Background: an optimization exercise with open tools, aiming at small area, a short achievable clock period and few clock cycles. Do not read the settings as production practice. Where RTL was checked, it was by simulation tests only, not by an equivalence proof against the original. The series may have gaps, and a smaller design here may also do less where the tests do not look. Only the layout flow was run in runs 2, 7 and 16; the RTL was not checked for function there.

==> flow/design.v <==
module DCT(
	input                     clk,
	input                     rst_n,
	input                     in_valid,
	input  signed       [7:0] in_data,
	output logic              out_valid,
	output logic signed [9:0] out_data
);
function [35:0] csa;
	input [17:0] a, b, c;
	reg [17:0] s, k;
	begin
		s = a ^ b ^ c;
		k = (a & b) | (a & c) | (b & c);
		csa = {k[16:0], 1'b0, s};
	end
endfunction
function [17:0] padd;
	input [17:0] a, b;
	input        cin;
	reg [17:0] p, g, gg, pp, c;
	integer l, i, m;
	begin
		p = a ^ b;
		g = a & b;
		g[0] = g[0] | (p[0] & cin);
		gg = g;
		pp = p;
		for (l = 0; l < 5; l = l + 1)
			for (i = 0; i < 18; i = i + 1)
				if ((i >> l) & 1) begin
					m = ((i >> l) << l) - 1;
					gg[i] = gg[i] | (pp[i] & gg[m]);
					pp[i] = pp[i] & pp[m];
				end
		c = {gg[16:0], cin};
		padd = p ^ c;
	end
endfunction
function [35:0] paddc;
	input [17:0] a, b;
	reg [17:0] p, g, gg, pp, c0, c1;
	integer l, i, m;
	begin
		p = a ^ b;
		g = a & b;
		gg = g;
		pp = p;
		for (l = 0; l < 5; l = l + 1)
			for (i = 0; i < 18; i = i + 1)
				if ((i >> l) & 1) begin
					m = ((i >> l) << l) - 1;
					gg[i] = gg[i] | (pp[i] & gg[m]);
					pp[i] = pp[i] & pp[m];
				end
		c0 = {gg[16:0], 1'b0};
		c1 = {gg[16:0] | pp[16:0], 1'b1};
		paddc = {p ^ c1, p ^ c0};
	end
endfunction
logic [5:0] cnt;
always_ff @(posedge clk or negedge rst_n) begin
	if (!rst_n)
		cnt <= 6'd0;
	else if (cnt == 6'd0)
		cnt <= in_valid ? 6'd1 : 6'd0;
	else if (cnt == 6'd33)
		cnt <= 6'd0;
	else
		cnt <= cnt + 6'd1;
end
always_ff @(posedge clk or negedge rst_n) begin
	if (!rst_n)
		out_valid <= 1'b0;
	else
		out_valid <= (cnt >= 6'd18) && (cnt <= 6'd33);
end
logic [5:0] cm10;
logic [1:0] trow;      
logic       t1even, s_p, s_qa, s_qb1, s_qb2;
logic       r0sel, rot, m2_ld, bank_ld, y2_ld, m_rot, kf;
logic [1:0] osel;      
assign cm10 = cnt - 6'd10;
assign trow = cm10[3:2];
always_ff @(posedge clk) begin
	t1even  <= (trow == 2'd2);
	s_p     <= (trow == 2'd2);
	s_qa    <= (trow == 2'd1);
	s_qb1   <= (trow == 2'd1);
	s_qb2   <= (trow == 2'd2);
	r0sel   <= (cnt >= 6'd12) && (cnt <= 6'd15);
	rot     <= (cnt >= 6'd15) && (cnt <= 6'd25);
	m2_ld   <= (cnt == 6'd15) || (cnt == 6'd19) || (cnt == 6'd23) || (cnt == 6'd27);
	bank_ld <= (cnt == 6'd16) || (cnt == 6'd20) || (cnt == 6'd24) || (cnt == 6'd28);
	y2_ld   <= (cnt == 6'd17) || (cnt == 6'd21) || (cnt == 6'd25) || (cnt == 6'd29);
	m_rot   <= (cnt == 6'd18) || (cnt == 6'd22) || (cnt == 6'd26) || (cnt == 6'd30);
	kf      <= (cnt == 6'd19) || (cnt == 6'd23) || (cnt == 6'd27) || (cnt == 6'd31);
	osel    <= cnt[1:0] + 2'd3;
end
logic signed [7:0] sr [0:15];
integer j;
always_ff @(posedge clk) begin
	sr[0] <= rot ? sr[15] : in_data;
	for (j = 1; j < 16; j = j + 1)
		sr[j] <= sr[j-1];
end
logic [17:0] r0a, r0b, r0c, r0d, r0s1, r0c1, r0s2, r0c2, r0s;
assign r0a = {{10{sr[0][7]}}, sr[0]};
assign r0b = {{10{sr[4][7]}}, sr[4]};
assign r0c = {{10{sr[8][7]}}, sr[8]};
assign r0d = {{10{sr[12][7]}}, sr[12]};
assign {r0c1, r0s1} = csa(r0a, r0b, r0c);
assign {r0c2, r0s2} = csa(r0s1, r0c1, r0d);
assign r0s = padd(r0s2, r0c2, 1'b0);
logic [7:0] ta, tb, tc, td;
logic [7:0] pa, pb, qa, qb;
assign ta = sr[2];
assign tb = sr[6];
assign tc = sr[10];
assign td = sr[14];
assign pa = s_p ? ta : td;
assign pb = s_p ? tc : ta;
assign qa = s_qa ? tc : tb;
assign qb = s_qb1 ? tb : s_qb2 ? td : tc;
logic [17:0] p1w, q1w;
assign p1w = padd({{10{pa[7]}}, pa}, ~{{10{pb[7]}}, pb}, 1'b1);
assign q1w = padd({{10{qa[7]}}, qa}, ~{{10{qb[7]}}, qb}, 1'b1);
logic [8:0] tp, tqv;
logic       teven;
always_ff @(posedge clk) begin
	tp    <= p1w[8:0];
	tqv   <= q1w[8:0];
	teven <= t1even;
end
logic [17:0] xp, xq, xt1, xt2, xt3, xt4, xt5, xt6;
logic [17:0] xs1, xc1, xs2, xc2, xs3, xc3, xs, xc;
assign xp  = {9'd0, ~tp[8], tp[7:0]};
assign xq  = {9'd0, ~tqv[8], tqv[7:0]};
assign xt1 = xp << 6;
assign xt2 = teven ? (xq << 6) : (xq << 5);
assign xt3 = teven ? 18'd0 : (xp << 4);
assign xt4 = teven ? 18'd0 : (xp << 1);
assign xt5 = teven ? 18'd0 : xp;
assign xt6 = teven ? 18'd0 : (xq << 1);
assign {xc1, xs1} = csa(xt1, xt2, xt3);
assign {xc2, xs2} = csa(xt4, xt5, xt6);
assign {xc3, xs3} = csa(xs1, xc1, xs2);
assign {xc,  xs}  = csa(xs3, xc3, xc2);
logic [15:0] ts, tc2;
logic        teven2;
always_ff @(posedge clk) begin
	ts     <= xs[15:0];
	tc2    <= xc[15:0];
	teven2 <= teven;
end
logic [17:0] tk, tsa, tca, tx;
assign tk  = teven2 ? 18'h08000 : 18'h08B00;
assign {tca, tsa} = csa({2'd0, ts}, {2'd0, tc2}, tk);
assign tx  = padd(tsa, tca, 1'b0);
logic [8:0]  yn;
logic        cn;
logic [8:0]  tq [1:3];
logic [17:0] ynext;
assign ynext = padd({9'd0, yn}, 18'd0, cn);
always_ff @(posedge clk) begin
	if (r0sel) begin
		yn <= r0s[9:1];
		cn <= r0s[9] & r0s[0];
	end else begin
		yn <= tx[15:7];
		cn <= tx[15] & (tx[6:0] != 7'd0);
	end
	tq[1] <= ynext[8:0];
	tq[2] <= tq[1];
	tq[3] <= tq[2];
end
logic [17:0] t0e, t1e, yne;
assign yne = {{9{yn[8]}}, yn};
assign t1e = {{9{tq[1][8]}}, tq[1]};
assign t0e = {{9{tq[3][8]}}, tq[3]};
logic [17:0] e1n, o1n, o0n;
assign e1n = padd(t1e, yne, cn);
assign o1n = padd(t1e, ~yne, ~cn);
assign o0n = padd(t0e, ~yne, ~cn);
logic [10:0] e1r;
always_ff @(posedge clk)
	e1r <= e1n[10:0];
logic [17:0] e1x, as0, ac0, as2, ac2, s0, s2;
assign e1x = {{7{e1r[10]}}, e1r};
assign {ac0, as0} = csa(t0e, yne, e1x);
assign {ac2, as2} = csa(t0e, yne, ~e1x);
assign s0 = padd(as0, ac0, cn);
assign s2 = padd(as2, {ac2[17:1], cn}, 1'b1);
logic [9:0]  y0r, y2a, y2r, m1, m2;
logic        y0f, y2af;
logic [17:0] y2i;
assign y2i = padd({8'd0, y2a}, 18'd0, y2af);
always_ff @(posedge clk) begin
	y0r  <= s0[10:1];
	y0f  <= s0[11] & s0[0];
	y2a  <= s2[10:1];
	y2af <= s2[11] & s2[0];
	if (y2_ld) begin
		y2r <= y2i[9:0];
	end
	if (bank_ld)
		m1 <= o0n[9:0];
	else if (m_rot)
		m1 <= ~m2;
	if (m2_ld)
		m2 <= o1n[9:0];
	else if (m_rot)
		m2 <= m1;
end
logic [17:0] zm1, zm2;
logic [17:0] zs1, zc1, zs2, zc2, zs3, zc3, zs, zc;
assign zm1 = {8'd0, ~m1[9], m1[8:0]};
assign zm2 = {8'd0, ~m2[9], m2[8:0]};
assign {zc1, zs1} = csa(zm1 << 6, zm1 << 4, zm1 << 1);
assign {zc2, zs2} = csa(zm1, zm2 << 5, zm2 << 1);
assign {zc3, zs3} = csa(zs1, zc1, zs2);
assign {zc,  zs}  = csa(zs3, zc3, zc2);
logic [8:0] zlo;
assign zlo = {2'd0, zs[6:0]} + {2'd0, zc[6:0]} + (kf ? 9'd83 : 9'd0);
logic [9:0] zsh, zch;
logic [1:0] zc7;
logic       znz;
always_ff @(posedge clk) begin
	zsh <= zs[16:7];
	zch <= zc[16:7];
	zc7 <= zlo[8:7];
	znz <= (zlo[6:0] != 7'd0);
end
logic [17:0] uk, us, uc;
logic [35:0] uu;
logic [9:0]  zt;
assign uk = {8'd0, 10'h22C | {8'd0, zc7}};
assign {uc, us} = csa({8'd0, zsh}, {8'd0, zch}, uk);
assign uu = paddc(us, uc);
assign zt = (uu[9] & znz) ? uu[27:18] : uu[9:0];
logic [17:0] y0i;
assign y0i = padd({8'd0, y0r}, 18'd0, y0f);
always_ff @(posedge clk) begin
	case (osel)
		2'd0: out_data <= y0i[9:0];
		2'd2: out_data <= y2r;
		default: out_data <= zt;
	endcase
end
endmodule
==> flow/run.sh <==
#!/bin/bash
# synth_recipe.tcl (not shown) runs the flow's synth.tcl, then flattens the netlist and writes it again
# the make line also repeats each setting of config.mk as NAME=value (left out here)
make -C /OpenROAD-flow-scripts/flow DESIGN_CONFIG=/design/flow/config.mk WORK_HOME=/design/flow/orfs CLKGATE_MAP_FILE= SYNTH_SCRIPT=/design/flow/synth_recipe.tcl finish
==> flow/config.mk <==
export PLATFORM = sky130hd
export DESIGN_NAME = DCT
export DESIGN_NICKNAME = DCT
export VERILOG_FILES = /design/flow/design.v
export SDC_FILE = /design/flow/constraint.sdc
export NUM_CORES = 4
export LEC_CHECK = 0
export CAP_MARGIN = 20
export CORE_MARGIN = 2
export CORE_UTILIZATION = 60
export CTS_CLUSTER_DIAMETER = 100
export CTS_CLUSTER_SIZE = 30
export SLEW_MARGIN = 20
==> flow/constraint.sdc <==
create_clock -name core_clock -period 10.5 [get_ports {clk}]
set_input_delay 2.1000 -clock core_clock [delete_from_list [all_inputs] [get_ports {clk}]]
set_output_delay 2.1000 -clock core_clock [all_outputs]
set_load 0.01 [all_outputs]
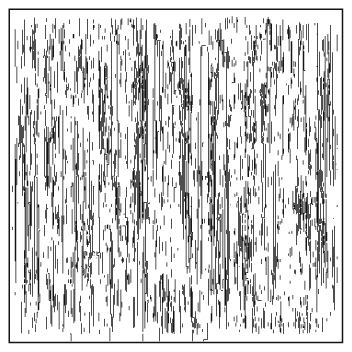
Figure 1: run 1, metal 2.
Drawn at 2 px/um.
main direction = vertical
wire length on this layer = 14300 um
nets with wire on the layer = 1354
share of all routed wire = 53%
met2 global-route usage: 39.2%
WL final: 26700 um
total via count after detailed routing: 8418

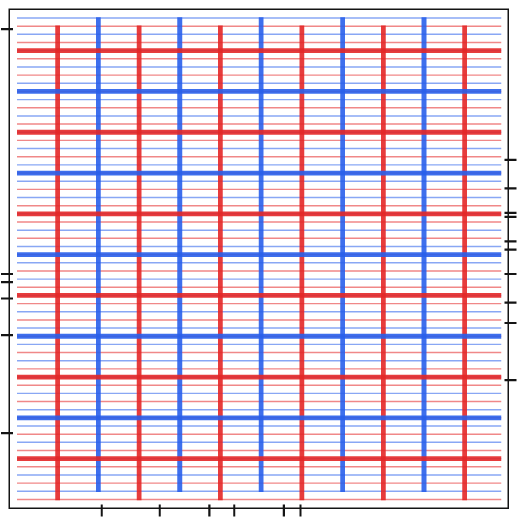
Figure 2: run 1, supply network.
Drawn at 3 px/um. Pins as bars on the die edge.
blue -> VDD
red -> VSS
met5 straps = 11
met1 rails = 60
met4 straps = 11
rows = 59
signal pins = 22
horizontal die dimension: 166 um
Core Region: 25900 sq um

==> flow_summary.json, run 1 <==
{
  "worst-setup-path-type": "reg -> reg",
  "grtUsageMet1_pct": 23.9,
  "ctsResizeCount": 0,
  "fin_util_pct": 64.6,
  "synthDominantAreaCellType": "dfxtp_1",
  "timing.final.max_slew_violations": 0,
  "multi_input_comb_area_sq_um": 7990,
  "gr-usage-met3_pct": 2.19,
  "hold_buffers": 0,
  "synth_cell_type_count": 54,
  "ff_latch_area_sq_um": 6860,
  "area_growth_from_synthesis_to_layout_pct": 6.40,
  "design.final.nets": 1655,
  "synth_area_per_cell_sq_um": 11.9,
  "worstPathCellList": "fa_1 -> fa_1 -> ha_1 -> a211oi_1 -> o21bai_1 -> a21oi_1 -> o21bai_1 -> a21o_1 -> fa_1 -> xnor2_1 -> xnor2_1 -> nand3_1 -> o21ai_0",
  "dr.first_iter.drc_count": 286,
  "layout.cells.non_filler": 1685,
  "final_setup_fails": 0,
  "comb.multi_input.count": 768,
  "start_util_pct": 60.7,
  "tritoncts": "built",
  "max_freq_mhz": 278,
  "multiplexer_share_of_the_synthesized_area_pct": 4.16,
  "dp.cells": 1662,
  "pin_count": 22,
  "crit_arrival_ns": 4.02,
  "cts.path.max_buffers": 3,
  "top_usage_layer": "met2",
  "detailroute.wirelength.met2_um": 14300,
  "drtAntennaViolNets": 0,
  "min_path_cells": 0,
  "cp_slowest_cell": "fa_1",
  "placed_cell_area_sq_um": 16300,
  "rows": 59,
  "maxSlewHeadroom_pct": 42.1,
  "reg_to_reg_setup_timing_slack_ns": 6.91,
  "post-route-min-period_ns": 3.59,
  "worst_ep_required_time_ns": 10.93,
  "stdcell_area_sq_um": 16700,
  "max_slew.worst_pin.slew_ns": 0.867,
  "synth_top_family_by_area": "adder cells",
  "buf_share_pct": 1.35,
  "cts_root_cell": "clkbuf_16",
  "worstPathBufferInverterCount": 0,
  "layout.clock_buffers": 19,
  "drtPass1Iterations": 5,
  "post-place-ws_ns": 6.95,
  "sort_of_element_at_the_start_of_the_critical_path": "flip-flop",
  "yosys.area_share.xor_xnor_pct": 4.67,
  "top_area_cells_in_the_synthesized_netlist": "dfxtp_1 (37%), fa_1 (18%), ha_1 (13%)",
  "design.seq.count": 326,
  "global_route_overflow": 0,
  "synth.yosys.seq_area_share_pct": 43.6,
  "setup.worst_path.start": "sr[0][2]$_DFF_P_",
  "clock_network_area_fraction_pct": 2.66,
  "cp_top_family": "adder cells",
  "layout_common_cells": "dfxtp_1 (289), inv_1 (210), ha_1 (160)",
  "first_global_vias": 9027,
  "grt_first_pass_wirelength_um": 44700,
  "drive_gt1_share_pct": 4.22,
  "outcome": "complete, no violations",
  "num-fill-cells": 2035,
  "worst-path-stages": 13,
  "viasPerCell": 5.00,
  "endpoint_kind": "flip-flop",
  "drt-wirelength-per-cell_um": 15.8,
  "synthSimpleGateAreaFrac_pct": 5.64,
  "yosys_most_used_dff": "dfxtp_1",
  "setup-tns-final_ns": 0
}
Testbench counts for the RTL of run 1, summed over its fixed seeds: cycles 8,704.
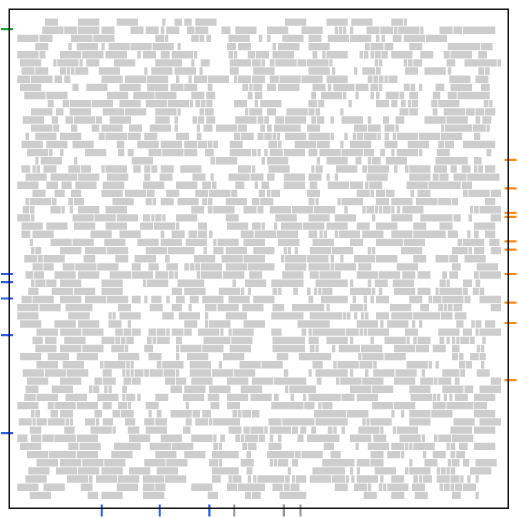
Figure 3: run 1, I/O pins on the die edge.
Drawn at 3 px/um. Pins as bars across the die edge, other pins in gray.
orange -> `out_data`  # pins 10, direction output, edge right
blue -> `in_data`  # pins 8, direction input, edge 5 left, 3 bottom
green -> `clk`  # pins 1, direction input, edge left
Die Y: 166 um
count of buffers inserted at the top-level ports: 21

Figure 4. Routed metal, one color a layer (run 1).
Drawn at 2 px/um.
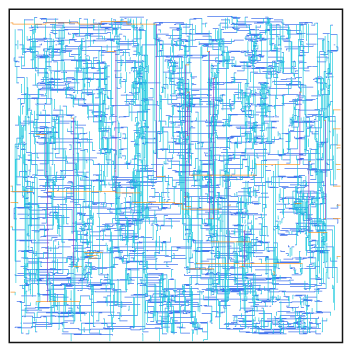

==> run 2: changes to the inputs <==
--- a/flow/design.v
+++ b/flow/design.v
@@ -35,27 +35,6 @@
 				end
 		c = {gg[16:0], cin};
 		padd = p ^ c;
-	end
-endfunction
-function [35:0] paddc;
-	input [17:0] a, b;
-	reg [17:0] p, g, gg, pp, c0, c1;
-	integer l, i, m;
-	begin
-		p = a ^ b;
-		g = a & b;
-		gg = g;
-		pp = p;
-		for (l = 0; l < 5; l = l + 1)
-			for (i = 0; i < 18; i = i + 1)
-				if ((i >> l) & 1) begin
-					m = ((i >> l) << l) - 1;
-					gg[i] = gg[i] | (pp[i] & gg[m]);
-					pp[i] = pp[i] & pp[m];
-				end
-		c0 = {gg[16:0], 1'b0};
-		c1 = {gg[16:0] | pp[16:0], 1'b1};
-		paddc = {p ^ c1, p ^ c0};
 	end
 endfunction
 logic [5:0] cnt;
@@ -220,25 +199,23 @@
 assign {zc2, zs2} = csa(zm1, zm2 << 5, zm2 << 1);
 assign {zc3, zs3} = csa(zs1, zc1, zs2);
 assign {zc,  zs}  = csa(zs3, zc3, zc2);
-logic [8:0] zlo;
-assign zlo = {2'd0, zs[6:0]} + {2'd0, zc[6:0]} + (kf ? 9'd83 : 9'd0);
-logic [9:0] zsh, zch;
-logic [1:0] zc7;
-logic       znz;
-always_ff @(posedge clk) begin
-	zsh <= zs[16:7];
-	zch <= zc[16:7];
-	zc7 <= zlo[8:7];
-	znz <= (zlo[6:0] != 7'd0);
-end
-logic [17:0] uk, us, uc;
-logic [35:0] uu;
+logic [16:0] zsr, zcr;
+logic        kf2;
+always_ff @(posedge clk) begin
+	zsr <= zs[16:0];
+	zcr <= zc[16:0];
+	kf2 <= kf;
+end
+logic [17:0] z, zb, zsb, zcb, y0i;
 logic [9:0]  zt;
-assign uk = {8'd0, 10'h22C | {8'd0, zc7}};
-assign {uc, us} = csa({8'd0, zsh}, {8'd0, zch}, uk);
-assign uu = paddc(us, uc);
-assign zt = (uu[9] & znz) ? uu[27:18] : uu[9:0];
-logic [17:0] y0i;
+logic [17:0] zka, zkb, zsa, zca;
+assign zka = kf2 ? 18'h11653 : 18'h11600;
+assign zkb = kf2 ? 18'h116D2 : 18'h1167F;
+assign {zca, zsa} = csa({1'b0, zsr}, {1'b0, zcr}, zka);
+assign {zcb, zsb} = csa({1'b0, zsr}, {1'b0, zcr}, zkb);
+assign z  = padd(zsa, zca, 1'b0);
+assign zb = padd(zsb, zcb, 1'b0);
+assign zt = z[16] ? zb[16:7] : z[16:7];
 assign y0i = padd({8'd0, y0r}, 18'd0, y0f);
 always_ff @(posedge clk) begin
 	case (osel)
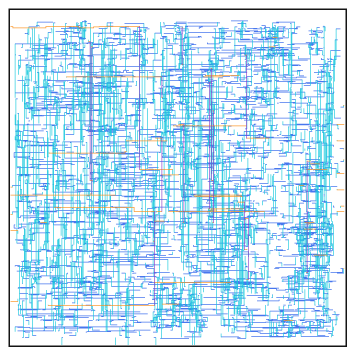
Figure 5: run 2, routed metal, one color a layer.
Drawn at 2 px/um.
orange -> met3  # wire length 697 um
cyan -> met2  # wire length 14500 um
purple -> met4  # wire length 702 um
blue -> met1  # wire length 11800 um
WL final: 27700 um
total via count after detailed routing: 8769
Tot GR Track Use: 20.7%
average wire length per cell after detail routing: 16.1 um

==> flow_summary.json, run 2 <==
{
  "pin_count": 22,
  "post-place-ws_ns": 6.91,
  "top_usage_layer": "met2",
  "outcome": "complete, no violations",
  "portBuffers": 21,
  "cp_top_family": "adder cells",
  "detailroute.wirelength.met2_um": 14500,
  "multiplexer_share_of_the_synthesized_area_pct": 3.46,
  "count_leader_synth": "dfxtp_1",
  "worstPathBufferInverterCount": 0,
  "buf_share_pct": 1.27,
  "setup-tns-final_ns": 0,
  "crit_arrival_ns": 4.02,
  "dr.first_iter.drc_count": 417,
  "synth_area_per_cell_sq_um": 11.8,
  "timing.final.max_slew_violations": 0,
  "post-route-min-period_ns": 3.59,
  "cts_root_cell": "clkbuf_16",
  "worst-path-stages": 13,
  "layout.clock_buffers": 20,
  "num-fill-cells": 2058,
  "cts.path.max_buffers": 3,
  "max_slew.worst_pin.slew_ns": 0.921,
  "synthSimpleGateAreaFrac_pct": 6.04,
  "worstPathCellList": "fa_1 -> fa_1 -> ha_1 -> a21o_1 -> a21oi_1 -> o21bai_1 -> a21o_1 -> a21o_1 -> a21o_1 -> fa_1 -> xnor2_1 -> nand3_1 -> o21ai_0",
  "viasPerCell": 5.10,
  "drive_gt1_share_pct": 3.76,
  "synth_cell_type_count": 63,
  "clock_network_area_fraction_pct": 2.50,
  "synth.yosys.seq_area_share_pct": 43.8,
  "gr-usage-met3_pct": 2.32,
  "comb.multi_input.count": 789,
  "yosys_most_used_dff": "dfxtp_1",
  "grt_first_pass_wirelength_um": 45700,
  "yosys.area_share.xor_xnor_pct": 3.59,
  "drtPass1Iterations": 4,
  "hold_buffers": 0,
  "ff_latch_area_sq_um": 7040,
  "critical_path.most_common_cell": "a21o_1",
  "top_area_cells_in_the_synthesized_netlist": "dfxtp_1 (37%), fa_1 (17%), ha_1 (13%)",
  "dp.cells": 1695,
  "reg_to_reg_setup_timing_slack_ns": 6.91,
  "maxSlewHeadroom_pct": 38.5,
  "min_path_cells": 0,
  "grt.met2_usage_pct": 38.9,
  "global_route_overflow": 0,
  "cts.sinks": 335,
  "worst_ep_required_time_ns": 10.93,
  "start_util_pct": 61.4,
  "multi_input_comb_area_sq_um": 8170,
  "grtUsageMet1_pct": 25.2,
  "layout.cells.non_filler": 1718,
  "setup.worst_path.start": "sr[0][2]$_DFF_P_",
  "fin_util_pct": 65.2,
  "design.final.nets": 1696,
  "worst-setup-path-type": "reg -> reg",
  "design.seq.count": 335,
  "placed_cell_area_sq_um": 16600,
  "timing.final.ws_setup_ns": 6.91,
  "sort_of_element_at_the_start_of_the_critical_path": "flip-flop",
  "area_growth_from_synthesis_to_layout_pct": 6.14,
  "endpoint_kind": "flip-flop"
}
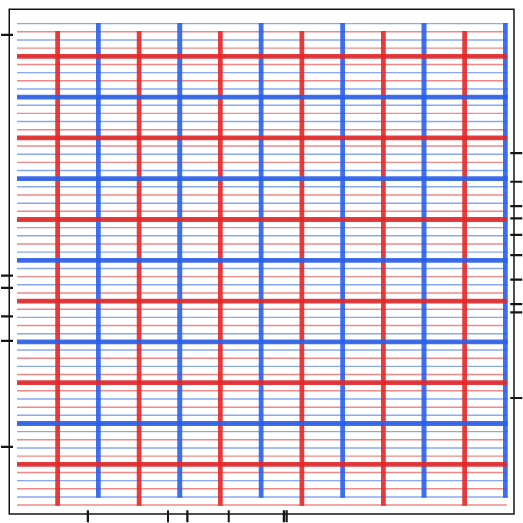
Figure 6: run 2, supply network.
Drawn at 3 px/um. Pins as bars on the die edge.
blue -> VDD
red -> VSS
met5 straps = 11
met1 rails = 60
Die Y: 168 um
Core Region: 26200 sq um
horizontal die dimension: 168 um

Figure 7. I/O pins on the die edge (run 2).
Drawn at 3 px/um. Pins as bars across the die edge, other pins in gray.
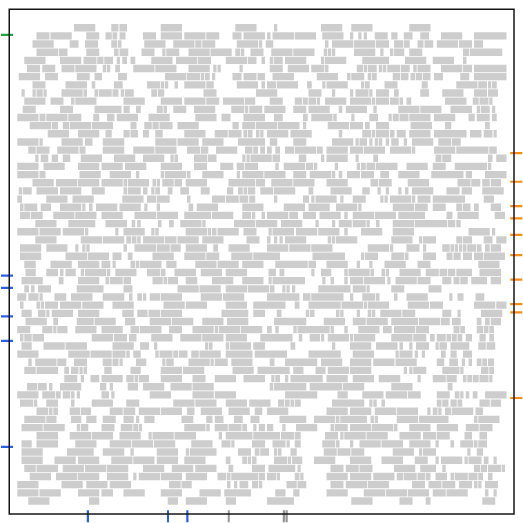

==> run 3: changes to the inputs <==
--- a/flow/design.v
+++ b/flow/design.v
@@ -37,6 +37,27 @@
 		padd = p ^ c;
 	end
 endfunction
+function [35:0] paddc;
+	input [17:0] a, b;
+	reg [17:0] p, g, gg, pp, c0, c1;
+	integer l, i, m;
+	begin
+		p = a ^ b;
+		g = a & b;
+		gg = g;
+		pp = p;
+		for (l = 0; l < 5; l = l + 1)
+			for (i = 0; i < 18; i = i + 1)
+				if ((i >> l) & 1) begin
+					m = ((i >> l) << l) - 1;
+					gg[i] = gg[i] | (pp[i] & gg[m]);
+					pp[i] = pp[i] & pp[m];
+				end
+		c0 = {gg[16:0], 1'b0};
+		c1 = {gg[16:0] | pp[16:0], 1'b1};
+		paddc = {p ^ c1, p ^ c0};
+	end
+endfunction
 logic [5:0] cnt;
 always_ff @(posedge clk or negedge rst_n) begin
 	if (!rst_n)
@@ -57,7 +78,7 @@
 logic [5:0] cm10;
 logic [1:0] trow;      
 logic       t1even, s_p, s_qa, s_qb1, s_qb2;
-logic       r0sel, rot, m2_ld, bank_ld, y2_ld, m_rot, kf;
+logic       r0sel, rot, m2_ld, bank_ld, y2_ld, m_rot;
 logic [1:0] osel;      
 assign cm10 = cnt - 6'd10;
 assign trow = cm10[3:2];
@@ -73,7 +94,6 @@
 	bank_ld <= (cnt == 6'd16) || (cnt == 6'd20) || (cnt == 6'd24) || (cnt == 6'd28);
 	y2_ld   <= (cnt == 6'd17) || (cnt == 6'd21) || (cnt == 6'd25) || (cnt == 6'd29);
 	m_rot   <= (cnt == 6'd18) || (cnt == 6'd22) || (cnt == 6'd26) || (cnt == 6'd30);
-	kf      <= (cnt == 6'd19) || (cnt == 6'd23) || (cnt == 6'd27) || (cnt == 6'd31);
 	osel    <= cnt[1:0] + 2'd3;
 end
 logic signed [7:0] sr [0:15];
@@ -83,14 +103,15 @@
 	for (j = 1; j < 16; j = j + 1)
 		sr[j] <= sr[j-1];
 end
-logic [17:0] r0a, r0b, r0c, r0d, r0s1, r0c1, r0s2, r0c2, r0s;
-assign r0a = {{10{sr[0][7]}}, sr[0]};
-assign r0b = {{10{sr[4][7]}}, sr[4]};
-assign r0c = {{10{sr[8][7]}}, sr[8]};
-assign r0d = {{10{sr[12][7]}}, sr[12]};
+logic [17:0] r0a, r0b, r0c, r0d, r0s1, r0c1, r0s2, r0c2, r0u, r0s;
+assign r0a = {10'd0, ~sr[0][7], sr[0][6:0]};
+assign r0b = {10'd0, ~sr[4][7], sr[4][6:0]};
+assign r0c = {10'd0, ~sr[8][7], sr[8][6:0]};
+assign r0d = {10'd0, ~sr[12][7], sr[12][6:0]};
 assign {r0c1, r0s1} = csa(r0a, r0b, r0c);
 assign {r0c2, r0s2} = csa(r0s1, r0c1, r0d);
-assign r0s = padd(r0s2, r0c2, 1'b0);
+assign r0u = padd(r0s2, r0c2, 1'b0);
+assign r0s = {8'd0, ~r0u[9], r0u[8:0]};
 logic [7:0] ta, tb, tc, td;
 logic [7:0] pa, pb, qa, qb;
 assign ta = sr[2];
@@ -172,8 +193,9 @@
 assign s2 = padd(as2, {ac2[17:1], cn}, 1'b1);
 logic [9:0]  y0r, y2a, y2r, m1, m2;
 logic        y0f, y2af;
-logic [17:0] y2i;
+logic [17:0] y2i, m2n;
 assign y2i = padd({8'd0, y2a}, 18'd0, y2af);
+assign m2n = padd({8'd0, ~m2}, 18'd0, 1'b1);
 always_ff @(posedge clk) begin
 	y0r  <= s0[10:1];
 	y0f  <= s0[11] & s0[0];
@@ -185,37 +207,40 @@
 	if (bank_ld)
 		m1 <= o0n[9:0];
 	else if (m_rot)
-		m1 <= ~m2;
+		m1 <= m2n[9:0];
 	if (m2_ld)
 		m2 <= o1n[9:0];
 	else if (m_rot)
 		m2 <= m1;
 end
 logic [17:0] zm1, zm2;
-logic [17:0] zs1, zc1, zs2, zc2, zs3, zc3, zs, zc;
+logic [17:0] zs1, zc1, zs2, zc2, zs3, zc3, zs, zc, zlo;
+logic [6:0]  zor;
 assign zm1 = {8'd0, ~m1[9], m1[8:0]};
 assign zm2 = {8'd0, ~m2[9], m2[8:0]};
 assign {zc1, zs1} = csa(zm1 << 6, zm1 << 4, zm1 << 1);
 assign {zc2, zs2} = csa(zm1, zm2 << 5, zm2 << 1);
 assign {zc3, zs3} = csa(zs1, zc1, zs2);
 assign {zc,  zs}  = csa(zs3, zc3, zc2);
-logic [16:0] zsr, zcr;
-logic        kf2;
-always_ff @(posedge clk) begin
-	zsr <= zs[16:0];
-	zcr <= zc[16:0];
-	kf2 <= kf;
-end
-logic [17:0] z, zb, zsb, zcb, y0i;
+assign zlo = padd({11'd0, zs[6:0]}, {11'd0, zc[6:0]}, 1'b0);
+assign zor = {zs[5:0] | zc[5:0], 1'b0};
+logic [9:0] zsh, zch;
+logic       zc7;
+logic       znz;
+always_ff @(posedge clk) begin
+	zsh <= zs[16:7];
+	zch <= zc[16:7];
+	zc7 <= zlo[7];
+	znz <= ((zs[6:0] ^ zc[6:0]) != zor);
+end
+logic [17:0] uk, us, uc;
+logic [35:0] uu;
 logic [9:0]  zt;
-logic [17:0] zka, zkb, zsa, zca;
-assign zka = kf2 ? 18'h11653 : 18'h11600;
-assign zkb = kf2 ? 18'h116D2 : 18'h1167F;
-assign {zca, zsa} = csa({1'b0, zsr}, {1'b0, zcr}, zka);
-assign {zcb, zsb} = csa({1'b0, zsr}, {1'b0, zcr}, zkb);
-assign z  = padd(zsa, zca, 1'b0);
-assign zb = padd(zsb, zcb, 1'b0);
-assign zt = z[16] ? zb[16:7] : z[16:7];
+assign uk = {8'd0, 10'h22C | {9'd0, zc7}};
+assign {uc, us} = csa({8'd0, zsh}, {8'd0, zch}, uk);
+assign uu = paddc(us, uc);
+assign zt = (uu[9] & znz) ? uu[27:18] : uu[9:0];
+logic [17:0] y0i;
 assign y0i = padd({8'd0, y0r}, 18'd0, y0f);
 always_ff @(posedge clk) begin
 	case (osel)
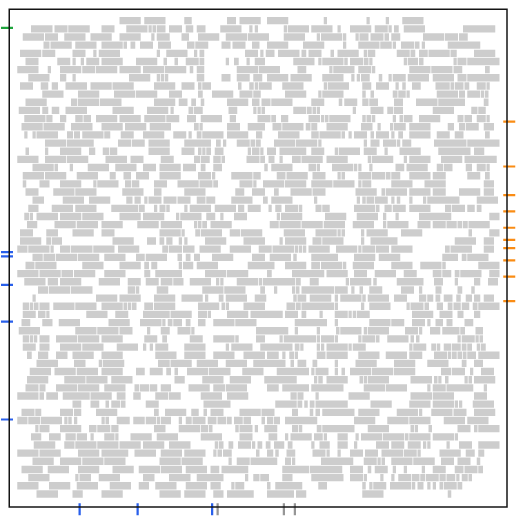
Figure 8: run 3, I/O pins on the die edge.
Drawn at 3 px/um. Pins as bars across the die edge, other pins in gray.
green -> `clk`  # pins 1, direction input, edge left
blue -> `in_data`  # pins 8, direction input, edge 5 left, 3 bottom
orange -> `out_data`  # pins 10, direction output, edge right
all pins by edge = 10 right, 6 left, 6 bottom
Die Y: 165 um
horizontal die dimension: 165 um

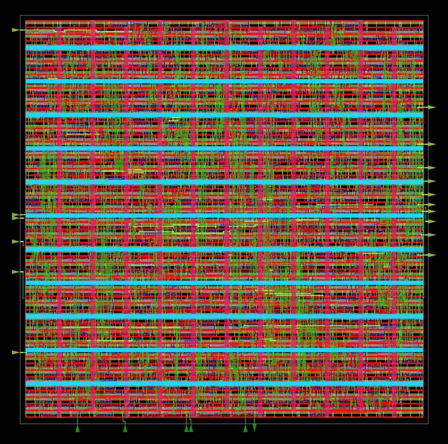
Figure 9: run 3, final layout.
Top-Level Pins: 22
finished layout cell area: 16600 sq um
std cell rows: 59
utilization of the core after routing: 64.4%
WL final: 26700 um

==> flow_summary.json, run 3 <==
{
  "outcome": "complete, no violations",
  "buf_share_pct": 1.35,
  "first_global_vias": 8637,
  "drtPass1Iterations": 4,
  "num-fill-cells": 2115,
  "portBuffers": 21,
  "drtAntennaViolNets": 0,
  "multi_input_comb_area_sq_um": 7880,
  "seqAreaFraction_pct": 41.0,
  "coreArea_sq_um": 25800,
  "top_usage_layer": "met2",
  "crit_arrival_ns": 1.40,
  "synth_top_family_by_area": "adder cells",
  "yosys.area_share.xor_xnor_pct": 4.64,
  "hold_buffers": 0,
  "num_vias": 8354,
  "cts.sinks": 324,
  "design.final.nets": 1659,
  "rsz_0062_raised_after_global_routing": "false",
  "timing.final.max_slew_violations": 0,
  "comb.multi_input.count": 762,
  "synth_area_per_cell_sq_um": 11.7,
  "min_path_cells": 0,
  "layout.cells.non_filler": 1690,
  "grt.met2_usage_pct": 39.9,
  "tritoncts": "built",
  "floorplan.die_area_sq_um": 27400,
  "placed_cell_area_sq_um": 16200,
  "setup-tns-final_ns": 0,
  "post-place-ws_ns": 7.11,
  "max_freq_mhz": 286,
  "worst-path-stages": 1,
  "synth_cell_type_count": 58,
  "ff_latch_area_sq_um": 6820,
  "cp_slowest_cell": "clkdlybuf4s50_1",
  "drt-wirelength-per-cell_um": 15.8,
  "final_setup_fails": 0,
  "yosys_most_used_dff": "dfxtp_1",
  "crit_path_end": "out_data[3]",
  "dp.cells": 1667,
  "design.seq.count": 324,
  "worst-setup-path-type": "reg -> out",
  "synthDominantAreaCellType": "dfxtp_1",
  "start_util_pct": 60.5,
  "top_area_cells_in_the_synthesized_netlist": "dfxtp_1 (37%), fa_1 (17%), ha_1 (13%)",
  "cts_root_cell": "clkbuf_16",
  "cts.path.max_buffers": 3,
  "grtUsageMet1_pct": 24.7,
  "post-route-min-period_ns": 3.50,
  "gr-usage-met3_pct": 2.15,
  "clock_network_area_fraction_pct": 2.70,
  "grt_first_pass_wirelength_um": 43300,
  "timing.final.ws_setup_ns": 7.00,
  "endpoint_kind": "primary output",
  "worstPathCellList": "clkdlybuf4s50_1",
  "area_growth_from_synthesis_to_layout_pct": 6.40,
  "detailroute.wirelength.met2_um": 13900,
  "dr.first_iter.drc_count": 317,
  "global_route_overflow": 0,
  "sort_of_element_at_the_start_of_the_critical_path": "flip-flop",
  "synthSimpleGateAreaFrac_pct": 5.82,
  "multiplexer_share_of_the_synthesized_area_pct": 3.47,
  "cp_top_family": "buffers and inverters",
  "layout_common_cells": "dfxtp_1 (287), inv_1 (223), ha_1 (164)",
  "layout.clock_buffers": 18,
  "ctsResizeCount": 0
}
Testbench counts for the RTL of run 3, summed over its fixed seeds: cycles 8,704.
Figure 10. Routed metal, one color a layer (run 3).
Drawn at 2 px/um.
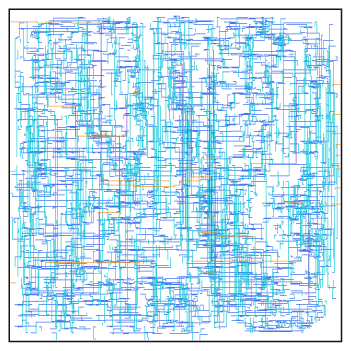

==> run 4: changes to the inputs <==
==> flow/flow/run.sh (new file) <==
#!/bin/bash
# Layout: the standard flow (standard.sh, all steps), except that the
# buffers ORFS puts on the input and output ports are buf_2 cells
# (buffer_ports -buffer_cell) instead of its default choice.
# make's full output goes to flow.log here; each step's own log is under orfs/logs/.
set -euo pipefail
export BUFFER_PORTS_ARGS="-buffer_cell sky130_fd_sc_hd__buf_2"
bash standard.sh > flow.log 2>&1
==> flow/standard.sh (new file) <==
#!/bin/bash
# synth_recipe.tcl (not shown) runs the flow's synth.tcl, then flattens the netlist and writes it again
# the make line also repeats each setting of config.mk as NAME=value (left out here)
make -C /OpenROAD-flow-scripts/flow DESIGN_CONFIG=/design/flow/config.mk WORK_HOME=/design/flow/orfs CLKGATE_MAP_FILE= SYNTH_SCRIPT=/design/flow/synth_recipe.tcl "${@:-finish}"
removed: flow/run.sh
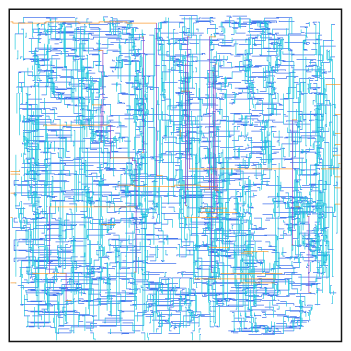
Figure 11: run 4, routed metal, one color a layer.
Drawn at 2 px/um.
cyan -> met2  # wire length 13600 um
orange -> met3  # wire length 542 um
blue -> met1  # wire length 11200 um
purple -> met4  # wire length 870 um
Tot GR Track Use: 20.4%
total via count after detailed routing: 8354
WL final: 26300 um

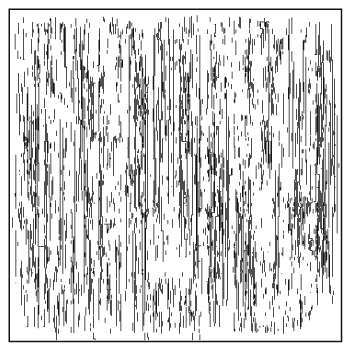
Figure 12: run 4, metal 2.
Drawn at 2 px/um.
main direction = vertical
longest straight run = 85.7 um
share of all routed wire = 52%
nets with wire on the layer = 1345
met2 global-route usage: 37.9%

==> flow_summary.json, run 4 <==
{
  "outcome": "complete, no violations",
  "synth_area_per_cell_sq_um": 11.7,
  "cts.path.max_buffers": 3,
  "maxSlewHeadroom_pct": 41.8,
  "worstPathBufferInverterCount": 2,
  "buf_share_pct": 0.727,
  "clock_network_area_fraction_pct": 2.67,
  "grtUsageMet1_pct": 24.9,
  "fin_util_pct": 63.9,
  "timing.final.max_slew_violations": 0,
  "floorplan.die_area_sq_um": 27400,
  "layout.cells.non_filler": 1689,
  "layout_common_cells": "dfxtp_1 (287), inv_1 (223), ha_1 (164)",
  "worstPathCellList": "inv_1 -> ha_1 -> inv_1 -> ha_1 -> a21oi_1 -> a21o_1 -> nand2_1 -> a21o_1 -> a21oi_1 -> fa_1 -> xor3_2 -> nand4_2 -> nand3_2 -> a21oi_2 -> xnor2_1 -> mux2_4",
  "worst-setup-path-type": "reg -> reg",
  "final_setup_fails": 0,
  "min_path_cells": 0,
  "viasPerCell": 4.95,
  "global_route_overflow": 0,
  "drt-wirelength-per-cell_um": 15.5,
  "cp_slowest_cell": "xor3_2",
  "design.final.nets": 1659,
  "synth_cell_type_count": 58,
  "multi_input_area_share_pct": 47.7,
  "stdcell_area_sq_um": 16500,
  "worst-path-stages": 16,
  "setup.worst_path.start": "zch[3]$_DFF_P_",
  "endpoint_kind": "flip-flop",
  "synth.yosys.seq_area_share_pct": 43.6,
  "pin_count": 22,
  "synthSimpleGateAreaFrac_pct": 5.82,
  "first_global_vias": 8511,
  "crit_path_end": "out_data[7]$_DFF_P_",
  "reg_to_reg_setup_timing_slack_ns": 7.07,
  "dp.cells": 1667,
  "multi_input_comb_area_sq_um": 7880,
  "multiplexer_share_of_the_synthesized_area_pct": 3.47,
  "yosys-top-cells-count": "dfxtp_1 (287), inv_1 (223), ha_1 (164)",
  "worstRegToRegCells": 16,
  "tritoncts": "built",
  "design.seq.count": 324,
  "yosys_most_used_dff": "dfxtp_1",
  "max_slew.worst_pin.slew_ns": 0.871,
  "gr-usage-met3_pct": 2.62,
  "largest_registers": "sr x128, tq x27, ts x16",
  "drtPass1Iterations": 4,
  "top_area_cells_in_the_synthesized_netlist": "dfxtp_1 (37%), fa_1 (17%), ha_1 (13%)",
  "timing.final.ws_setup_ns": 7.07,
  "ctsResizeCount": 0,
  "top_usage_layer": "met2",
  "worst_ep_required_time_ns": 10.90,
  "cts_root_cell": "clkbuf_16",
  "synth_top_family_by_area": "adder cells",
  "seqAreaFraction_pct": 41.3,
  "area_growth_from_synthesis_to_layout_pct": 5.68,
  "signal_inverters": 223,
  "count_leader_synth": "dfxtp_1",
  "grt_first_pass_wirelength_um": 42900,
  "ff_latch_area_sq_um": 6820,
  "start_util_pct": 60.5,
  "num-fill-cells": 2054,
  "portBuffers": 21,
  "max_freq_mhz": 292,
  "cp_top_family": "compound AO/OA/AOI/OAI gates",
  "coreArea_sq_um": 25800,
  "comb.multi_input.count": 762,
  "post-place-ws_ns": 7.10,
  "synthDominantAreaCellType": "dfxtp_1",
  "rsz_0062_raised_after_global_routing": "false",
  "post-dp-hpwl_um": 21500,
  "die_width_um": 165,
  "post-route-min-period_ns": 3.43,
  "placed_cell_area_sq_um": 16100,
  "drtAntennaViolNets": 0
}
Figure 13. Congestion heat map (run 4).
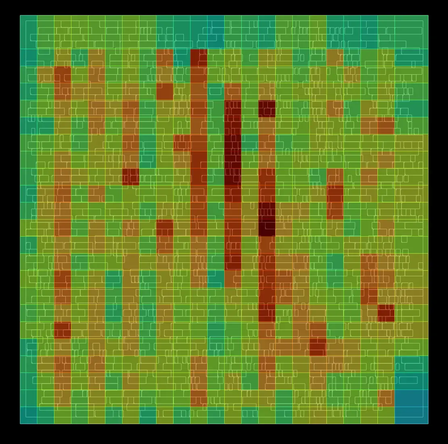

==> run 5: changes to the inputs <==
--- a/flow/design.v
+++ b/flow/design.v
@@ -16,6 +16,26 @@
 	end
 endfunction
 function [17:0] padd;
+	input [17:0] a, b;
+	input        cin;
+	reg [17:0] p, g, gg, pp, c;
+	integer d, i;
+	begin
+		p = a ^ b;
+		g = a & b;
+		g[0] = g[0] | (p[0] & cin);
+		gg = g;
+		pp = p;
+		for (d = 1; d < 18; d = d * 2)
+			for (i = 17; i >= d; i = i - 1) begin
+				gg[i] = gg[i] | (pp[i] & gg[i-d]);
+				pp[i] = pp[i] & pp[i-d];
+			end
+		c = {gg[16:0], cin};
+		padd = p ^ c;
+	end
+endfunction
+function [17:0] padds;
 	input [17:0] a, b;
 	input        cin;
 	reg [17:0] p, g, gg, pp, c;
@@ -34,25 +54,23 @@
 					pp[i] = pp[i] & pp[m];
 				end
 		c = {gg[16:0], cin};
-		padd = p ^ c;
+		padds = p ^ c;
 	end
 endfunction
 function [35:0] paddc;
 	input [17:0] a, b;
 	reg [17:0] p, g, gg, pp, c0, c1;
-	integer l, i, m;
+	integer d, i;
 	begin
 		p = a ^ b;
 		g = a & b;
 		gg = g;
 		pp = p;
-		for (l = 0; l < 5; l = l + 1)
-			for (i = 0; i < 18; i = i + 1)
-				if ((i >> l) & 1) begin
-					m = ((i >> l) << l) - 1;
-					gg[i] = gg[i] | (pp[i] & gg[m]);
-					pp[i] = pp[i] & pp[m];
-				end
+		for (d = 1; d < 18; d = d * 2)
+			for (i = 17; i >= d; i = i - 1) begin
+				gg[i] = gg[i] | (pp[i] & gg[i-d]);
+				pp[i] = pp[i] & pp[i-d];
+			end
 		c0 = {gg[16:0], 1'b0};
 		c1 = {gg[16:0] | pp[16:0], 1'b1};
 		paddc = {p ^ c1, p ^ c0};
@@ -123,8 +141,8 @@
 assign qa = s_qa ? tc : tb;
 assign qb = s_qb1 ? tb : s_qb2 ? td : tc;
 logic [17:0] p1w, q1w;
-assign p1w = padd({{10{pa[7]}}, pa}, ~{{10{pb[7]}}, pb}, 1'b1);
-assign q1w = padd({{10{qa[7]}}, qa}, ~{{10{qb[7]}}, qb}, 1'b1);
+assign p1w = padds({{10{pa[7]}}, pa}, ~{{10{pb[7]}}, pb}, 1'b1);
+assign q1w = padds({{10{qa[7]}}, qa}, ~{{10{qb[7]}}, qb}, 1'b1);
 logic [8:0] tp, tqv;
 logic       teven;
 always_ff @(posedge clk) begin
@@ -161,7 +179,7 @@
 logic        cn;
 logic [8:0]  tq [1:3];
 logic [17:0] ynext;
-assign ynext = padd({9'd0, yn}, 18'd0, cn);
+assign ynext = padds({9'd0, yn}, 18'd0, cn);
 always_ff @(posedge clk) begin
 	if (r0sel) begin
 		yn <= r0s[9:1];
@@ -194,8 +212,8 @@
 logic [9:0]  y0r, y2a, y2r, m1, m2;
 logic        y0f, y2af;
 logic [17:0] y2i, m2n;
-assign y2i = padd({8'd0, y2a}, 18'd0, y2af);
-assign m2n = padd({8'd0, ~m2}, 18'd0, 1'b1);
+assign y2i = padds({8'd0, y2a}, 18'd0, y2af);
+assign m2n = padds({8'd0, ~m2}, 18'd0, 1'b1);
 always_ff @(posedge clk) begin
 	y0r  <= s0[10:1];
 	y0f  <= s0[11] & s0[0];
@@ -222,7 +240,7 @@
 assign {zc2, zs2} = csa(zm1, zm2 << 5, zm2 << 1);
 assign {zc3, zs3} = csa(zs1, zc1, zs2);
 assign {zc,  zs}  = csa(zs3, zc3, zc2);
-assign zlo = padd({11'd0, zs[6:0]}, {11'd0, zc[6:0]}, 1'b0);
+assign zlo = padds({11'd0, zs[6:0]}, {11'd0, zc[6:0]}, 1'b0);
 assign zor = {zs[5:0] | zc[5:0], 1'b0};
 logic [9:0] zsh, zch;
 logic       zc7;
@@ -241,7 +259,7 @@
 assign uu = paddc(us, uc);
 assign zt = (uu[9] & znz) ? uu[27:18] : uu[9:0];
 logic [17:0] y0i;
-assign y0i = padd({8'd0, y0r}, 18'd0, y0f);
+assign y0i = padds({8'd0, y0r}, 18'd0, y0f);
 always_ff @(posedge clk) begin
 	case (osel)
 		2'd0: out_data <= y0i[9:0];
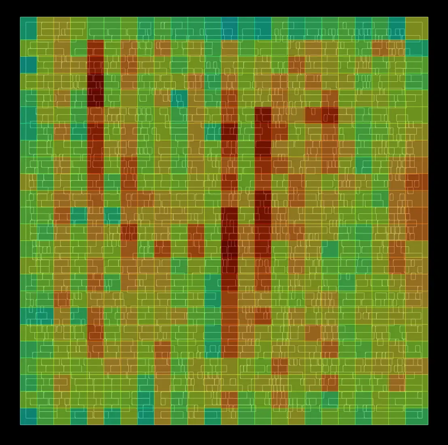
Figure 14: run 5, congestion heat map.
met3 capacity usage during global routing: 1.90%
Tot GR Track Use: 21.7%
most crowded layer after global routing: met2
average wire length per cell after detail routing: 16.4 um

==> flow_summary.json, run 5 <==
{
  "outcome": "complete, no violations",
  "max_slew.worst_pin.slew_ns": 0.948,
  "comb.multi_input.count": 882,
  "stdcell_area_sq_um": 17000,
  "post-route-min-period_ns": 3.28,
  "post-dp-hpwl_um": 24100,
  "cp_top_family": "compound AO/OA/AOI/OAI gates",
  "fin_util_pct": 63.9,
  "dr.first_iter.drc_count": 341,
  "grtUsageMet1_pct": 25.7,
  "crit_path_end": "y2a[9]$_DFF_P_",
  "area_growth_from_synthesis_to_layout_pct": 5.46,
  "final_setup_fails": 0,
  "worst-path-stages": 9,
  "floorplan.die_area_sq_um": 28200,
  "portBuffers": 21,
  "die_width_um": 168,
  "multi_input_area_share_pct": 49.4,
  "yosys_most_used_dff": "dfxtp_1",
  "reg_to_reg_setup_timing_slack_ns": 7.22,
  "first_global_vias": 9583,
  "critical_path.most_common_cell": "fa_1",
  "yosys.area_share.xor_xnor_pct": 4.77,
  "cp_slowest_cell": "fa_1",
  "crit_arrival_ns": 3.63,
  "viasPerCell": 5.15,
  "dp.cells": 1782,
  "cts.path.max_buffers": 3,
  "drive_gt1_share_pct": 5.33,
  "num-fill-cells": 2157,
  "multi_input_comb_area_sq_um": 8410,
  "endpoint_kind": "flip-flop",
  "coreArea_sq_um": 26700,
  "seqAreaFraction_pct": 40.2,
  "pin_count": 22,
  "global_route_overflow": 0,
  "synth_top_family_by_area": "adder cells",
  "buf_share_pct": 0.661,
  "maxSlewHeadroom_pct": 36.7,
  "ff_latch_area_sq_um": 6840,
  "worst-setup-path-type": "reg -> reg",
  "count_leader_synth": "dfxtp_1"
}
Testbench counts for the RTL of run 5, summed over its fixed seeds: cycles 8,704.
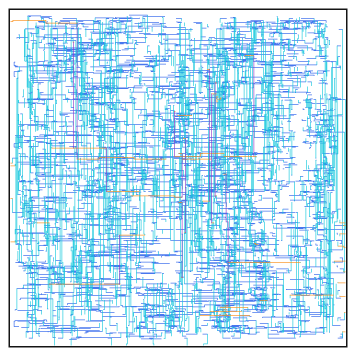
Figure 15: run 5, routed metal, one color a layer.
Drawn at 2 px/um.
purple -> met4  # wire length 600 um
cyan -> met2  # wire length 16000 um
blue -> met1  # wire length 12500 um
orange -> met3  # wire length 447 um
WL final: 29600 um
total via count after detailed routing: 9294

Figure 16. Final layout (run 5).
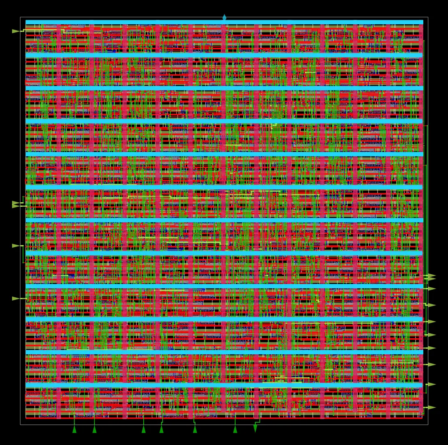

==> run 6: changes to the inputs <==
==> flow/flow/run.sh (replaced) <==
#!/bin/bash
# Layout: the standard flow (standard.sh, all steps), except that the
# buffers ORFS puts on the input and output ports are buf_2 cells
# (buffer_ports -buffer_cell), and timing repair aims for 7.4 ns of setup slack.
# make's full output goes to flow.log here; each step's own log is under orfs/logs/.
set -euo pipefail
export BUFFER_PORTS_ARGS="-buffer_cell sky130_fd_sc_hd__buf_2"
export SETUP_SLACK_MARGIN=7.4
bash standard.sh > flow.log 2>&1
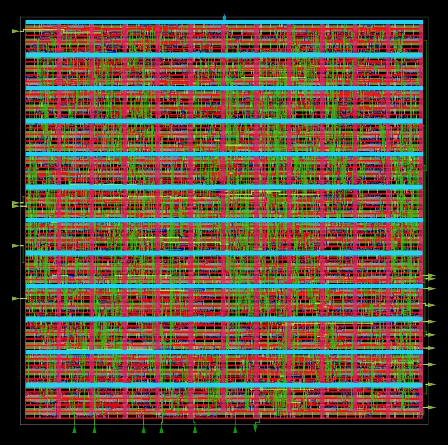
Figure 17: run 6, final layout.
die area: 28200 sq um
utilization of the core after routing: 64.7%
horizontal die dimension: 168 um

==> flow_summary.json, run 6 <==
{
  "cp_slowest_cell": "dfrtp_1",
  "max_slew.worst_pin.slew_ns": 0.878,
  "synthSimpleGateAreaFrac_pct": 7.43,
  "post-place-ws_ns": 7.23,
  "rows": 60,
  "coreArea_sq_um": 26700,
  "clock_network_area_fraction_pct": 2.53,
  "post-route-min-period_ns": 3.11,
  "crit_path_end": "out_valid",
  "count_leader_synth": "dfxtp_1",
  "worst_ep_required_time_ns": 8.40,
  "reg_to_reg_setup_timing_slack_ns": 7.44,
  "buf_share_pct": 1.36,
  "yosys.area_share.xor_xnor_pct": 4.77,
  "synth_top_family_by_area": "adder cells",
  "stdcell_area_sq_um": 17200,
  "dp.cells": 1782,
  "final_setup_fails": 0,
  "viasPerCell": 5.16,
  "cts_root_cell": "clkbuf_16",
  "cp_top_family": "flip-flops",
  "synth_area_per_cell_sq_um": 11.2,
  "largest_registers": "sr x128, tq x27, ts x16",
  "endpoint_kind": "primary output",
  "design.final.nets": 1772,
  "timing.final.ws_setup_ns": 7.39,
  "global_route_overflow": 0,
  "crit_arrival_ns": 1.01,
  "num-fill-cells": 2138,
  "drtAntennaViolNets": 0,
  "grt_first_pass_wirelength_um": 48200,
  "worst-setup-path-type": "reg -> out",
  "design.seq.count": 325,
  "drtPass1Iterations": 4,
  "area_growth_from_synthesis_to_layout_pct": 6.86,
  "cts.sinks": 325,
  "synth_cell_type_count": 66,
  "tritoncts": "built",
  "worstPathBufferInverterCount": 1,
  "dr.first_iter.drc_count": 395,
  "multiplexer_share_of_the_synthesized_area_pct": 3.46,
  "setup.worst_path.start": "out_valid$_DFF_PN0_",
  "worst-path-stages": 1,
  "outcome": "complete, no violations",
  "multi_input_area_share_pct": 49.2,
  "first_global_vias": 9591,
  "synth.yosys.seq_area_share_pct": 42.4,
  "yosys-top-cells-count": "dfxtp_1 (288), inv_1 (212), ha_1 (174)",
  "postRouteWirelength_um": 29900,
  "yosys_most_used_dff": "dfxtp_1",
  "layout.clock_buffers": 18,
  "cts.path.max_buffers": 3,
  "worstPathCellList": "buf_2"
}
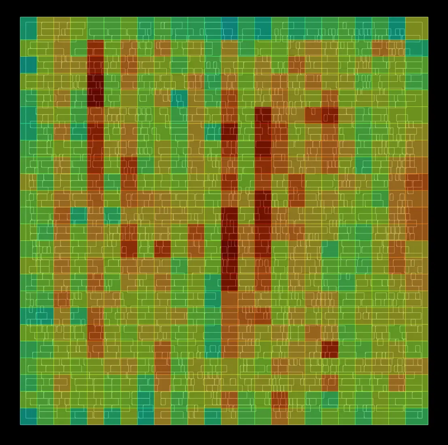
Figure 18: run 6, congestion heat map.
Tot GR Track Use: 21.8%
Global Route met1 Usage: 25.6%
average wire length per cell after detail routing: 16.5 um
met2 global-route usage: 42.7%

Figure 19. I/O pins on the die edge (run 6).
Drawn at 3 px/um. Pins as bars across the die edge, other pins in gray.
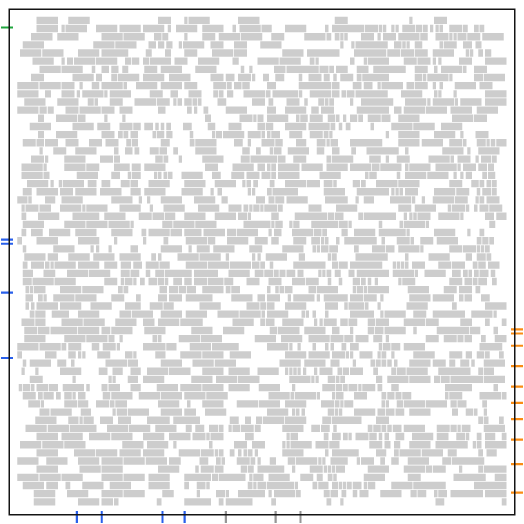

==> run 7: changes to the inputs <==
--- a/flow/design.v
+++ b/flow/design.v
@@ -96,7 +96,7 @@
 logic [5:0] cm10;
 logic [1:0] trow;      
 logic       t1even, s_p, s_qa, s_qb1, s_qb2;
-logic       r0sel, rot, m2_ld, bank_ld, y2_ld, m_rot;
+logic       r0sel, rot, m2_ld, bank_ld, m_rot;
 logic [1:0] osel;      
 assign cm10 = cnt - 6'd10;
 assign trow = cm10[3:2];
@@ -110,7 +110,6 @@
 	rot     <= (cnt >= 6'd15) && (cnt <= 6'd25);
 	m2_ld   <= (cnt == 6'd15) || (cnt == 6'd19) || (cnt == 6'd23) || (cnt == 6'd27);
 	bank_ld <= (cnt == 6'd16) || (cnt == 6'd20) || (cnt == 6'd24) || (cnt == 6'd28);
-	y2_ld   <= (cnt == 6'd17) || (cnt == 6'd21) || (cnt == 6'd25) || (cnt == 6'd29);
 	m_rot   <= (cnt == 6'd18) || (cnt == 6'd22) || (cnt == 6'd26) || (cnt == 6'd30);
 	osel    <= cnt[1:0] + 2'd3;
 end
@@ -174,7 +173,7 @@
 logic [17:0] tk, tsa, tca, tx;
 assign tk  = teven2 ? 18'h08000 : 18'h08B00;
 assign {tca, tsa} = csa({2'd0, ts}, {2'd0, tc2}, tk);
-assign tx  = padd(tsa, tca, 1'b0);
+assign tx  = padds(tsa, tca, 1'b0);
 logic [8:0]  yn;
 logic        cn;
 logic [8:0]  tq [1:3];
@@ -197,9 +196,9 @@
 assign t1e = {{9{tq[1][8]}}, tq[1]};
 assign t0e = {{9{tq[3][8]}}, tq[3]};
 logic [17:0] e1n, o1n, o0n;
-assign e1n = padd(t1e, yne, cn);
-assign o1n = padd(t1e, ~yne, ~cn);
-assign o0n = padd(t0e, ~yne, ~cn);
+assign e1n = padds(t1e, yne, cn);
+assign o1n = padds(t1e, ~yne, ~cn);
+assign o0n = padds(t0e, ~yne, ~cn);
 logic [10:0] e1r;
 always_ff @(posedge clk)
 	e1r <= e1n[10:0];
@@ -209,18 +208,16 @@
 assign {ac2, as2} = csa(t0e, yne, ~e1x);
 assign s0 = padd(as0, ac0, cn);
 assign s2 = padd(as2, {ac2[17:1], cn}, 1'b1);
-logic [9:0]  y0r, y2a, y2r, m1, m2;
-logic        y0f, y2af;
-logic [17:0] y2i, m2n;
-assign y2i = padds({8'd0, y2a}, 18'd0, y2af);
+logic [9:0]  y0r, y2r, m1, m2;
+logic        y0f, y2f;
+logic [17:0] m2n;
 assign m2n = padds({8'd0, ~m2}, 18'd0, 1'b1);
 always_ff @(posedge clk) begin
 	y0r  <= s0[10:1];
 	y0f  <= s0[11] & s0[0];
-	y2a  <= s2[10:1];
-	y2af <= s2[11] & s2[0];
-	if (y2_ld) begin
-		y2r <= y2i[9:0];
+	if (bank_ld) begin
+		y2r <= s2[10:1];
+		y2f <= s2[11] & s2[0];
 	end
 	if (bank_ld)
 		m1 <= o0n[9:0];
@@ -253,18 +250,15 @@
 end
 logic [17:0] uk, us, uc;
 logic [35:0] uu;
-logic [9:0]  zt;
 assign uk = {8'd0, 10'h22C | {9'd0, zc7}};
 assign {uc, us} = csa({8'd0, zsh}, {8'd0, zch}, uk);
 assign uu = paddc(us, uc);
-assign zt = (uu[9] & znz) ? uu[27:18] : uu[9:0];
-logic [17:0] y0i;
-assign y0i = padds({8'd0, y0r}, 18'd0, y0f);
-always_ff @(posedge clk) begin
-	case (osel)
-		2'd0: out_data <= y0i[9:0];
-		2'd2: out_data <= y2r;
-		default: out_data <= zt;
-	endcase
-end
+logic [17:0] yi;
+logic [9:0]  obase;
+logic        zsel;
+assign yi    = padds({8'd0, osel[1] ? y2r : y0r}, 18'd0, osel[1] ? y2f : y0f);
+assign obase = osel[0] ? uu[9:0] : yi[9:0];
+assign zsel  = osel[0] & znz & uu[9];
+always_ff @(posedge clk)
+	out_data <= zsel ? uu[27:18] : obase;
 endmodule
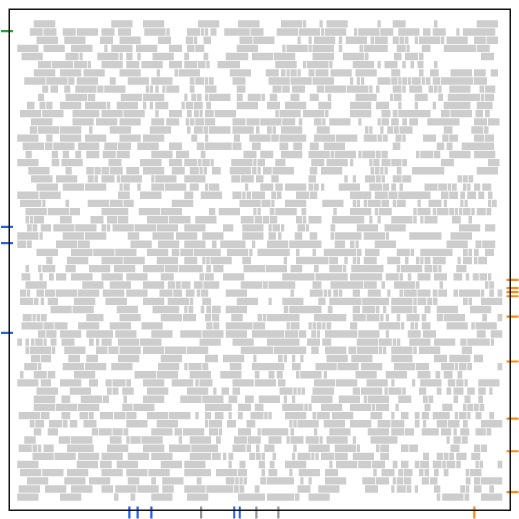
Figure 20: run 7, I/O pins on the die edge.
Drawn at 3 px/um. Pins as bars across the die edge, other pins in gray.
Die Y: 166 um
horizontal die dimension: 166 um

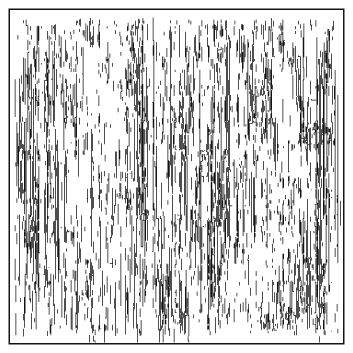
Figure 21: run 7, metal 2.
Drawn at 2 px/um.
total via count after detailed routing: 9140
WL final: 28700 um
met2 global-route usage: 38.1%

==> flow_summary.json, run 7 <==
{
  "outcome": "complete, no violations",
  "endpoint_kind": "primary output",
  "synth.yosys.seq_area_share_pct": 41.7,
  "worstRegToRegCells": 10,
  "floorplan.die_area_sq_um": 27700,
  "dp.cells": 1736,
  "post-route-min-period_ns": 3.11,
  "post-dp-hpwl_um": 23200,
  "max_slew.worst_pin.slew_ns": 0.939,
  "post-place-ws_ns": 7.21,
  "synthSimpleGateAreaFrac_pct": 7.55,
  "design.seq.count": 313,
  "grt_first_pass_wirelength_um": 47900,
  "timing.final.max_slew_violations": 0,
  "reg_to_reg_setup_timing_slack_ns": 7.50,
  "detailroute.wirelength.met2_um": 14100,
  "rsz_0062_raised_after_global_routing": "true",
  "seqAreaFraction_pct": 39.4,
  "drive_gt1_share_pct": 7.91,
  "layout.clock_buffers": 17,
  "cts.path.max_buffers": 3,
  "synthDominantAreaCellType": "dfxtp_1",
  "worst_ep_required_time_ns": 8.40,
  "min_path_cells": 0,
  "count_leader_synth": "dfxtp_1",
  "hold_buffers": 0,
  "sort_of_element_at_the_start_of_the_critical_path": "flip-flop",
  "yosys.area_share.xor_xnor_pct": 4.15,
  "synth_top_family_by_area": "adder cells",
  "grtUsageMet1_pct": 27.8,
  "drtAntennaViolNets": 0,
  "yosys_most_used_dff": "dfxtp_1",
  "comb.multi_input.count": 855,
  "maxSlewHeadroom_pct": 37.3,
  "cts.sinks": 313,
  "cp_top_family": "flip-flops",
  "crit_arrival_ns": 1.01,
  "final_setup_fails": 0,
  "stdcell_area_sq_um": 16800,
  "multi_input_comb_area_sq_um": 8370,
  "synth_area_per_cell_sq_um": 11.3,
  "ctsResizeCount": 7,
  "layout_common_cells": "dfxtp_1 (270), inv_1 (208), ha_1 (162)",
  "buf_share_pct": 1.02,
  "global_route_overflow": 0,
  "pin_count": 22,
  "tritoncts": "built",
  "clock_network_area_fraction_pct": 2.71,
  "drt-wirelength-per-cell_um": 16.3,
  "cts_root_cell": "clkbuf_16",
  "start_util_pct": 60.9,
  "timing.final.ws_setup_ns": 7.39,
  "worst-setup-path-type": "reg -> out",
  "placed_cell_area_sq_um": 16300,
  "crit_path_end": "out_valid",
  "max_freq_mhz": 322,
  "synth_cell_type_count": 72,
  "setup-tns-final_ns": 0,
  "drtPass1Iterations": 7,
  "gr-usage-met3_pct": 2.21,
  "top_area_cells_in_the_synthesized_netlist": "dfxtp_1 (35%), fa_1 (16%), ha_1 (13%)",
  "worstPathBufferInverterCount": 1,
  "layout.cells.non_filler": 1764,
  "first_global_vias": 9492,
  "num-fill-cells": 2149,
  "largest_registers": "sr x128, tq x27, ts x16"
}
Figure 22. Congestion heat map (run 7).
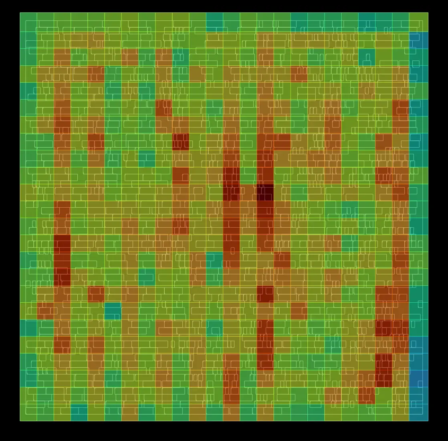

==> run 8: changes to the inputs <==
--- a/flow/design.v
+++ b/flow/design.v
@@ -120,14 +120,17 @@
 	for (j = 1; j < 16; j = j + 1)
 		sr[j] <= sr[j-1];
 end
-logic [17:0] r0a, r0b, r0c, r0d, r0s1, r0c1, r0s2, r0c2, r0u, r0s;
-assign r0a = {10'd0, ~sr[0][7], sr[0][6:0]};
-assign r0b = {10'd0, ~sr[4][7], sr[4][6:0]};
-assign r0c = {10'd0, ~sr[8][7], sr[8][6:0]};
-assign r0d = {10'd0, ~sr[12][7], sr[12][6:0]};
+logic [17:0] r0a, r0b, r0c, r0d, r0s1, r0c1, r0pn, r0u, r0s;
+assign r0a = {10'd0, ~sr[3][7], sr[3][6:0]};
+assign r0b = {10'd0, ~sr[7][7], sr[7][6:0]};
+assign r0c = {10'd0, ~sr[11][7], sr[11][6:0]};
 assign {r0c1, r0s1} = csa(r0a, r0b, r0c);
-assign {r0c2, r0s2} = csa(r0s1, r0c1, r0d);
-assign r0u = padd(r0s2, r0c2, 1'b0);
+assign r0pn = padds(r0s1, r0c1, 1'b0);
+logic [9:0] r0p;
+always_ff @(posedge clk)
+	r0p <= r0pn[9:0];
+assign r0d = {10'd0, ~sr[0][7], sr[0][6:0]};
+assign r0u = padds({8'd0, r0p}, r0d, 1'b0);
 assign r0s = {8'd0, ~r0u[9], r0u[8:0]};
 logic [7:0] ta, tb, tc, td;
 logic [7:0] pa, pb, qa, qb;
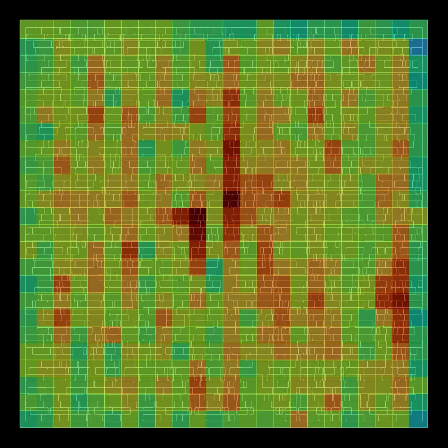
Figure 23: run 8, congestion heat map.
met2 global-route usage: 39.3%
utilization of the core after routing: 64.7%

==> flow_summary.json, run 8 <==
{
  "worstPathBufferInverterCount": 1,
  "stdcell_area_sq_um": 16800,
  "globalplace.congestion": 0.805,
  "cp_slowest_cell": "dfrtp_1",
  "design.final.nets": 1697,
  "buffers": 34,
  "start_util_pct": 60.8,
  "cp_top_family": "flip-flops",
  "seqAreaFraction_pct": 40.6,
  "clock_network_area_fraction_pct": 2.48,
  "layout.cells.non_filler": 1734,
  "endpoint_kind": "primary output",
  "design.seq.count": 323,
  "top_usage_layer": "met2",
  "syn-num-nets": 1668,
  "ctsResizeCount": 5,
  "synthSimpleGateAreaFrac_pct": 5.98,
  "drive_gt1_share_pct": 8.22,
  "layout_common_cells": "dfxtp_1 (277), inv_1 (223), ha_1 (169)",
  "synth.yosys.seq_area_share_pct": 43.1,
  "buf_share_pct": 1.27,
  "hold_buffers": 0,
  "synth_cell_type_count": 65,
  "crit_path_end": "out_valid",
  "cts.sinks": 323,
  "reg_to_reg_setup_timing_slack_ns": 7.54,
  "num-fill-cells": 2099,
  "worst-path-stages": 1,
  "first_global_vias": 9259,
  "global_route_overflow": 0,
  "netlist_area_sq_um": 15800,
  "drt-wirelength-per-cell_um": 15.6,
  "antenna_found_initial": 0,
  "dp.cells": 1704,
  "setup-tns-final_ns": 0,
  "tapcell.inserted": 335,
  "dr.first_iter.drc_count": 274,
  "post-dp-hpwl_um": 22100,
  "multi_input_comb_area_sq_um": 8080,
  "comb.multi_input.count": 794,
  "detailroute.wirelength.met2_um": 14400,
  "largest_registers": "sr x128, tq x27, ts x16",
  "tritoncts": "built",
  "floorplan.die_area_sq_um": 27600,
  "grtUsageMet1_pct": 24.4,
  "largest_reg_flops": 128,
  "cts_root_cell": "clkbuf_16",
  "synth_top_family_by_area": "adder cells",
  "viasPerCell": 5.08,
  "multiplexer_share_of_the_synthesized_area_pct": 4.29,
  "layout.clock_buffers": 19,
  "timing.final.max_slew_violations": 0,
  "max_freq_mhz": 323,
  "min_path_cells": 0,
  "min_period_over_period_pct": 29.5,
  "yosys_most_used_dff": "dfxtp_1",
  "coreArea_sq_um": 26000,
  "crit_arrival_ns": 1.00,
  "portBuffers": 21,
  "num_vias": 8803,
  "worstRegToRegCells": 11,
  "outcome": "complete, no violations",
  "gr-usage-all-layers_pct": 20.4,
  "max_slew.worst_pin.slew_ns": 0.782,
  "timing.final.ws_setup_ns": 7.40,
  "cts.path.max_buffers": 3,
  "sort_of_element_at_the_start_of_the_critical_path": "flip-flop",
  "drtPass1Iterations": 4,
  "worst_ep_required_time_ns": 8.40,
  "post-place-ws_ns": 7.26,
  "placed_cell_area_sq_um": 16300,
  "gr-usage-met3_pct": 2.12,
  "pin_count": 22,
  "yosys-top-cells-count": "dfxtp_1 (285), inv_1 (227), ha_1 (169)",
  "setup.worst_path.start": "out_valid$_DFF_PN0_",
  "top_area_cells_in_the_synthesized_netlist": "dfxtp_1 (36%), fa_1 (15%), ha_1 (13%)",
  "postRouteWirelength_um": 27000,
  "signal_inverters": 228,
  "worst_skew_pair.late_latency_ns": 0.50,
  "ff_latch_area_sq_um": 6830,
  "synthDominantAreaCellType": "dfxtp_1",
  "grt_first_pass_wirelength_um": 45300,
  "drtAntennaViolNets": 0,
  "post-route-min-period_ns": 3.10,
  "rows": 59,
  "final_setup_fails": 0,
  "synth_area_per_cell_sq_um": 11.6,
  "area_growth_from_synthesis_to_layout_pct": 6.42,
  "yosys.area_share.xor_xnor_pct": 4.55,
  "worstPathCellList": "buf_2",
  "multi_input_area_share_pct": 48.0,
  "count_leader_synth": "dfxtp_1",
  "rsz_0062_raised_after_global_routing": "true",
  "worst-setup-path-type": "reg -> out",
  "maxSlewHeadroom_pct": 47.8
}
Testbench counts for the RTL of run 8, summed over its fixed seeds: cycles 8,704.
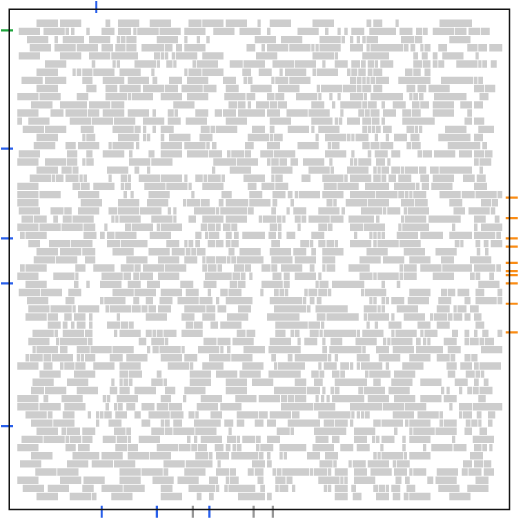
Figure 24: run 8, I/O pins on the die edge.
Drawn at 3 px/um. Pins as bars across the die edge, other pins in gray.
orange -> `out_data`  # pins 10, direction output, edge right
blue -> `in_data`  # pins 8, direction input, edge 4 left, 3 bottom, 1 top
green -> `clk`  # pins 1, direction input, edge left
Die Y: 166 um
horizontal die dimension: 166 um

Figure 25. Metal 2 (run 8).
Drawn at 2 px/um.
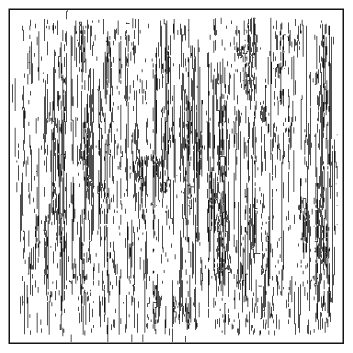

==> run 9: changes to the inputs <==
--- a/flow/config.mk
+++ b/flow/config.mk
@@ -8,6 +8,6 @@
 export CAP_MARGIN = 20
 export CORE_MARGIN = 2
 export CORE_UTILIZATION = 60
-export CTS_CLUSTER_DIAMETER = 100
-export CTS_CLUSTER_SIZE = 30
+export CTS_CLUSTER_DIAMETER = 120
+export CTS_CLUSTER_SIZE = 35
 export SLEW_MARGIN = 20
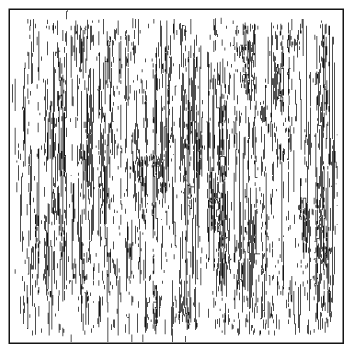
Figure 26: run 9, metal 2.
Drawn at 2 px/um.
main direction = vertical
nets with wire on the layer = 1399
longest straight run = 75.8 um
wire length on this layer = 14500 um
total via count after detailed routing: 8784
WL final: 27100 um

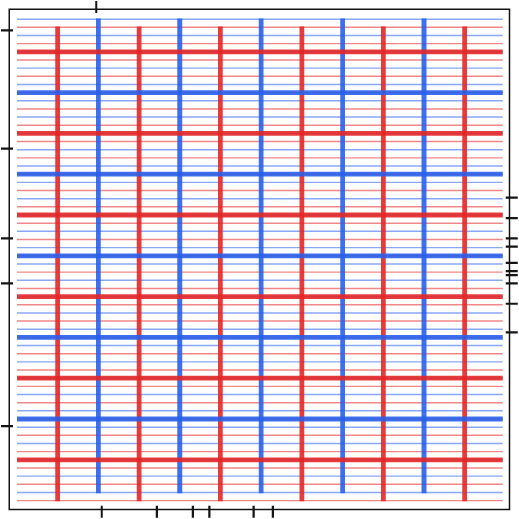
Figure 27: run 9, supply network.
Drawn at 3 px/um. Pins as bars on the die edge.
Core Region: 26000 sq um

==> flow_summary.json, run 9 <==
{
  "outcome": "complete, no violations",
  "tritoncts": "built",
  "seqAreaFraction_pct": 40.7,
  "synth.yosys.seq_area_share_pct": 43.1,
  "multiplexer_share_of_the_synthesized_area_pct": 4.29,
  "tapcell.inserted": 335,
  "syn-num-nets": 1668,
  "area_growth_from_synthesis_to_layout_pct": 6.15,
  "yosys_most_used_dff": "dfxtp_1",
  "placed_cell_area_sq_um": 16300,
  "viasPerCell": 5.07,
  "timing.final.ws_setup_ns": 7.39,
  "cp_top_family": "flip-flops",
  "design.final.nets": 1695,
  "synth_top_family_by_area": "adder cells",
  "detailroute.wirelength.met2_um": 14500,
  "endpoint_kind": "primary output",
  "num-fill-cells": 2114,
  "stdcell_area_sq_um": 16800,
  "setup-tns-final_ns": 0,
  "antenna_found_initial": 0,
  "reg_to_reg_setup_timing_slack_ns": 7.54,
  "drtPass1Iterations": 4,
  "ctsResizeCount": 5,
  "worst_skew_pair.late_latency_ns": 0.51,
  "max_freq_mhz": 322,
  "layout.clock_buffers": 16,
  "first_global_vias": 9246,
  "dp.cells": 1704,
  "cts.path.max_buffers": 3,
  "floorplan.die_area_sq_um": 27600,
  "multi_input_comb_area_sq_um": 8080,
  "yosys.area_share.xor_xnor_pct": 4.55,
  "start_util_pct": 60.8,
  "die_width_um": 166,
  "synthSimpleGateAreaFrac_pct": 5.98,
  "post-place-ws_ns": 7.26,
  "rows": 59,
  "design.seq.count": 323,
  "worstPathCellList": "buf_2",
  "layout.cells.non_filler": 1732,
  "synth_area_per_cell_sq_um": 11.6,
  "hold_buffers": 0,
  "buffers": 33,
  "yosys-top-cells-count": "dfxtp_1 (285), inv_1 (227), ha_1 (169)",
  "setup.worst_path.start": "out_valid$_DFF_PN0_",
  "fin_util_pct": 64.5,
  "maxSlewHeadroom_pct": 51.2,
  "sort_of_element_at_the_start_of_the_critical_path": "flip-flop",
  "drt-wirelength-per-cell_um": 15.6,
  "synth_cell_type_count": 65
}
Figure 28. Routed metal, one color a layer (run 9).
Drawn at 2 px/um.
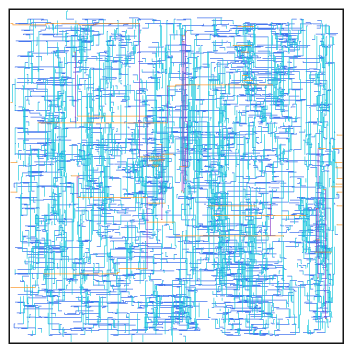

==> run 10: changes to the inputs <==
--- a/flow/config.mk
+++ b/flow/config.mk
@@ -8,6 +8,7 @@
 export CAP_MARGIN = 20
 export CORE_MARGIN = 2
 export CORE_UTILIZATION = 60
-export CTS_CLUSTER_DIAMETER = 120
-export CTS_CLUSTER_SIZE = 35
+export CTS_BUF_LIST = sky130_fd_sc_hd__clkbuf_8
+export CTS_CLUSTER_DIAMETER = 60
+export CTS_CLUSTER_SIZE = 20
 export SLEW_MARGIN = 20
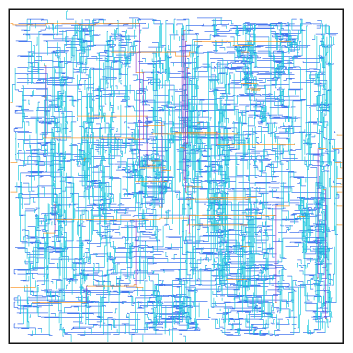
Figure 29: run 10, routed metal, one color a layer.
Drawn at 2 px/um.
WL final: 27200 um
average wire length per cell after detail routing: 15.5 um
Tot GR Track Use: 20.6%
total via count after detailed routing: 8830

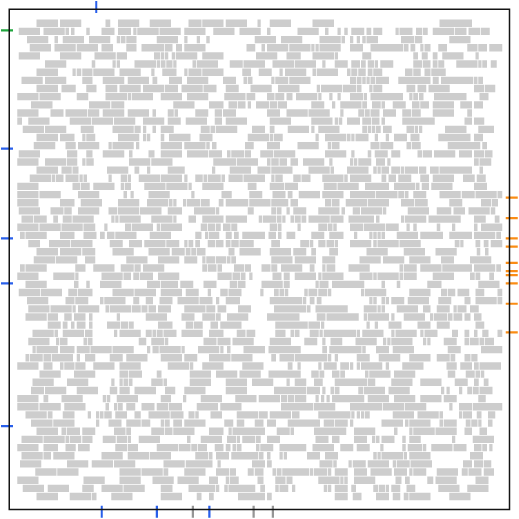
Figure 30: run 10, I/O pins on the die edge.
Drawn at 3 px/um. Pins as bars across the die edge, other pins in gray.

==> flow_summary.json, run 10 <==
{
  "outcome": "complete, no violations",
  "synthSimpleGateAreaFrac_pct": 5.98,
  "buf_share_pct": 1.26,
  "max_freq_mhz": 317,
  "clock_network_area_fraction_pct": 3.06,
  "start_util_pct": 60.8,
  "cts.path.max_buffers": 3,
  "timing.final.max_slew_violations": 0,
  "seqAreaFraction_pct": 40.4,
  "rows": 59,
  "buffers": 34,
  "coreArea_sq_um": 26000,
  "rsz_0062_raised_after_global_routing": "true",
  "post-place-ws_ns": 7.26,
  "drtAntennaViolNets": 0,
  "synth_area_per_cell_sq_um": 11.6,
  "grt.met2_usage_pct": 38.9,
  "signal_inverters": 228,
  "post-dp-hpwl_um": 22100,
  "largest_reg_flops": 128,
  "syn-num-nets": 1668,
  "hold_slack_ns": 0.325,
  "hold_buffers": 0,
  "synthDominantAreaCellType": "dfxtp_1",
  "yosys.area_share.xor_xnor_pct": 4.55,
  "die_width_um": 166,
  "setup-tns-final_ns": 0,
  "max_slew.worst_pin.slew_ns": 0.754,
  "reg_to_reg_setup_timing_slack_ns": 7.51,
  "yosys_most_used_dff": "dfxtp_1",
  "worst_skew_pair.late_latency_ns": 0.57,
  "maxSlewHeadroom_pct": 49.7,
  "first_global_vias": 9321,
  "final_setup_fails": 0,
  "count_leader_synth": "dfxtp_1",
  "area_growth_from_synthesis_to_layout_pct": 7.08,
  "layout.cells.non_filler": 1756,
  "multi_input_comb_area_sq_um": 8080,
  "floorplan.die.height_um": 166,
  "design.seq.count": 323,
  "design.final.nets": 1707,
  "top_usage_layer": "met2",
  "sort_of_element_at_the_start_of_the_critical_path": "flip-flop",
  "worstPathCellList": "buf_2",
  "synth_top_family_by_area": "adder cells",
  "global_route_overflow": 0,
  "synth_cell_type_count": 65,
  "post-route-min-period_ns": 3.16,
  "largest_registers": "sr x128, tq x27, ts x16",
  "top_area_cells_in_the_synthesized_netlist": "dfxtp_1 (36%), fa_1 (15%), ha_1 (13%)",
  "worst_hold_path_type": "reg -> reg",
  "ctsResizeCount": 3,
  "netlist_area_sq_um": 15800,
  "antenna_found_initial": 0,
  "multiplexer_share_of_the_synthesized_area_pct": 4.29,
  "cts.sinks": 323,
  "comb.multi_input.count": 794,
  "floorplan.die_area_sq_um": 27600,
  "endpoint_kind": "primary output",
  "drtPass1Iterations": 4,
  "ff_latch_area_sq_um": 6830,
  "globalplace.congestion": 0.805,
  "tritoncts": "built",
  "min_path_cells": 0,
  "cp_top_family": "flip-flops",
  "worst_ep_required_time_ns": 8.40,
  "cp_slowest_cell": "dfrtp_1",
  "detailroute.wirelength.met2_um": 14400,
  "dp.cells": 1704,
  "num-fill-cells": 2102,
  "portBuffers": 21,
  "fin_util_pct": 65.1,
  "multi_input_area_share_pct": 47.7,
  "worstPathBufferInverterCount": 1,
  "yosys-top-cells-count": "dfxtp_1 (285), inv_1 (227), ha_1 (169)",
  "grt_first_pass_wirelength_um": 45600,
  "tapcell.inserted": 335,
  "cts_root_cell": "clkbuf_8",
  "timing.final.ws_setup_ns": 7.34,
  "crit_path_end": "out_valid",
  "setup.worst_path.start": "out_valid$_DFF_PN0_",
  "layout.clock_buffers": 26,
  "gr-usage-met3_pct": 2.31
}
Figure 31. Final layout (run 10).
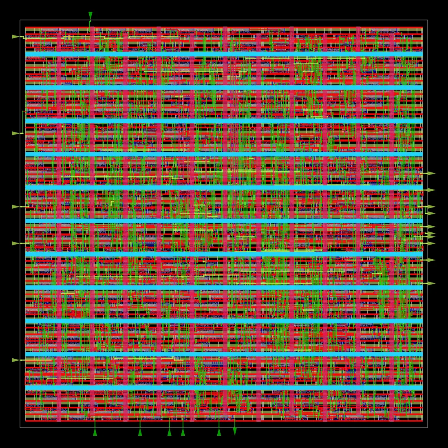

==> run 11: changes to the inputs <==
==> flow/flow/run.sh (replaced) <==
#!/bin/bash
# Layout: the standard flow (standard.sh, all steps), except that the
# buffers ORFS puts on the input and output ports are buf_2 cells
# (buffer_ports -buffer_cell), timing repair aims for 7.4 ns of setup slack,
# and the clock tree puts no buffers at its branching points.
# make's full output goes to flow.log here; each step's own log is under orfs/logs/.
set -euo pipefail
export BUFFER_PORTS_ARGS="-buffer_cell sky130_fd_sc_hd__buf_2"
export SETUP_SLACK_MARGIN=7.4
export CTS_ARGS="-sink_clustering_enable -repair_clock_nets -sink_clustering_size 30 -sink_clustering_max_diameter 100 -branching_point_buffers_distance 10000 -distance_between_buffers 10000"
bash standard.sh > flow.log 2>&1
--- a/flow/config.mk
+++ b/flow/config.mk
@@ -8,7 +8,6 @@
 export CAP_MARGIN = 20
 export CORE_MARGIN = 2
 export CORE_UTILIZATION = 60
-export CTS_BUF_LIST = sky130_fd_sc_hd__clkbuf_8
-export CTS_CLUSTER_DIAMETER = 60
-export CTS_CLUSTER_SIZE = 20
+export CTS_CLUSTER_DIAMETER = 100
+export CTS_CLUSTER_SIZE = 30
 export SLEW_MARGIN = 20
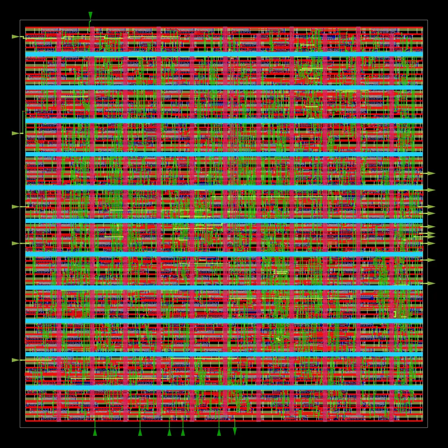
Figure 32: run 11, final layout.
non-filler instance count after layout: 1734
finished layout cell area: 16800 sq um
WL final: 27000 um
die area: 27600 sq um

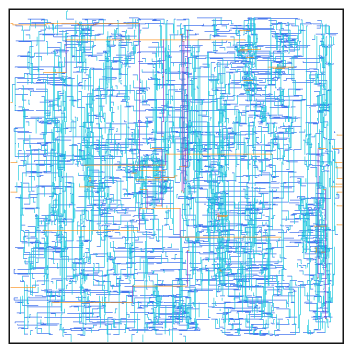
Figure 33: run 11, routed metal, one color a layer.
Drawn at 2 px/um.
Tot GR Track Use: 20.4%
total via count after detailed routing: 8803
average wire length per cell after detail routing: 15.6 um

==> flow_summary.json, run 11 <==
{
  "multi_input_comb_area_sq_um": 8080,
  "grt.met2_usage_pct": 39.3,
  "pin_count": 22,
  "design.seq.count": 323,
  "crit_arrival_ns": 1.00,
  "global_route_overflow": 0,
  "crit_path_end": "out_valid",
  "tritoncts": "built",
  "start_util_pct": 60.8,
  "synth_area_per_cell_sq_um": 11.6,
  "yosys-top-cells-count": "dfxtp_1 (285), inv_1 (227), ha_1 (169)",
  "synthDominantAreaCellType": "dfxtp_1",
  "grtUsageMet1_pct": 24.4,
  "top_area_cells_in_the_synthesized_netlist": "dfxtp_1 (36%), fa_1 (15%), ha_1 (13%)",
  "yosys.area_share.xor_xnor_pct": 4.55,
  "hold_buffers": 0,
  "worst_skew_pair.late_latency_ns": 0.50,
  "worst_ep_required_time_ns": 8.40,
  "layout_common_cells": "dfxtp_1 (277), inv_1 (223), ha_1 (169)",
  "antenna_found_initial": 0,
  "floorplan.die.height_um": 166,
  "dr.first_iter.drc_count": 274,
  "max_freq_mhz": 323,
  "timing.final.max_slew_violations": 0,
  "synth.yosys.seq_area_share_pct": 43.1,
  "worstPathCellList": "buf_2",
  "fin_util_pct": 64.7,
  "viasPerCell": 5.08,
  "multiplexer_share_of_the_synthesized_area_pct": 4.29,
  "post-route-min-period_ns": 3.10,
  "buffers": 34,
  "netlist_area_sq_um": 15800,
  "synthSimpleGateAreaFrac_pct": 5.98,
  "cts.sinks": 323,
  "worst_hold_path_type": "reg -> reg",
  "coreArea_sq_um": 26000,
  "worstRegToRegCells": 11,
  "min_path_cells": 0,
  "endpoint_kind": "primary output",
  "placed_cell_area_sq_um": 16300,
  "hold_slack_ns": 0.329,
  "ctsResizeCount": 5,
  "yosys_most_used_dff": "dfxtp_1",
  "grt_first_pass_wirelength_um": 45300,
  "drtPass1Iterations": 4,
  "comb.multi_input.count": 794,
  "buf_share_pct": 1.27,
  "worst-setup-path-type": "reg -> out",
  "cp_slowest_cell": "dfrtp_1",
  "cts_root_cell": "clkbuf_16",
  "rows": 59,
  "outcome": "complete, no violations",
  "largest_reg_flops": 128,
  "largest_registers": "sr x128, tq x27, ts x16",
  "reg_to_reg_setup_timing_slack_ns": 7.54,
  "rsz_0062_raised_after_global_routing": "true",
  "cts.path.max_buffers": 3,
  "syn-num-nets": 1668,
  "design.final.nets": 1697,
  "post-dp-hpwl_um": 22100,
  "detailroute.wirelength.met2_um": 14400,
  "min_period_over_period_pct": 29.5,
  "max_slew.worst_pin.slew_ns": 0.782,
  "cp_top_family": "flip-flops",
  "clock_network_area_fraction_pct": 2.48,
  "sort_of_element_at_the_start_of_the_critical_path": "flip-flop",
  "timing.final.ws_setup_ns": 7.40,
  "count_leader_synth": "dfxtp_1",
  "die_width_um": 166,
  "synth_cell_type_count": 65,
  "area_growth_from_synthesis_to_layout_pct": 6.42,
  "portBuffers": 21,
  "dp.cells": 1704,
  "num-fill-cells": 2099,
  "worstPathBufferInverterCount": 1,
  "signal_inverters": 228,
  "seqAreaFraction_pct": 40.6
}
==> run 12: changes to the inputs <==
--- a/flow/design.v
+++ b/flow/design.v
@@ -96,7 +96,7 @@
 logic [5:0] cm10;
 logic [1:0] trow;      
 logic       t1even, s_p, s_qa, s_qb1, s_qb2;
-logic       r0sel, rot, m2_ld, bank_ld, m_rot;
+logic       r0sel, rot, m2_ld, bank_ld, y2_ld, m_rot;
 logic [1:0] osel;      
 assign cm10 = cnt - 6'd10;
 assign trow = cm10[3:2];
@@ -110,6 +110,7 @@
 	rot     <= (cnt >= 6'd15) && (cnt <= 6'd25);
 	m2_ld   <= (cnt == 6'd15) || (cnt == 6'd19) || (cnt == 6'd23) || (cnt == 6'd27);
 	bank_ld <= (cnt == 6'd16) || (cnt == 6'd20) || (cnt == 6'd24) || (cnt == 6'd28);
+	y2_ld   <= (cnt == 6'd17) || (cnt == 6'd21) || (cnt == 6'd25) || (cnt == 6'd29);
 	m_rot   <= (cnt == 6'd18) || (cnt == 6'd22) || (cnt == 6'd26) || (cnt == 6'd30);
 	osel    <= cnt[1:0] + 2'd3;
 end
@@ -211,16 +212,18 @@
 assign {ac2, as2} = csa(t0e, yne, ~e1x);
 assign s0 = padd(as0, ac0, cn);
 assign s2 = padd(as2, {ac2[17:1], cn}, 1'b1);
-logic [9:0]  y0r, y2r, m1, m2;
-logic        y0f, y2f;
-logic [17:0] m2n;
+logic [9:0]  y0r, y2a, y2r, m1, m2;
+logic        y0f, y2af;
+logic [17:0] y2i, m2n;
+assign y2i = padds({8'd0, y2a}, 18'd0, y2af);
 assign m2n = padds({8'd0, ~m2}, 18'd0, 1'b1);
 always_ff @(posedge clk) begin
 	y0r  <= s0[10:1];
 	y0f  <= s0[11] & s0[0];
-	if (bank_ld) begin
-		y2r <= s2[10:1];
-		y2f <= s2[11] & s2[0];
+	y2a  <= s2[10:1];
+	y2af <= s2[11] & s2[0];
+	if (y2_ld) begin
+		y2r <= y2i[9:0];
 	end
 	if (bank_ld)
 		m1 <= o0n[9:0];
@@ -256,11 +259,11 @@
 assign uk = {8'd0, 10'h22C | {9'd0, zc7}};
 assign {uc, us} = csa({8'd0, zsh}, {8'd0, zch}, uk);
 assign uu = paddc(us, uc);
-logic [17:0] yi;
+logic [17:0] y0i;
 logic [9:0]  obase;
 logic        zsel;
-assign yi    = padds({8'd0, osel[1] ? y2r : y0r}, 18'd0, osel[1] ? y2f : y0f);
-assign obase = osel[0] ? uu[9:0] : yi[9:0];
+assign y0i   = padds({8'd0, y0r}, 18'd0, y0f);
+assign obase = osel[0] ? uu[9:0] : osel[1] ? y2r : y0i[9:0];
 assign zsel  = osel[0] & znz & uu[9];
 always_ff @(posedge clk)
 	out_data <= zsel ? uu[27:18] : obase;
==> flow/flow/run.sh (replaced) <==
#!/bin/bash
# Layout: the standard flow (standard.sh, all steps), except that the
# buffers ORFS puts on the input and output ports are buf_2 cells
# (buffer_ports -buffer_cell), and timing repair aims for 7.4 ns of setup slack.
# make's full output goes to flow.log here; each step's own log is under orfs/logs/.
set -euo pipefail
export BUFFER_PORTS_ARGS="-buffer_cell sky130_fd_sc_hd__buf_2"
export SETUP_SLACK_MARGIN=7.4
bash standard.sh > flow.log 2>&1
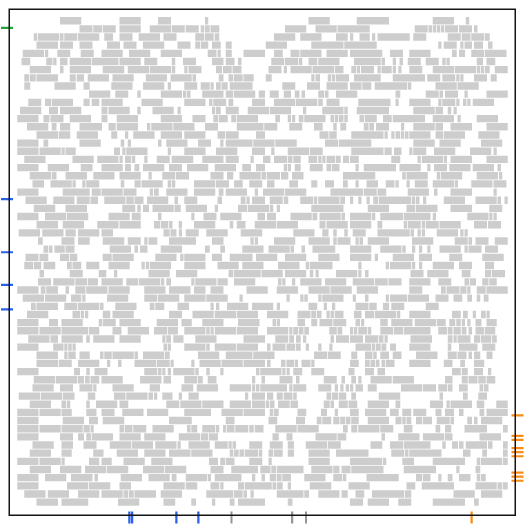
Figure 34: run 12, I/O pins on the die edge.
Drawn at 3 px/um. Pins as bars across the die edge, other pins in gray.
horizontal die dimension: 168 um
Die Y: 168 um

==> flow_summary.json, run 12 <==
{
  "pin_count": 22,
  "clock_network_area_fraction_pct": 2.65,
  "yosys.area_share.xor_xnor_pct": 4.82,
  "hold_slack_ns": 0.332,
  "count_leader_synth": "dfxtp_1",
  "worst-setup-path-type": "reg -> out",
  "endpoint_kind": "primary output",
  "postRouteWirelength_um": 28600,
  "ff_latch_area_sq_um": 7030,
  "crit_arrival_ns": 1.02,
  "post-place-ws_ns": 7.30,
  "yosys_most_used_dff": "dfxtp_1",
  "synth_top_family_by_area": "adder cells",
  "dp.cells": 1750,
  "syn-num-nets": 1719,
  "top_usage_layer": "met2",
  "layout.cells.non_filler": 1777,
  "worst_ep_required_time_ns": 8.40,
  "rsz_0062_raised_after_global_routing": "true",
  "post-route-min-period_ns": 3.12,
  "num-fill-cells": 2154,
  "gr-usage-all-layers_pct": 21.1,
  "design.final.nets": 1736,
  "multiplexer_share_of_the_synthesized_area_pct": 3.61,
  "layout.clock_buffers": 21,
  "area_growth_from_synthesis_to_layout_pct": 5.87,
  "netlist_area_sq_um": 16200,
  "cts_root_cell": "clkbuf_16",
  "cts.sinks": 334,
  "signal_inverters": 228,
  "setup.worst_path.start": "out_valid$_DFF_PN0_",
  "num_vias": 9163,
  "multi_input_area_share_pct": 47.9,
  "buf_share_pct": 0.826,
  "fin_util_pct": 64.0,
  "start_util_pct": 60.5,
  "post-dp-hpwl_um": 23100,
  "tapcell.inserted": 341,
  "synthSimpleGateAreaFrac_pct": 6.31,
  "final_setup_fails": 0,
  "maxSlewHeadroom_pct": 45.2,
  "max_slew.worst_pin.slew_ns": 0.820,
  "drtPass1Iterations": 4,
  "synth_cell_type_count": 63,
  "worstRegToRegCells": 9,
  "cp_top_family": "flip-flops",
  "top_area_cells_in_the_synthesized_netlist": "dfxtp_1 (37%), fa_1 (15%), ha_1 (13%)",
  "setup-tns-final_ns": 0,
  "floorplan.die_area_sq_um": 28300,
  "sort_of_element_at_the_start_of_the_critical_path": "flip-flop",
  "global_route_overflow": 0,
  "synth.yosys.seq_area_share_pct": 43.4,
  "detailroute.wirelength.met2_um": 15400,
  "outcome": "complete, no violations",
  "yosys-top-cells-count": "dfxtp_1 (297), inv_1 (228), ha_1 (174)",
  "buffers": 25,
  "tritoncts": "built",
  "viasPerCell": 5.16,
  "synthDominantAreaCellType": "dfxtp_1",
  "first_global_vias": 9675,
  "hold_buffers": 0,
  "timing.final.ws_setup_ns": 7.38,
  "ctsResizeCount": 1,
  "reg_to_reg_setup_timing_slack_ns": 7.53,
  "portBuffers": 21,
  "largest_registers": "sr x128, tq x27, ts x16",
  "timing.final.max_slew_violations": 0,
  "largest_reg_flops": 128,
  "dr.first_iter.drc_count": 327,
  "worst-path-stages": 1,
  "worst_skew_pair.late_latency_ns": 0.53,
  "seqAreaFraction_pct": 41.1,
  "worstPathCellList": "buf_2",
  "cts_buf_count": 15,
  "worst_hold_path_type": "reg -> reg",
  "globalplace.congestion": 0.849,
  "min_path_cells": 0,
  "grtUsageMet1_pct": 23.5,
  "rows": 60,
  "drtAntennaViolNets": 0,
  "design.seq.count": 334,
  "comb.multi_input.count": 825,
  "drive_gt1_share_pct": 6.82
}
Testbench counts for the RTL of run 12, summed over its fixed seeds: cycles 8,704.
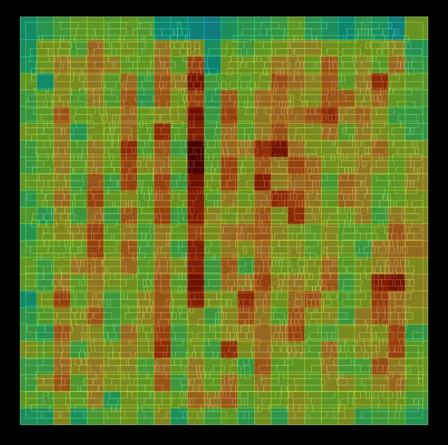
Figure 35: run 12, congestion heat map.
average wire length per cell after detail routing: 16.1 um
met3 capacity usage during global routing: 2.02%

Figure 36. Metal 2 (run 12).
Drawn at 2 px/um.
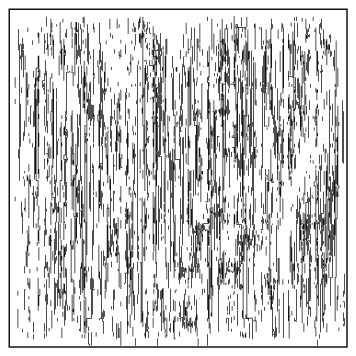

==> run 13: changes to the inputs <==
--- a/flow/config.mk
+++ b/flow/config.mk
@@ -5,6 +5,7 @@
 export SDC_FILE = /design/flow/constraint.sdc
 export NUM_CORES = 4
 export LEC_CHECK = 0
+export ABC_AREA = 1
 export CAP_MARGIN = 20
 export CORE_MARGIN = 2
 export CORE_UTILIZATION = 60
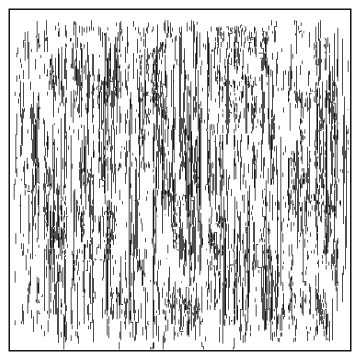
Figure 37: run 13, metal 2.
Drawn at 2 px/um.
total via count after detailed routing: 10200
met2 global-route usage: 44.3%
WL final: 30500 um

==> flow_summary.json, run 13 <==
{
  "die_width_um": 170,
  "grt_first_pass_wirelength_um": 50700,
  "area_growth_from_synthesis_to_layout_pct": 5.40,
  "hold_buffers": 0,
  "largest_reg_flops": 128,
  "buf_share_pct": 0.733,
  "syn-num-nets": 1977,
  "yosys-top-cells-count": "inv_1 (320), dfxtp_1 (297), nand2_1 (253)",
  "cts_root_cell": "clkbuf_16",
  "gr-usage-met3_pct": 2.26,
  "num-fill-cells": 2283,
  "dp.cells": 2012,
  "rows": 60,
  "multi_input_area_share_pct": 47.1,
  "post-route-min-period_ns": 3.11,
  "multi_input_comb_area_sq_um": 8200,
  "clock_network_area_fraction_pct": 2.50,
  "netlist_area_sq_um": 16500,
  "antenna_found_initial": 0,
  "tritoncts": "built",
  "ctsResizeCount": 0,
  "gr-usage-all-layers_pct": 22.3,
  "top_usage_layer": "met2",
  "max_freq_mhz": 322,
  "outcome": "complete, no violations",
  "top_area_cells_in_the_synthesized_netlist": "dfxtp_1 (36%), fa_1 (15%), ha_1 (13%)",
  "final_setup_fails": 0,
  "drt-wirelength-per-cell_um": 15.0,
  "reg_to_reg_setup_timing_slack_ns": 7.51,
  "detailroute.wirelength.met2_um": 16200,
  "seqAreaFraction_pct": 40.3,
  "layout.clock_buffers": 20,
  "cts.sinks": 334,
  "synthSimpleGateAreaFrac_pct": 11.4,
  "timing.final.ws_setup_ns": 7.39,
  "sort_of_element_at_the_start_of_the_critical_path": "flip-flop",
  "synthDominantAreaCellType": "dfxtp_1",
  "min_period_over_period_pct": 29.6,
  "layout_common_cells": "inv_1 (320), dfxtp_1 (296), nand2_1 (253)",
  "maxSlewHeadroom_pct": 55.5,
  "start_util_pct": 61.2,
  "signal_inverters": 322,
  "ff_latch_area_sq_um": 7020,
  "synth_top_family_by_area": "adder cells",
  "buffers": 24,
  "drtAntennaViolNets": 0,
  "first_global_vias": 10600
}
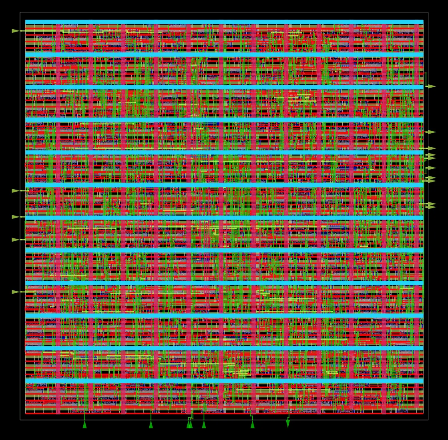
Figure 38: run 13, final layout.
die area: 28900 sq um
Die Y: 170 um
non-filler instance count after layout: 2037
utilization of the core after routing: 64.5%
finished layout cell area: 17400 sq um

Figure 39. Congestion heat map (run 13).
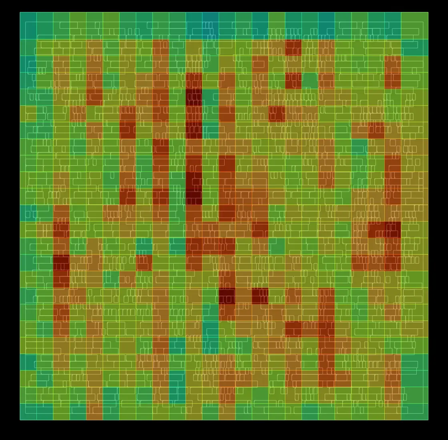

==> run 14: changes to the inputs <==
==> flow/flow/run.sh (replaced) <==
#!/bin/bash
# Layout: the standard flow (standard.sh, all steps), except that the
# buffers ORFS puts on the input and output ports are buf_2 cells
# (buffer_ports -buffer_cell) instead of its default choice.
# make's full output goes to flow.log here; each step's own log is under orfs/logs/.
set -euo pipefail
export BUFFER_PORTS_ARGS="-buffer_cell sky130_fd_sc_hd__buf_2"
bash standard.sh > flow.log 2>&1
--- a/flow/config.mk
+++ b/flow/config.mk
@@ -5,7 +5,6 @@
 export SDC_FILE = /design/flow/constraint.sdc
 export NUM_CORES = 4
 export LEC_CHECK = 0
-export ABC_AREA = 1
 export CAP_MARGIN = 20
 export CORE_MARGIN = 2
 export CORE_UTILIZATION = 60
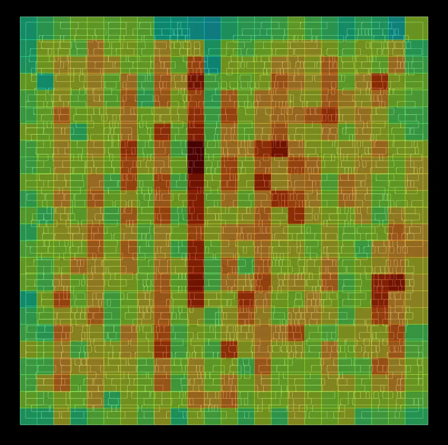
Figure 40: run 14, congestion heat map.
average wire length per cell after detail routing: 16.0 um
Global Route met1 Usage: 23.5%
Tot GR Track Use: 21.1%

==> flow_summary.json, run 14 <==
{
  "outcome": "complete, no violations",
  "worstRegToRegCells": 10,
  "buffers": 22,
  "globalplace.congestion": 0.849,
  "floorplan.die.height_um": 168,
  "multiplexer_share_of_the_synthesized_area_pct": 3.61,
  "synthDominantAreaCellType": "dfxtp_1",
  "synthSimpleGateAreaFrac_pct": 6.31,
  "multi_input_area_share_pct": 48.0,
  "maxSlewHeadroom_pct": 36.9,
  "max_slew.worst_pin.slew_ns": 0.945,
  "cts.path.max_buffers": 3,
  "crit_arrival_ns": 3.66,
  "signal_inverters": 228,
  "drtPass1Iterations": 4,
  "worstPathCellList": "inv_1 -> fa_1 -> inv_1 -> fa_1 -> a21oi_1 -> o21ai_0 -> a2111oi_0 -> o31ai_1 -> a21oi_1 -> xnor2_1",
  "post-route-min-period_ns": 3.20,
  "clock_network_area_fraction_pct": 2.66,
  "placed_cell_area_sq_um": 16600,
  "tritoncts": "built",
  "largest_reg_flops": 128,
  "global_route_overflow": 0,
  "first_global_vias": 9664,
  "timing.final.max_slew_violations": 0,
  "cts_buf_count": 15,
  "timing.final.ws_setup_ns": 7.30,
  "netlist_area_sq_um": 16200,
  "start_util_pct": 60.5,
  "post-dp-hpwl_um": 23100,
  "viasPerCell": 5.17,
  "area_growth_from_synthesis_to_layout_pct": 5.53,
  "setup-tns-final_ns": 0,
  "die_width_um": 168,
  "multi_input_comb_area_sq_um": 8190,
  "num-fill-cells": 2147,
  "final_setup_fails": 0,
  "floorplan.die_area_sq_um": 28300,
  "cts_root_cell": "clkbuf_16",
  "synth_area_per_cell_sq_um": 11.4,
  "grt.met2_usage_pct": 42.0,
  "dp.cells": 1750,
  "yosys-top-cells-count": "dfxtp_1 (297), inv_1 (228), ha_1 (174)",
  "drtAntennaViolNets": 0,
  "top_usage_layer": "met2",
  "design.final.nets": 1733,
  "coreArea_sq_um": 26700,
  "detailroute.wirelength.met2_um": 15300,
  "reg_to_reg_setup_timing_slack_ns": 7.30,
  "crit_path_end": "y0r[9]$_DFF_P_",
  "max_freq_mhz": 312,
  "seqAreaFraction_pct": 41.2,
  "sort_of_element_at_the_start_of_the_critical_path": "flip-flop",
  "drive_gt1_share_pct": 5.79,
  "synth_cell_type_count": 63,
  "yosys.area_share.xor_xnor_pct": 4.82,
  "ff_latch_area_sq_um": 7020,
  "layout.clock_buffers": 21,
  "worst-setup-path-type": "reg -> reg",
  "min_path_cells": 0,
  "count_leader_synth": "dfxtp_1",
  "antenna_found_initial": 1,
  "rows": 60,
  "worst_skew_pair.late_latency_ns": 0.53,
  "worstPathBufferInverterCount": 2,
  "synth_top_family_by_area": "adder cells",
  "cp_slowest_cell": "fa_1",
  "layout_common_cells": "dfxtp_1 (297), inv_1 (228), ha_1 (174)",
  "gr-usage-met3_pct": 2.02,
  "fin_util_pct": 63.8,
  "worst_ep_required_time_ns": 10.96,
  "largest_registers": "sr x128, tq x27, ts x16",
  "design.seq.count": 334,
  "top_area_cells_in_the_synthesized_netlist": "dfxtp_1 (37%), fa_1 (15%), ha_1 (13%)",
  "worst-path-stages": 10,
  "buf_share_pct": 0.660,
  "comb.multi_input.count": 825,
  "stdcell_area_sq_um": 17100,
  "hold_slack_ns": 0.335,
  "grt_first_pass_wirelength_um": 47200
}
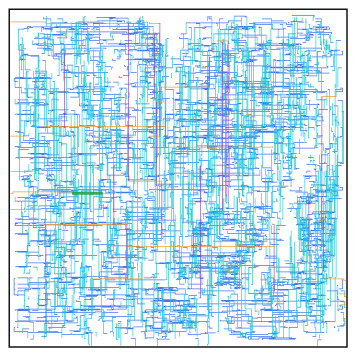
Figure 41: run 14, routed metal, one color a layer.
Drawn at 2 px/um.
blue -> met1  # wire length 11600 um
cyan -> met2  # wire length 15300 um
orange -> met3  # wire length 561 um
purple -> met4  # wire length 926 um
green -> met5  # wire length 13.8 um
WL final: 28400 um
total via count after detailed routing: 9168

Figure 42. Metal 2 (run 14).
Drawn at 2 px/um.
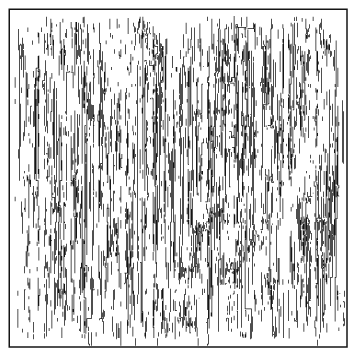

==> run 15: changes to the inputs <==
==> flow/flow/run.sh (replaced) <==
#!/bin/bash
# Layout: the standard flow (standard.sh, all steps), except that the
# buffers ORFS puts on the input and output ports are buf_2 cells
# (buffer_ports -buffer_cell), and timing repair aims for 7.45 ns of setup slack.
# make's full output goes to flow.log here; each step's own log is under orfs/logs/.
set -euo pipefail
export BUFFER_PORTS_ARGS="-buffer_cell sky130_fd_sc_hd__buf_2"
export SETUP_SLACK_MARGIN=7.45
bash standard.sh > flow.log 2>&1
--- a/flow/config.mk
+++ b/flow/config.mk
@@ -7,7 +7,7 @@
 export LEC_CHECK = 0
 export CAP_MARGIN = 20
 export CORE_MARGIN = 2
-export CORE_UTILIZATION = 60
+export CORE_UTILIZATION = 70
 export CTS_CLUSTER_DIAMETER = 100
 export CTS_CLUSTER_SIZE = 30
 export SLEW_MARGIN = 20
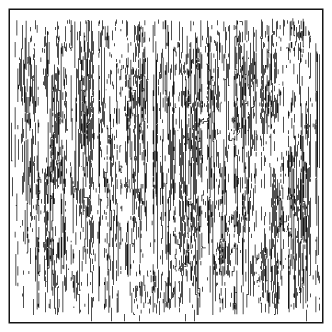
Figure 43: run 15, metal 2.
Drawn at 2 px/um.
wire length on this layer = 16100 um
main direction = vertical
nets with wire on the layer = 1480
met2 global-route usage: 49.5%
total via count after detailed routing: 9326
WL final: 29000 um

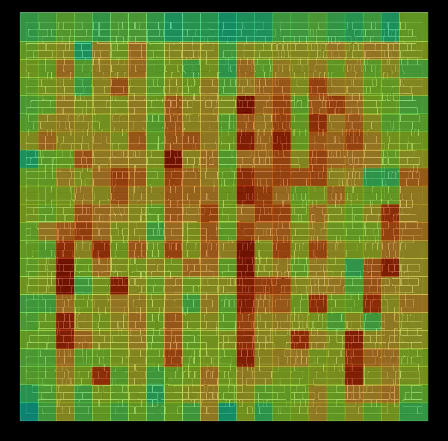
Figure 44: run 15, congestion heat map.
utilization of the core after routing: 75.7%
average wire length per cell after detail routing: 16.8 um
met3 capacity usage during global routing: 2.08%
Tot GR Track Use: 24.7%
Global Route met1 Usage: 27.5%

==> flow_summary.json, run 15 <==
{
  "outcome": "complete, no violations",
  "dp.cells": 1695,
  "multiplexer_share_of_the_synthesized_area_pct": 3.61,
  "ctsResizeCount": 6,
  "cts.path.max_buffers": 3,
  "worstPathCellList": "buf_2",
  "comb.multi_input.count": 825,
  "count_leader_synth": "dfxtp_1",
  "setup.worst_path.start": "out_valid$_DFF_PN0_",
  "start_util_pct": 71.4,
  "synth.yosys.seq_area_share_pct": 43.4,
  "floorplan.die_area_sq_um": 24300,
  "yosys_most_used_dff": "dfxtp_1",
  "worst-setup-path-type": "reg -> out",
  "synth_cell_type_count": 63,
  "num-fill-cells": 1563,
  "yosys-top-cells-count": "dfxtp_1 (297), inv_1 (228), ha_1 (174)",
  "min_period_over_period_pct": 29.7,
  "hold_slack_ns": 0.323,
  "layout_common_cells": "dfxtp_1 (287), inv_1 (227), ha_1 (174)",
  "worstRegToRegCells": 10,
  "viasPerCell": 5.40,
  "cts_root_cell": "clkbuf_16",
  "maxSlewHeadroom_pct": 53.7,
  "rows": 55,
  "rsz_0062_raised_after_global_routing": "true",
  "detailroute.wirelength.met2_um": 16100,
  "crit_path_end": "out_valid",
  "post-route-min-period_ns": 3.11,
  "hold_buffers": 0,
  "first_global_vias": 9782,
  "placed_cell_area_sq_um": 16500,
  "portBuffers": 21,
  "pin_count": 22,
  "coreArea_sq_um": 22600,
  "antenna_found_initial": 0,
  "stdcell_area_sq_um": 17100,
  "top_area_cells_in_the_synthesized_netlist": "dfxtp_1 (37%), fa_1 (15%), ha_1 (13%)",
  "layout.cells.non_filler": 1728,
  "worst_ep_required_time_ns": 8.40,
  "seqAreaFraction_pct": 41.1,
  "synthDominantAreaCellType": "dfxtp_1",
  "design.seq.count": 334,
  "ff_latch_area_sq_um": 7040
}
Figure 45. I/O pins on the die edge (run 15).
Drawn at 3 px/um. Pins as bars across the die edge, other pins in gray.
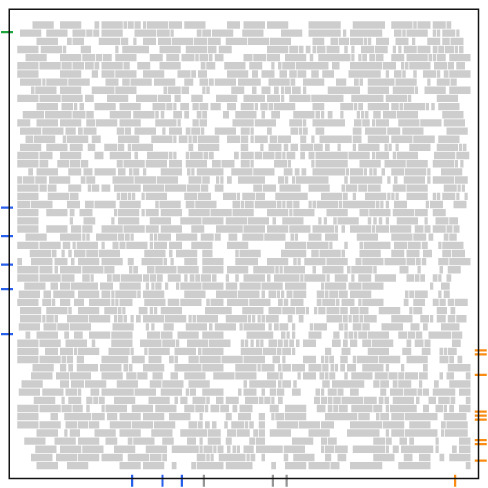

==> run 16: changes to the inputs <==
--- a/flow/design.v
+++ b/flow/design.v
@@ -126,12 +126,12 @@
 assign r0b = {10'd0, ~sr[7][7], sr[7][6:0]};
 assign r0c = {10'd0, ~sr[11][7], sr[11][6:0]};
 assign {r0c1, r0s1} = csa(r0a, r0b, r0c);
-assign r0pn = padds(r0s1, r0c1, 1'b0);
+assign r0pn = padd(r0s1, r0c1, 1'b0);
 logic [9:0] r0p;
 always_ff @(posedge clk)
 	r0p <= r0pn[9:0];
 assign r0d = {10'd0, ~sr[0][7], sr[0][6:0]};
-assign r0u = padds({8'd0, r0p}, r0d, 1'b0);
+assign r0u = padd({8'd0, r0p}, r0d, 1'b0);
 assign r0s = {8'd0, ~r0u[9], r0u[8:0]};
 logic [7:0] ta, tb, tc, td;
 logic [7:0] pa, pb, qa, qb;
@@ -177,7 +177,7 @@
 logic [17:0] tk, tsa, tca, tx;
 assign tk  = teven2 ? 18'h08000 : 18'h08B00;
 assign {tca, tsa} = csa({2'd0, ts}, {2'd0, tc2}, tk);
-assign tx  = padds(tsa, tca, 1'b0);
+assign tx  = padd(tsa, tca, 1'b0);
 logic [8:0]  yn;
 logic        cn;
 logic [8:0]  tq [1:3];
@@ -200,9 +200,9 @@
 assign t1e = {{9{tq[1][8]}}, tq[1]};
 assign t0e = {{9{tq[3][8]}}, tq[3]};
 logic [17:0] e1n, o1n, o0n;
-assign e1n = padds(t1e, yne, cn);
-assign o1n = padds(t1e, ~yne, ~cn);
-assign o0n = padds(t0e, ~yne, ~cn);
+assign e1n = padd(t1e, yne, cn);
+assign o1n = padd(t1e, ~yne, ~cn);
+assign o0n = padd(t0e, ~yne, ~cn);
 logic [10:0] e1r;
 always_ff @(posedge clk)
 	e1r <= e1n[10:0];
==> flow/flow/run.sh (replaced) <==
#!/bin/bash
# Layout: the standard flow (standard.sh, all steps), except that the
# buffers ORFS puts on the input and output ports are buf_2 cells
# (buffer_ports -buffer_cell) instead of its default choice.
# make's full output goes to flow.log here; each step's own log is under orfs/logs/.
set -euo pipefail
export BUFFER_PORTS_ARGS="-buffer_cell sky130_fd_sc_hd__buf_2"
bash standard.sh > flow.log 2>&1
--- a/flow/config.mk
+++ b/flow/config.mk
@@ -7,7 +7,7 @@
 export LEC_CHECK = 0
 export CAP_MARGIN = 20
 export CORE_MARGIN = 2
-export CORE_UTILIZATION = 70
+export CORE_UTILIZATION = 60
 export CTS_CLUSTER_DIAMETER = 100
 export CTS_CLUSTER_SIZE = 30
 export SLEW_MARGIN = 20
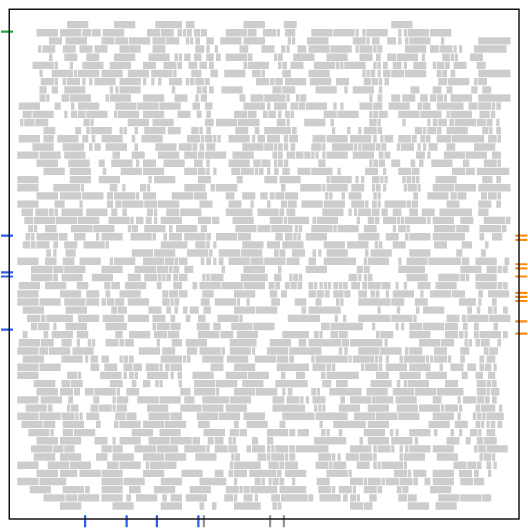
Figure 46: run 16, I/O pins on the die edge.
Drawn at 3 px/um. Pins as bars across the die edge, other pins in gray.
blue -> `in_data`  # pins 8, direction input, edge 4 left, 4 bottom
green -> `clk`  # pins 1, direction input, edge left
orange -> `out_data`  # pins 10, direction output, edge right
Die Y: 169 um
horizontal die dimension: 169 um

==> flow_summary.json, run 16 <==
{
  "outcome": "complete, no violations",
  "synthDominantAreaCellType": "dfxtp_1",
  "cts_buf_count": 15,
  "drive_gt1_share_pct": 5.12,
  "drtPass1Iterations": 5,
  "min_path_cells": 0,
  "viasPerCell": 5.11,
  "start_util_pct": 61.1,
  "largest_reg_flops": 128,
  "ctsResizeCount": 0,
  "grtUsageMet1_pct": 24.7,
  "final_setup_fails": 0,
  "multi_input_area_share_pct": 48.3,
  "synthSimpleGateAreaFrac_pct": 7.07,
  "post-place-ws_ns": 7.19,
  "buf_share_pct": 0.651,
  "gr-usage-met3_pct": 2.22,
  "worstPathCellList": "inv_1 -> fa_1 -> inv_1 -> fa_1 -> nor2b_1 -> o21ai_0 -> a21boi_0 -> o21ai_0 -> a21oi_1 -> o21ai_0 -> o311ai_0",
  "worst-setup-path-type": "reg -> reg",
  "rows": 60,
  "crit_arrival_ns": 3.72,
  "largest_registers": "sr x128, tq x27, ts x16",
  "stdcell_area_sq_um": 17300,
  "setup-tns-final_ns": 0,
  "reg_to_reg_setup_timing_slack_ns": 7.18,
  "yosys_most_used_dff": "dfxtp_1",
  "design.seq.count": 335,
  "cts_root_cell": "clkbuf_16",
  "endpoint_kind": "flip-flop",
  "setup.worst_path.start": "yn[1]$_DFF_P_",
  "synth.yosys.seq_area_share_pct": 42.9,
  "hold_slack_ns": 0.321,
  "gr-usage-all-layers_pct": 21.3,
  "yosys.area_share.xor_xnor_pct": 5.11,
  "worst_ep_required_time_ns": 10.90,
  "comb.multi_input.count": 896,
  "layout_common_cells": "dfxtp_1 (298), inv_1 (246), ha_1 (179)",
  "drtAntennaViolNets": 0,
  "buffers": 22,
  "sort_of_element_at_the_start_of_the_critical_path": "flip-flop",
  "rsz_0062_raised_after_global_routing": "false",
  "dp.cells": 1840,
  "crit_path_end": "y2a[9]$_DFF_P_",
  "max_slew.worst_pin.slew_ns": 0.937,
  "multiplexer_share_of_the_synthesized_area_pct": 3.68,
  "coreArea_sq_um": 26900,
  "clock_network_area_fraction_pct": 2.53,
  "synth_cell_type_count": 54,
  "portBuffers": 21,
  "timing.final.max_slew_violations": 0,
  "count_leader_synth": "dfxtp_1",
  "cts.sinks": 335,
  "layout.cells.non_filler": 1863,
  "top_area_cells_in_the_synthesized_netlist": "dfxtp_1 (36%), ha_1 (14%), fa_1 (13%)",
  "tritoncts": "built",
  "multi_input_comb_area_sq_um": 8360,
  "synth_area_per_cell_sq_um": 10.9,
  "pin_count": 22,
  "synth_top_family_by_area": "adder cells",
  "worst_hold_path_type": "reg -> reg",
  "hold_buffers": 0,
  "min_period_over_period_pct": 31.7,
  "design.final.nets": 1815,
  "floorplan.die_area_sq_um": 28700,
  "cp_slowest_cell": "fa_1",
  "cts.path.max_buffers": 3,
  "top_usage_layer": "met2",
  "netlist_area_sq_um": 16400,
  "yosys-top-cells-count": "dfxtp_1 (298), inv_1 (246), ha_1 (179)",
  "worst_skew_pair.late_latency_ns": 0.51,
  "detailroute.wirelength.met2_um": 14800,
  "signal_inverters": 246,
  "max_freq_mhz": 301,
  "worstPathBufferInverterCount": 2,
  "layout.clock_buffers": 20,
  "grt_first_pass_wirelength_um": 48300,
  "cp_top_family": "compound AO/OA/AOI/OAI gates",
  "ys_ff_latch": 335,
  "syn-num-nets": 1800,
  "dr.first_iter.drc_count": 370,
  "first_global_vias": 10000,
  "worstRegToRegCells": 11,
  "globalplace.congestion": 0.856,
  "area_growth_from_synthesis_to_layout_pct": 5.40,
  "drt-wirelength-per-cell_um": 15.3
}
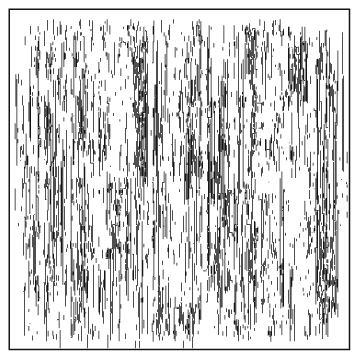
Figure 47: run 16, metal 2.
Drawn at 2 px/um.
longest straight run = 76.2 um
main direction = vertical
total via count after detailed routing: 9519
met2 global-route usage: 40.5%
WL final: 28500 um


==> gallery <==
Congestion heat map.
image #1
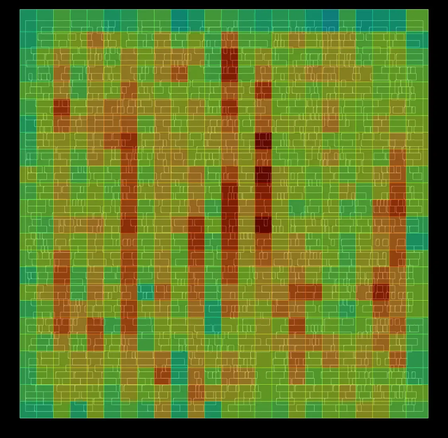
image #2
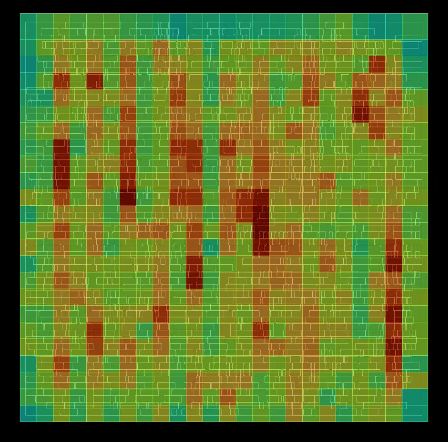
image #3
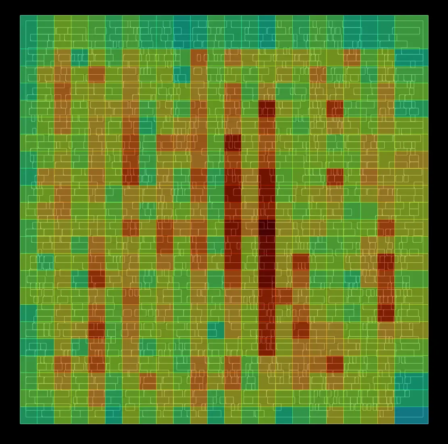
image #4
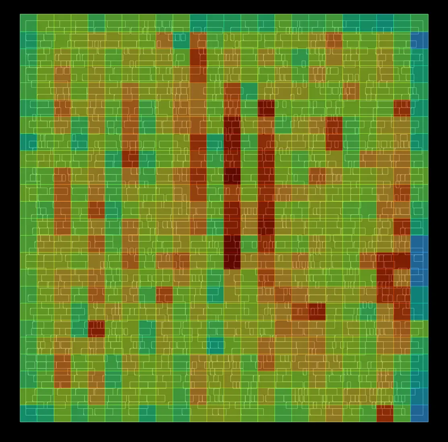
- image #1 = run 2
- image #4 = run 1
- image #2 = run 16
- image #3 = run 3


## Gallery

Final layout.
shot_01.png
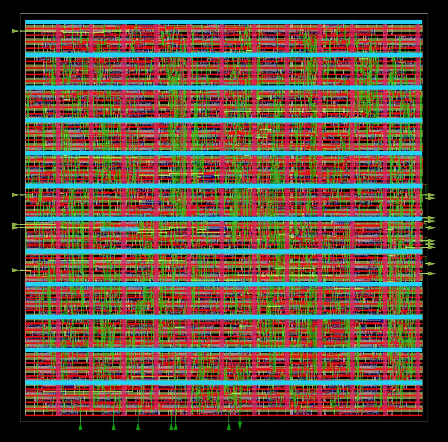
shot_02.png
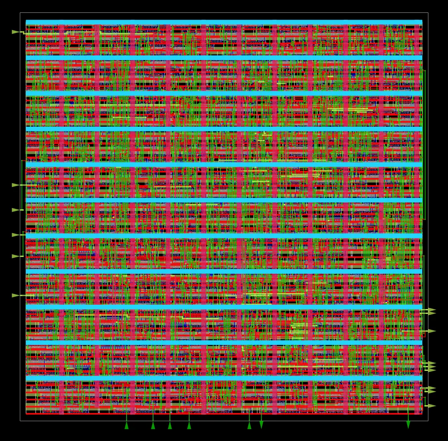
shot_03.png
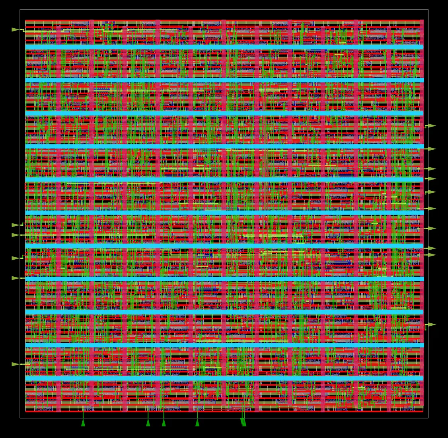
shot_04.png
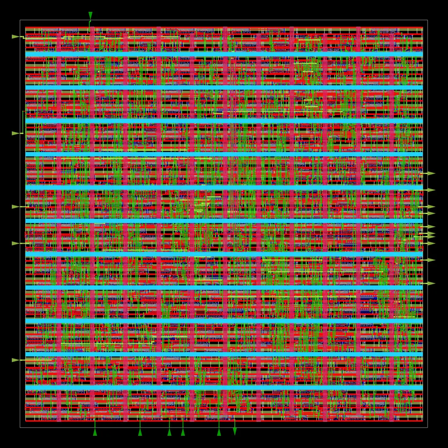
shot_05.png
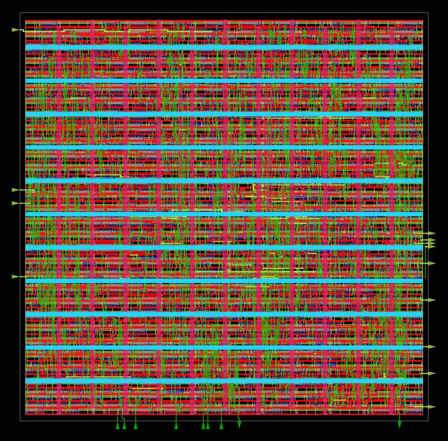
shot_03.png comes from run 2.
shot_04.png comes from run 9.
shot_05.png comes from run 7.
shot_02.png comes from run 15.
shot_01.png comes from run 16.

## port drivers added, routing unchanged
In the flow no input, the clock included, has a driving cell. The finished layouts below were timed again as built, in two steps.
Step 1 (the two cells are an assumption about what drives the block):
set clk [get_ports {clk}]
set_driving_cell -lib_cell sky130_fd_sc_hd__clkbuf_16 $clk
set_driving_cell -lib_cell sky130_fd_sc_hd__buf_2 [delete_from_list [all_inputs] $clk]
Step 2 times the ports against the registers' clock, not the clock port: input delays grow and output delays shrink by t, the midpoint of the rising clock arrivals with the driver on.
Three values: ideal, step 1, step 2; two values: the first two.
run	t (ns)	setup slack, ns	worst hold slack (ns)	latest minus earliest clock arrival (ns)	slew at the worst register clock pin (ns)
run 1	0.554	6.907 / 6.907 / 6.907	0.325 / 0.325 / 0.325	0.017 / 0.017	0.11 / 0.11
run 2	0.544	6.913 / 6.913 / 6.913	0.329 / 0.329 / 0.329	0.023 / 0.023	0.12 / 0.12
run 3	0.546	7.005 / 6.955 / 7.110	0.329 / 0.329 / 0.329	0.021 / 0.021	0.11 / 0.11
run 4	0.548	7.074 / 7.074 / 7.074	0.304 / 0.304 / 0.304	0.030 / 0.030	0.11 / 0.11
run 5	0.550	7.216 / 7.216 / 7.216	0.319 / 0.319 / 0.319	0.021 / 0.021	0.11 / 0.11
run 6	0.551	7.395 / 7.345 / 7.437	0.318 / 0.318 / 0.318	0.023 / 0.022	0.11 / 0.11
run 7	0.556	7.394 / 7.342 / 7.504	0.332 / 0.332 / 0.332	0.020 / 0.020	0.11 / 0.11
run 8	0.546	7.404 / 7.355 / 7.544	0.329 / 0.329 / 0.329	0.013 / 0.013	0.11 / 0.11
run 9	0.543	7.390 / 7.343 / 7.537	0.334 / 0.334 / 0.334	0.023 / 0.022	0.12 / 0.12
run 10	0.603	7.345 / 7.301 / 7.508	0.325 / 0.325 / 0.325	0.023 / 0.023	0.12 / 0.12
run 11	0.546	7.404 / 7.355 / 7.544	0.329 / 0.329 / 0.329	0.013 / 0.013	0.11 / 0.11
run 12	0.562	7.375 / 7.327 / 7.534	0.332 / 0.332 / 0.332	0.024 / 0.025	0.12 / 0.12
run 13	0.553	7.391 / 7.343 / 7.513	0.322 / 0.322 / 0.322	0.042 / 0.042	0.12 / 0.12
run 14	0.560	7.296 / 7.296 / 7.296	0.335 / 0.335 / 0.335	0.028 / 0.027	0.11 / 0.11
run 15	0.547	7.386 / 7.342 / 7.544	0.323 / 0.323 / 0.323	0.024 / 0.024	0.11 / 0.11
run 16	0.554	7.175 / 7.175 / 7.175	0.321 / 0.321 / 0.321	0.023 / 0.023	0.11 / 0.11
After both steps every run listed still meets setup and hold.
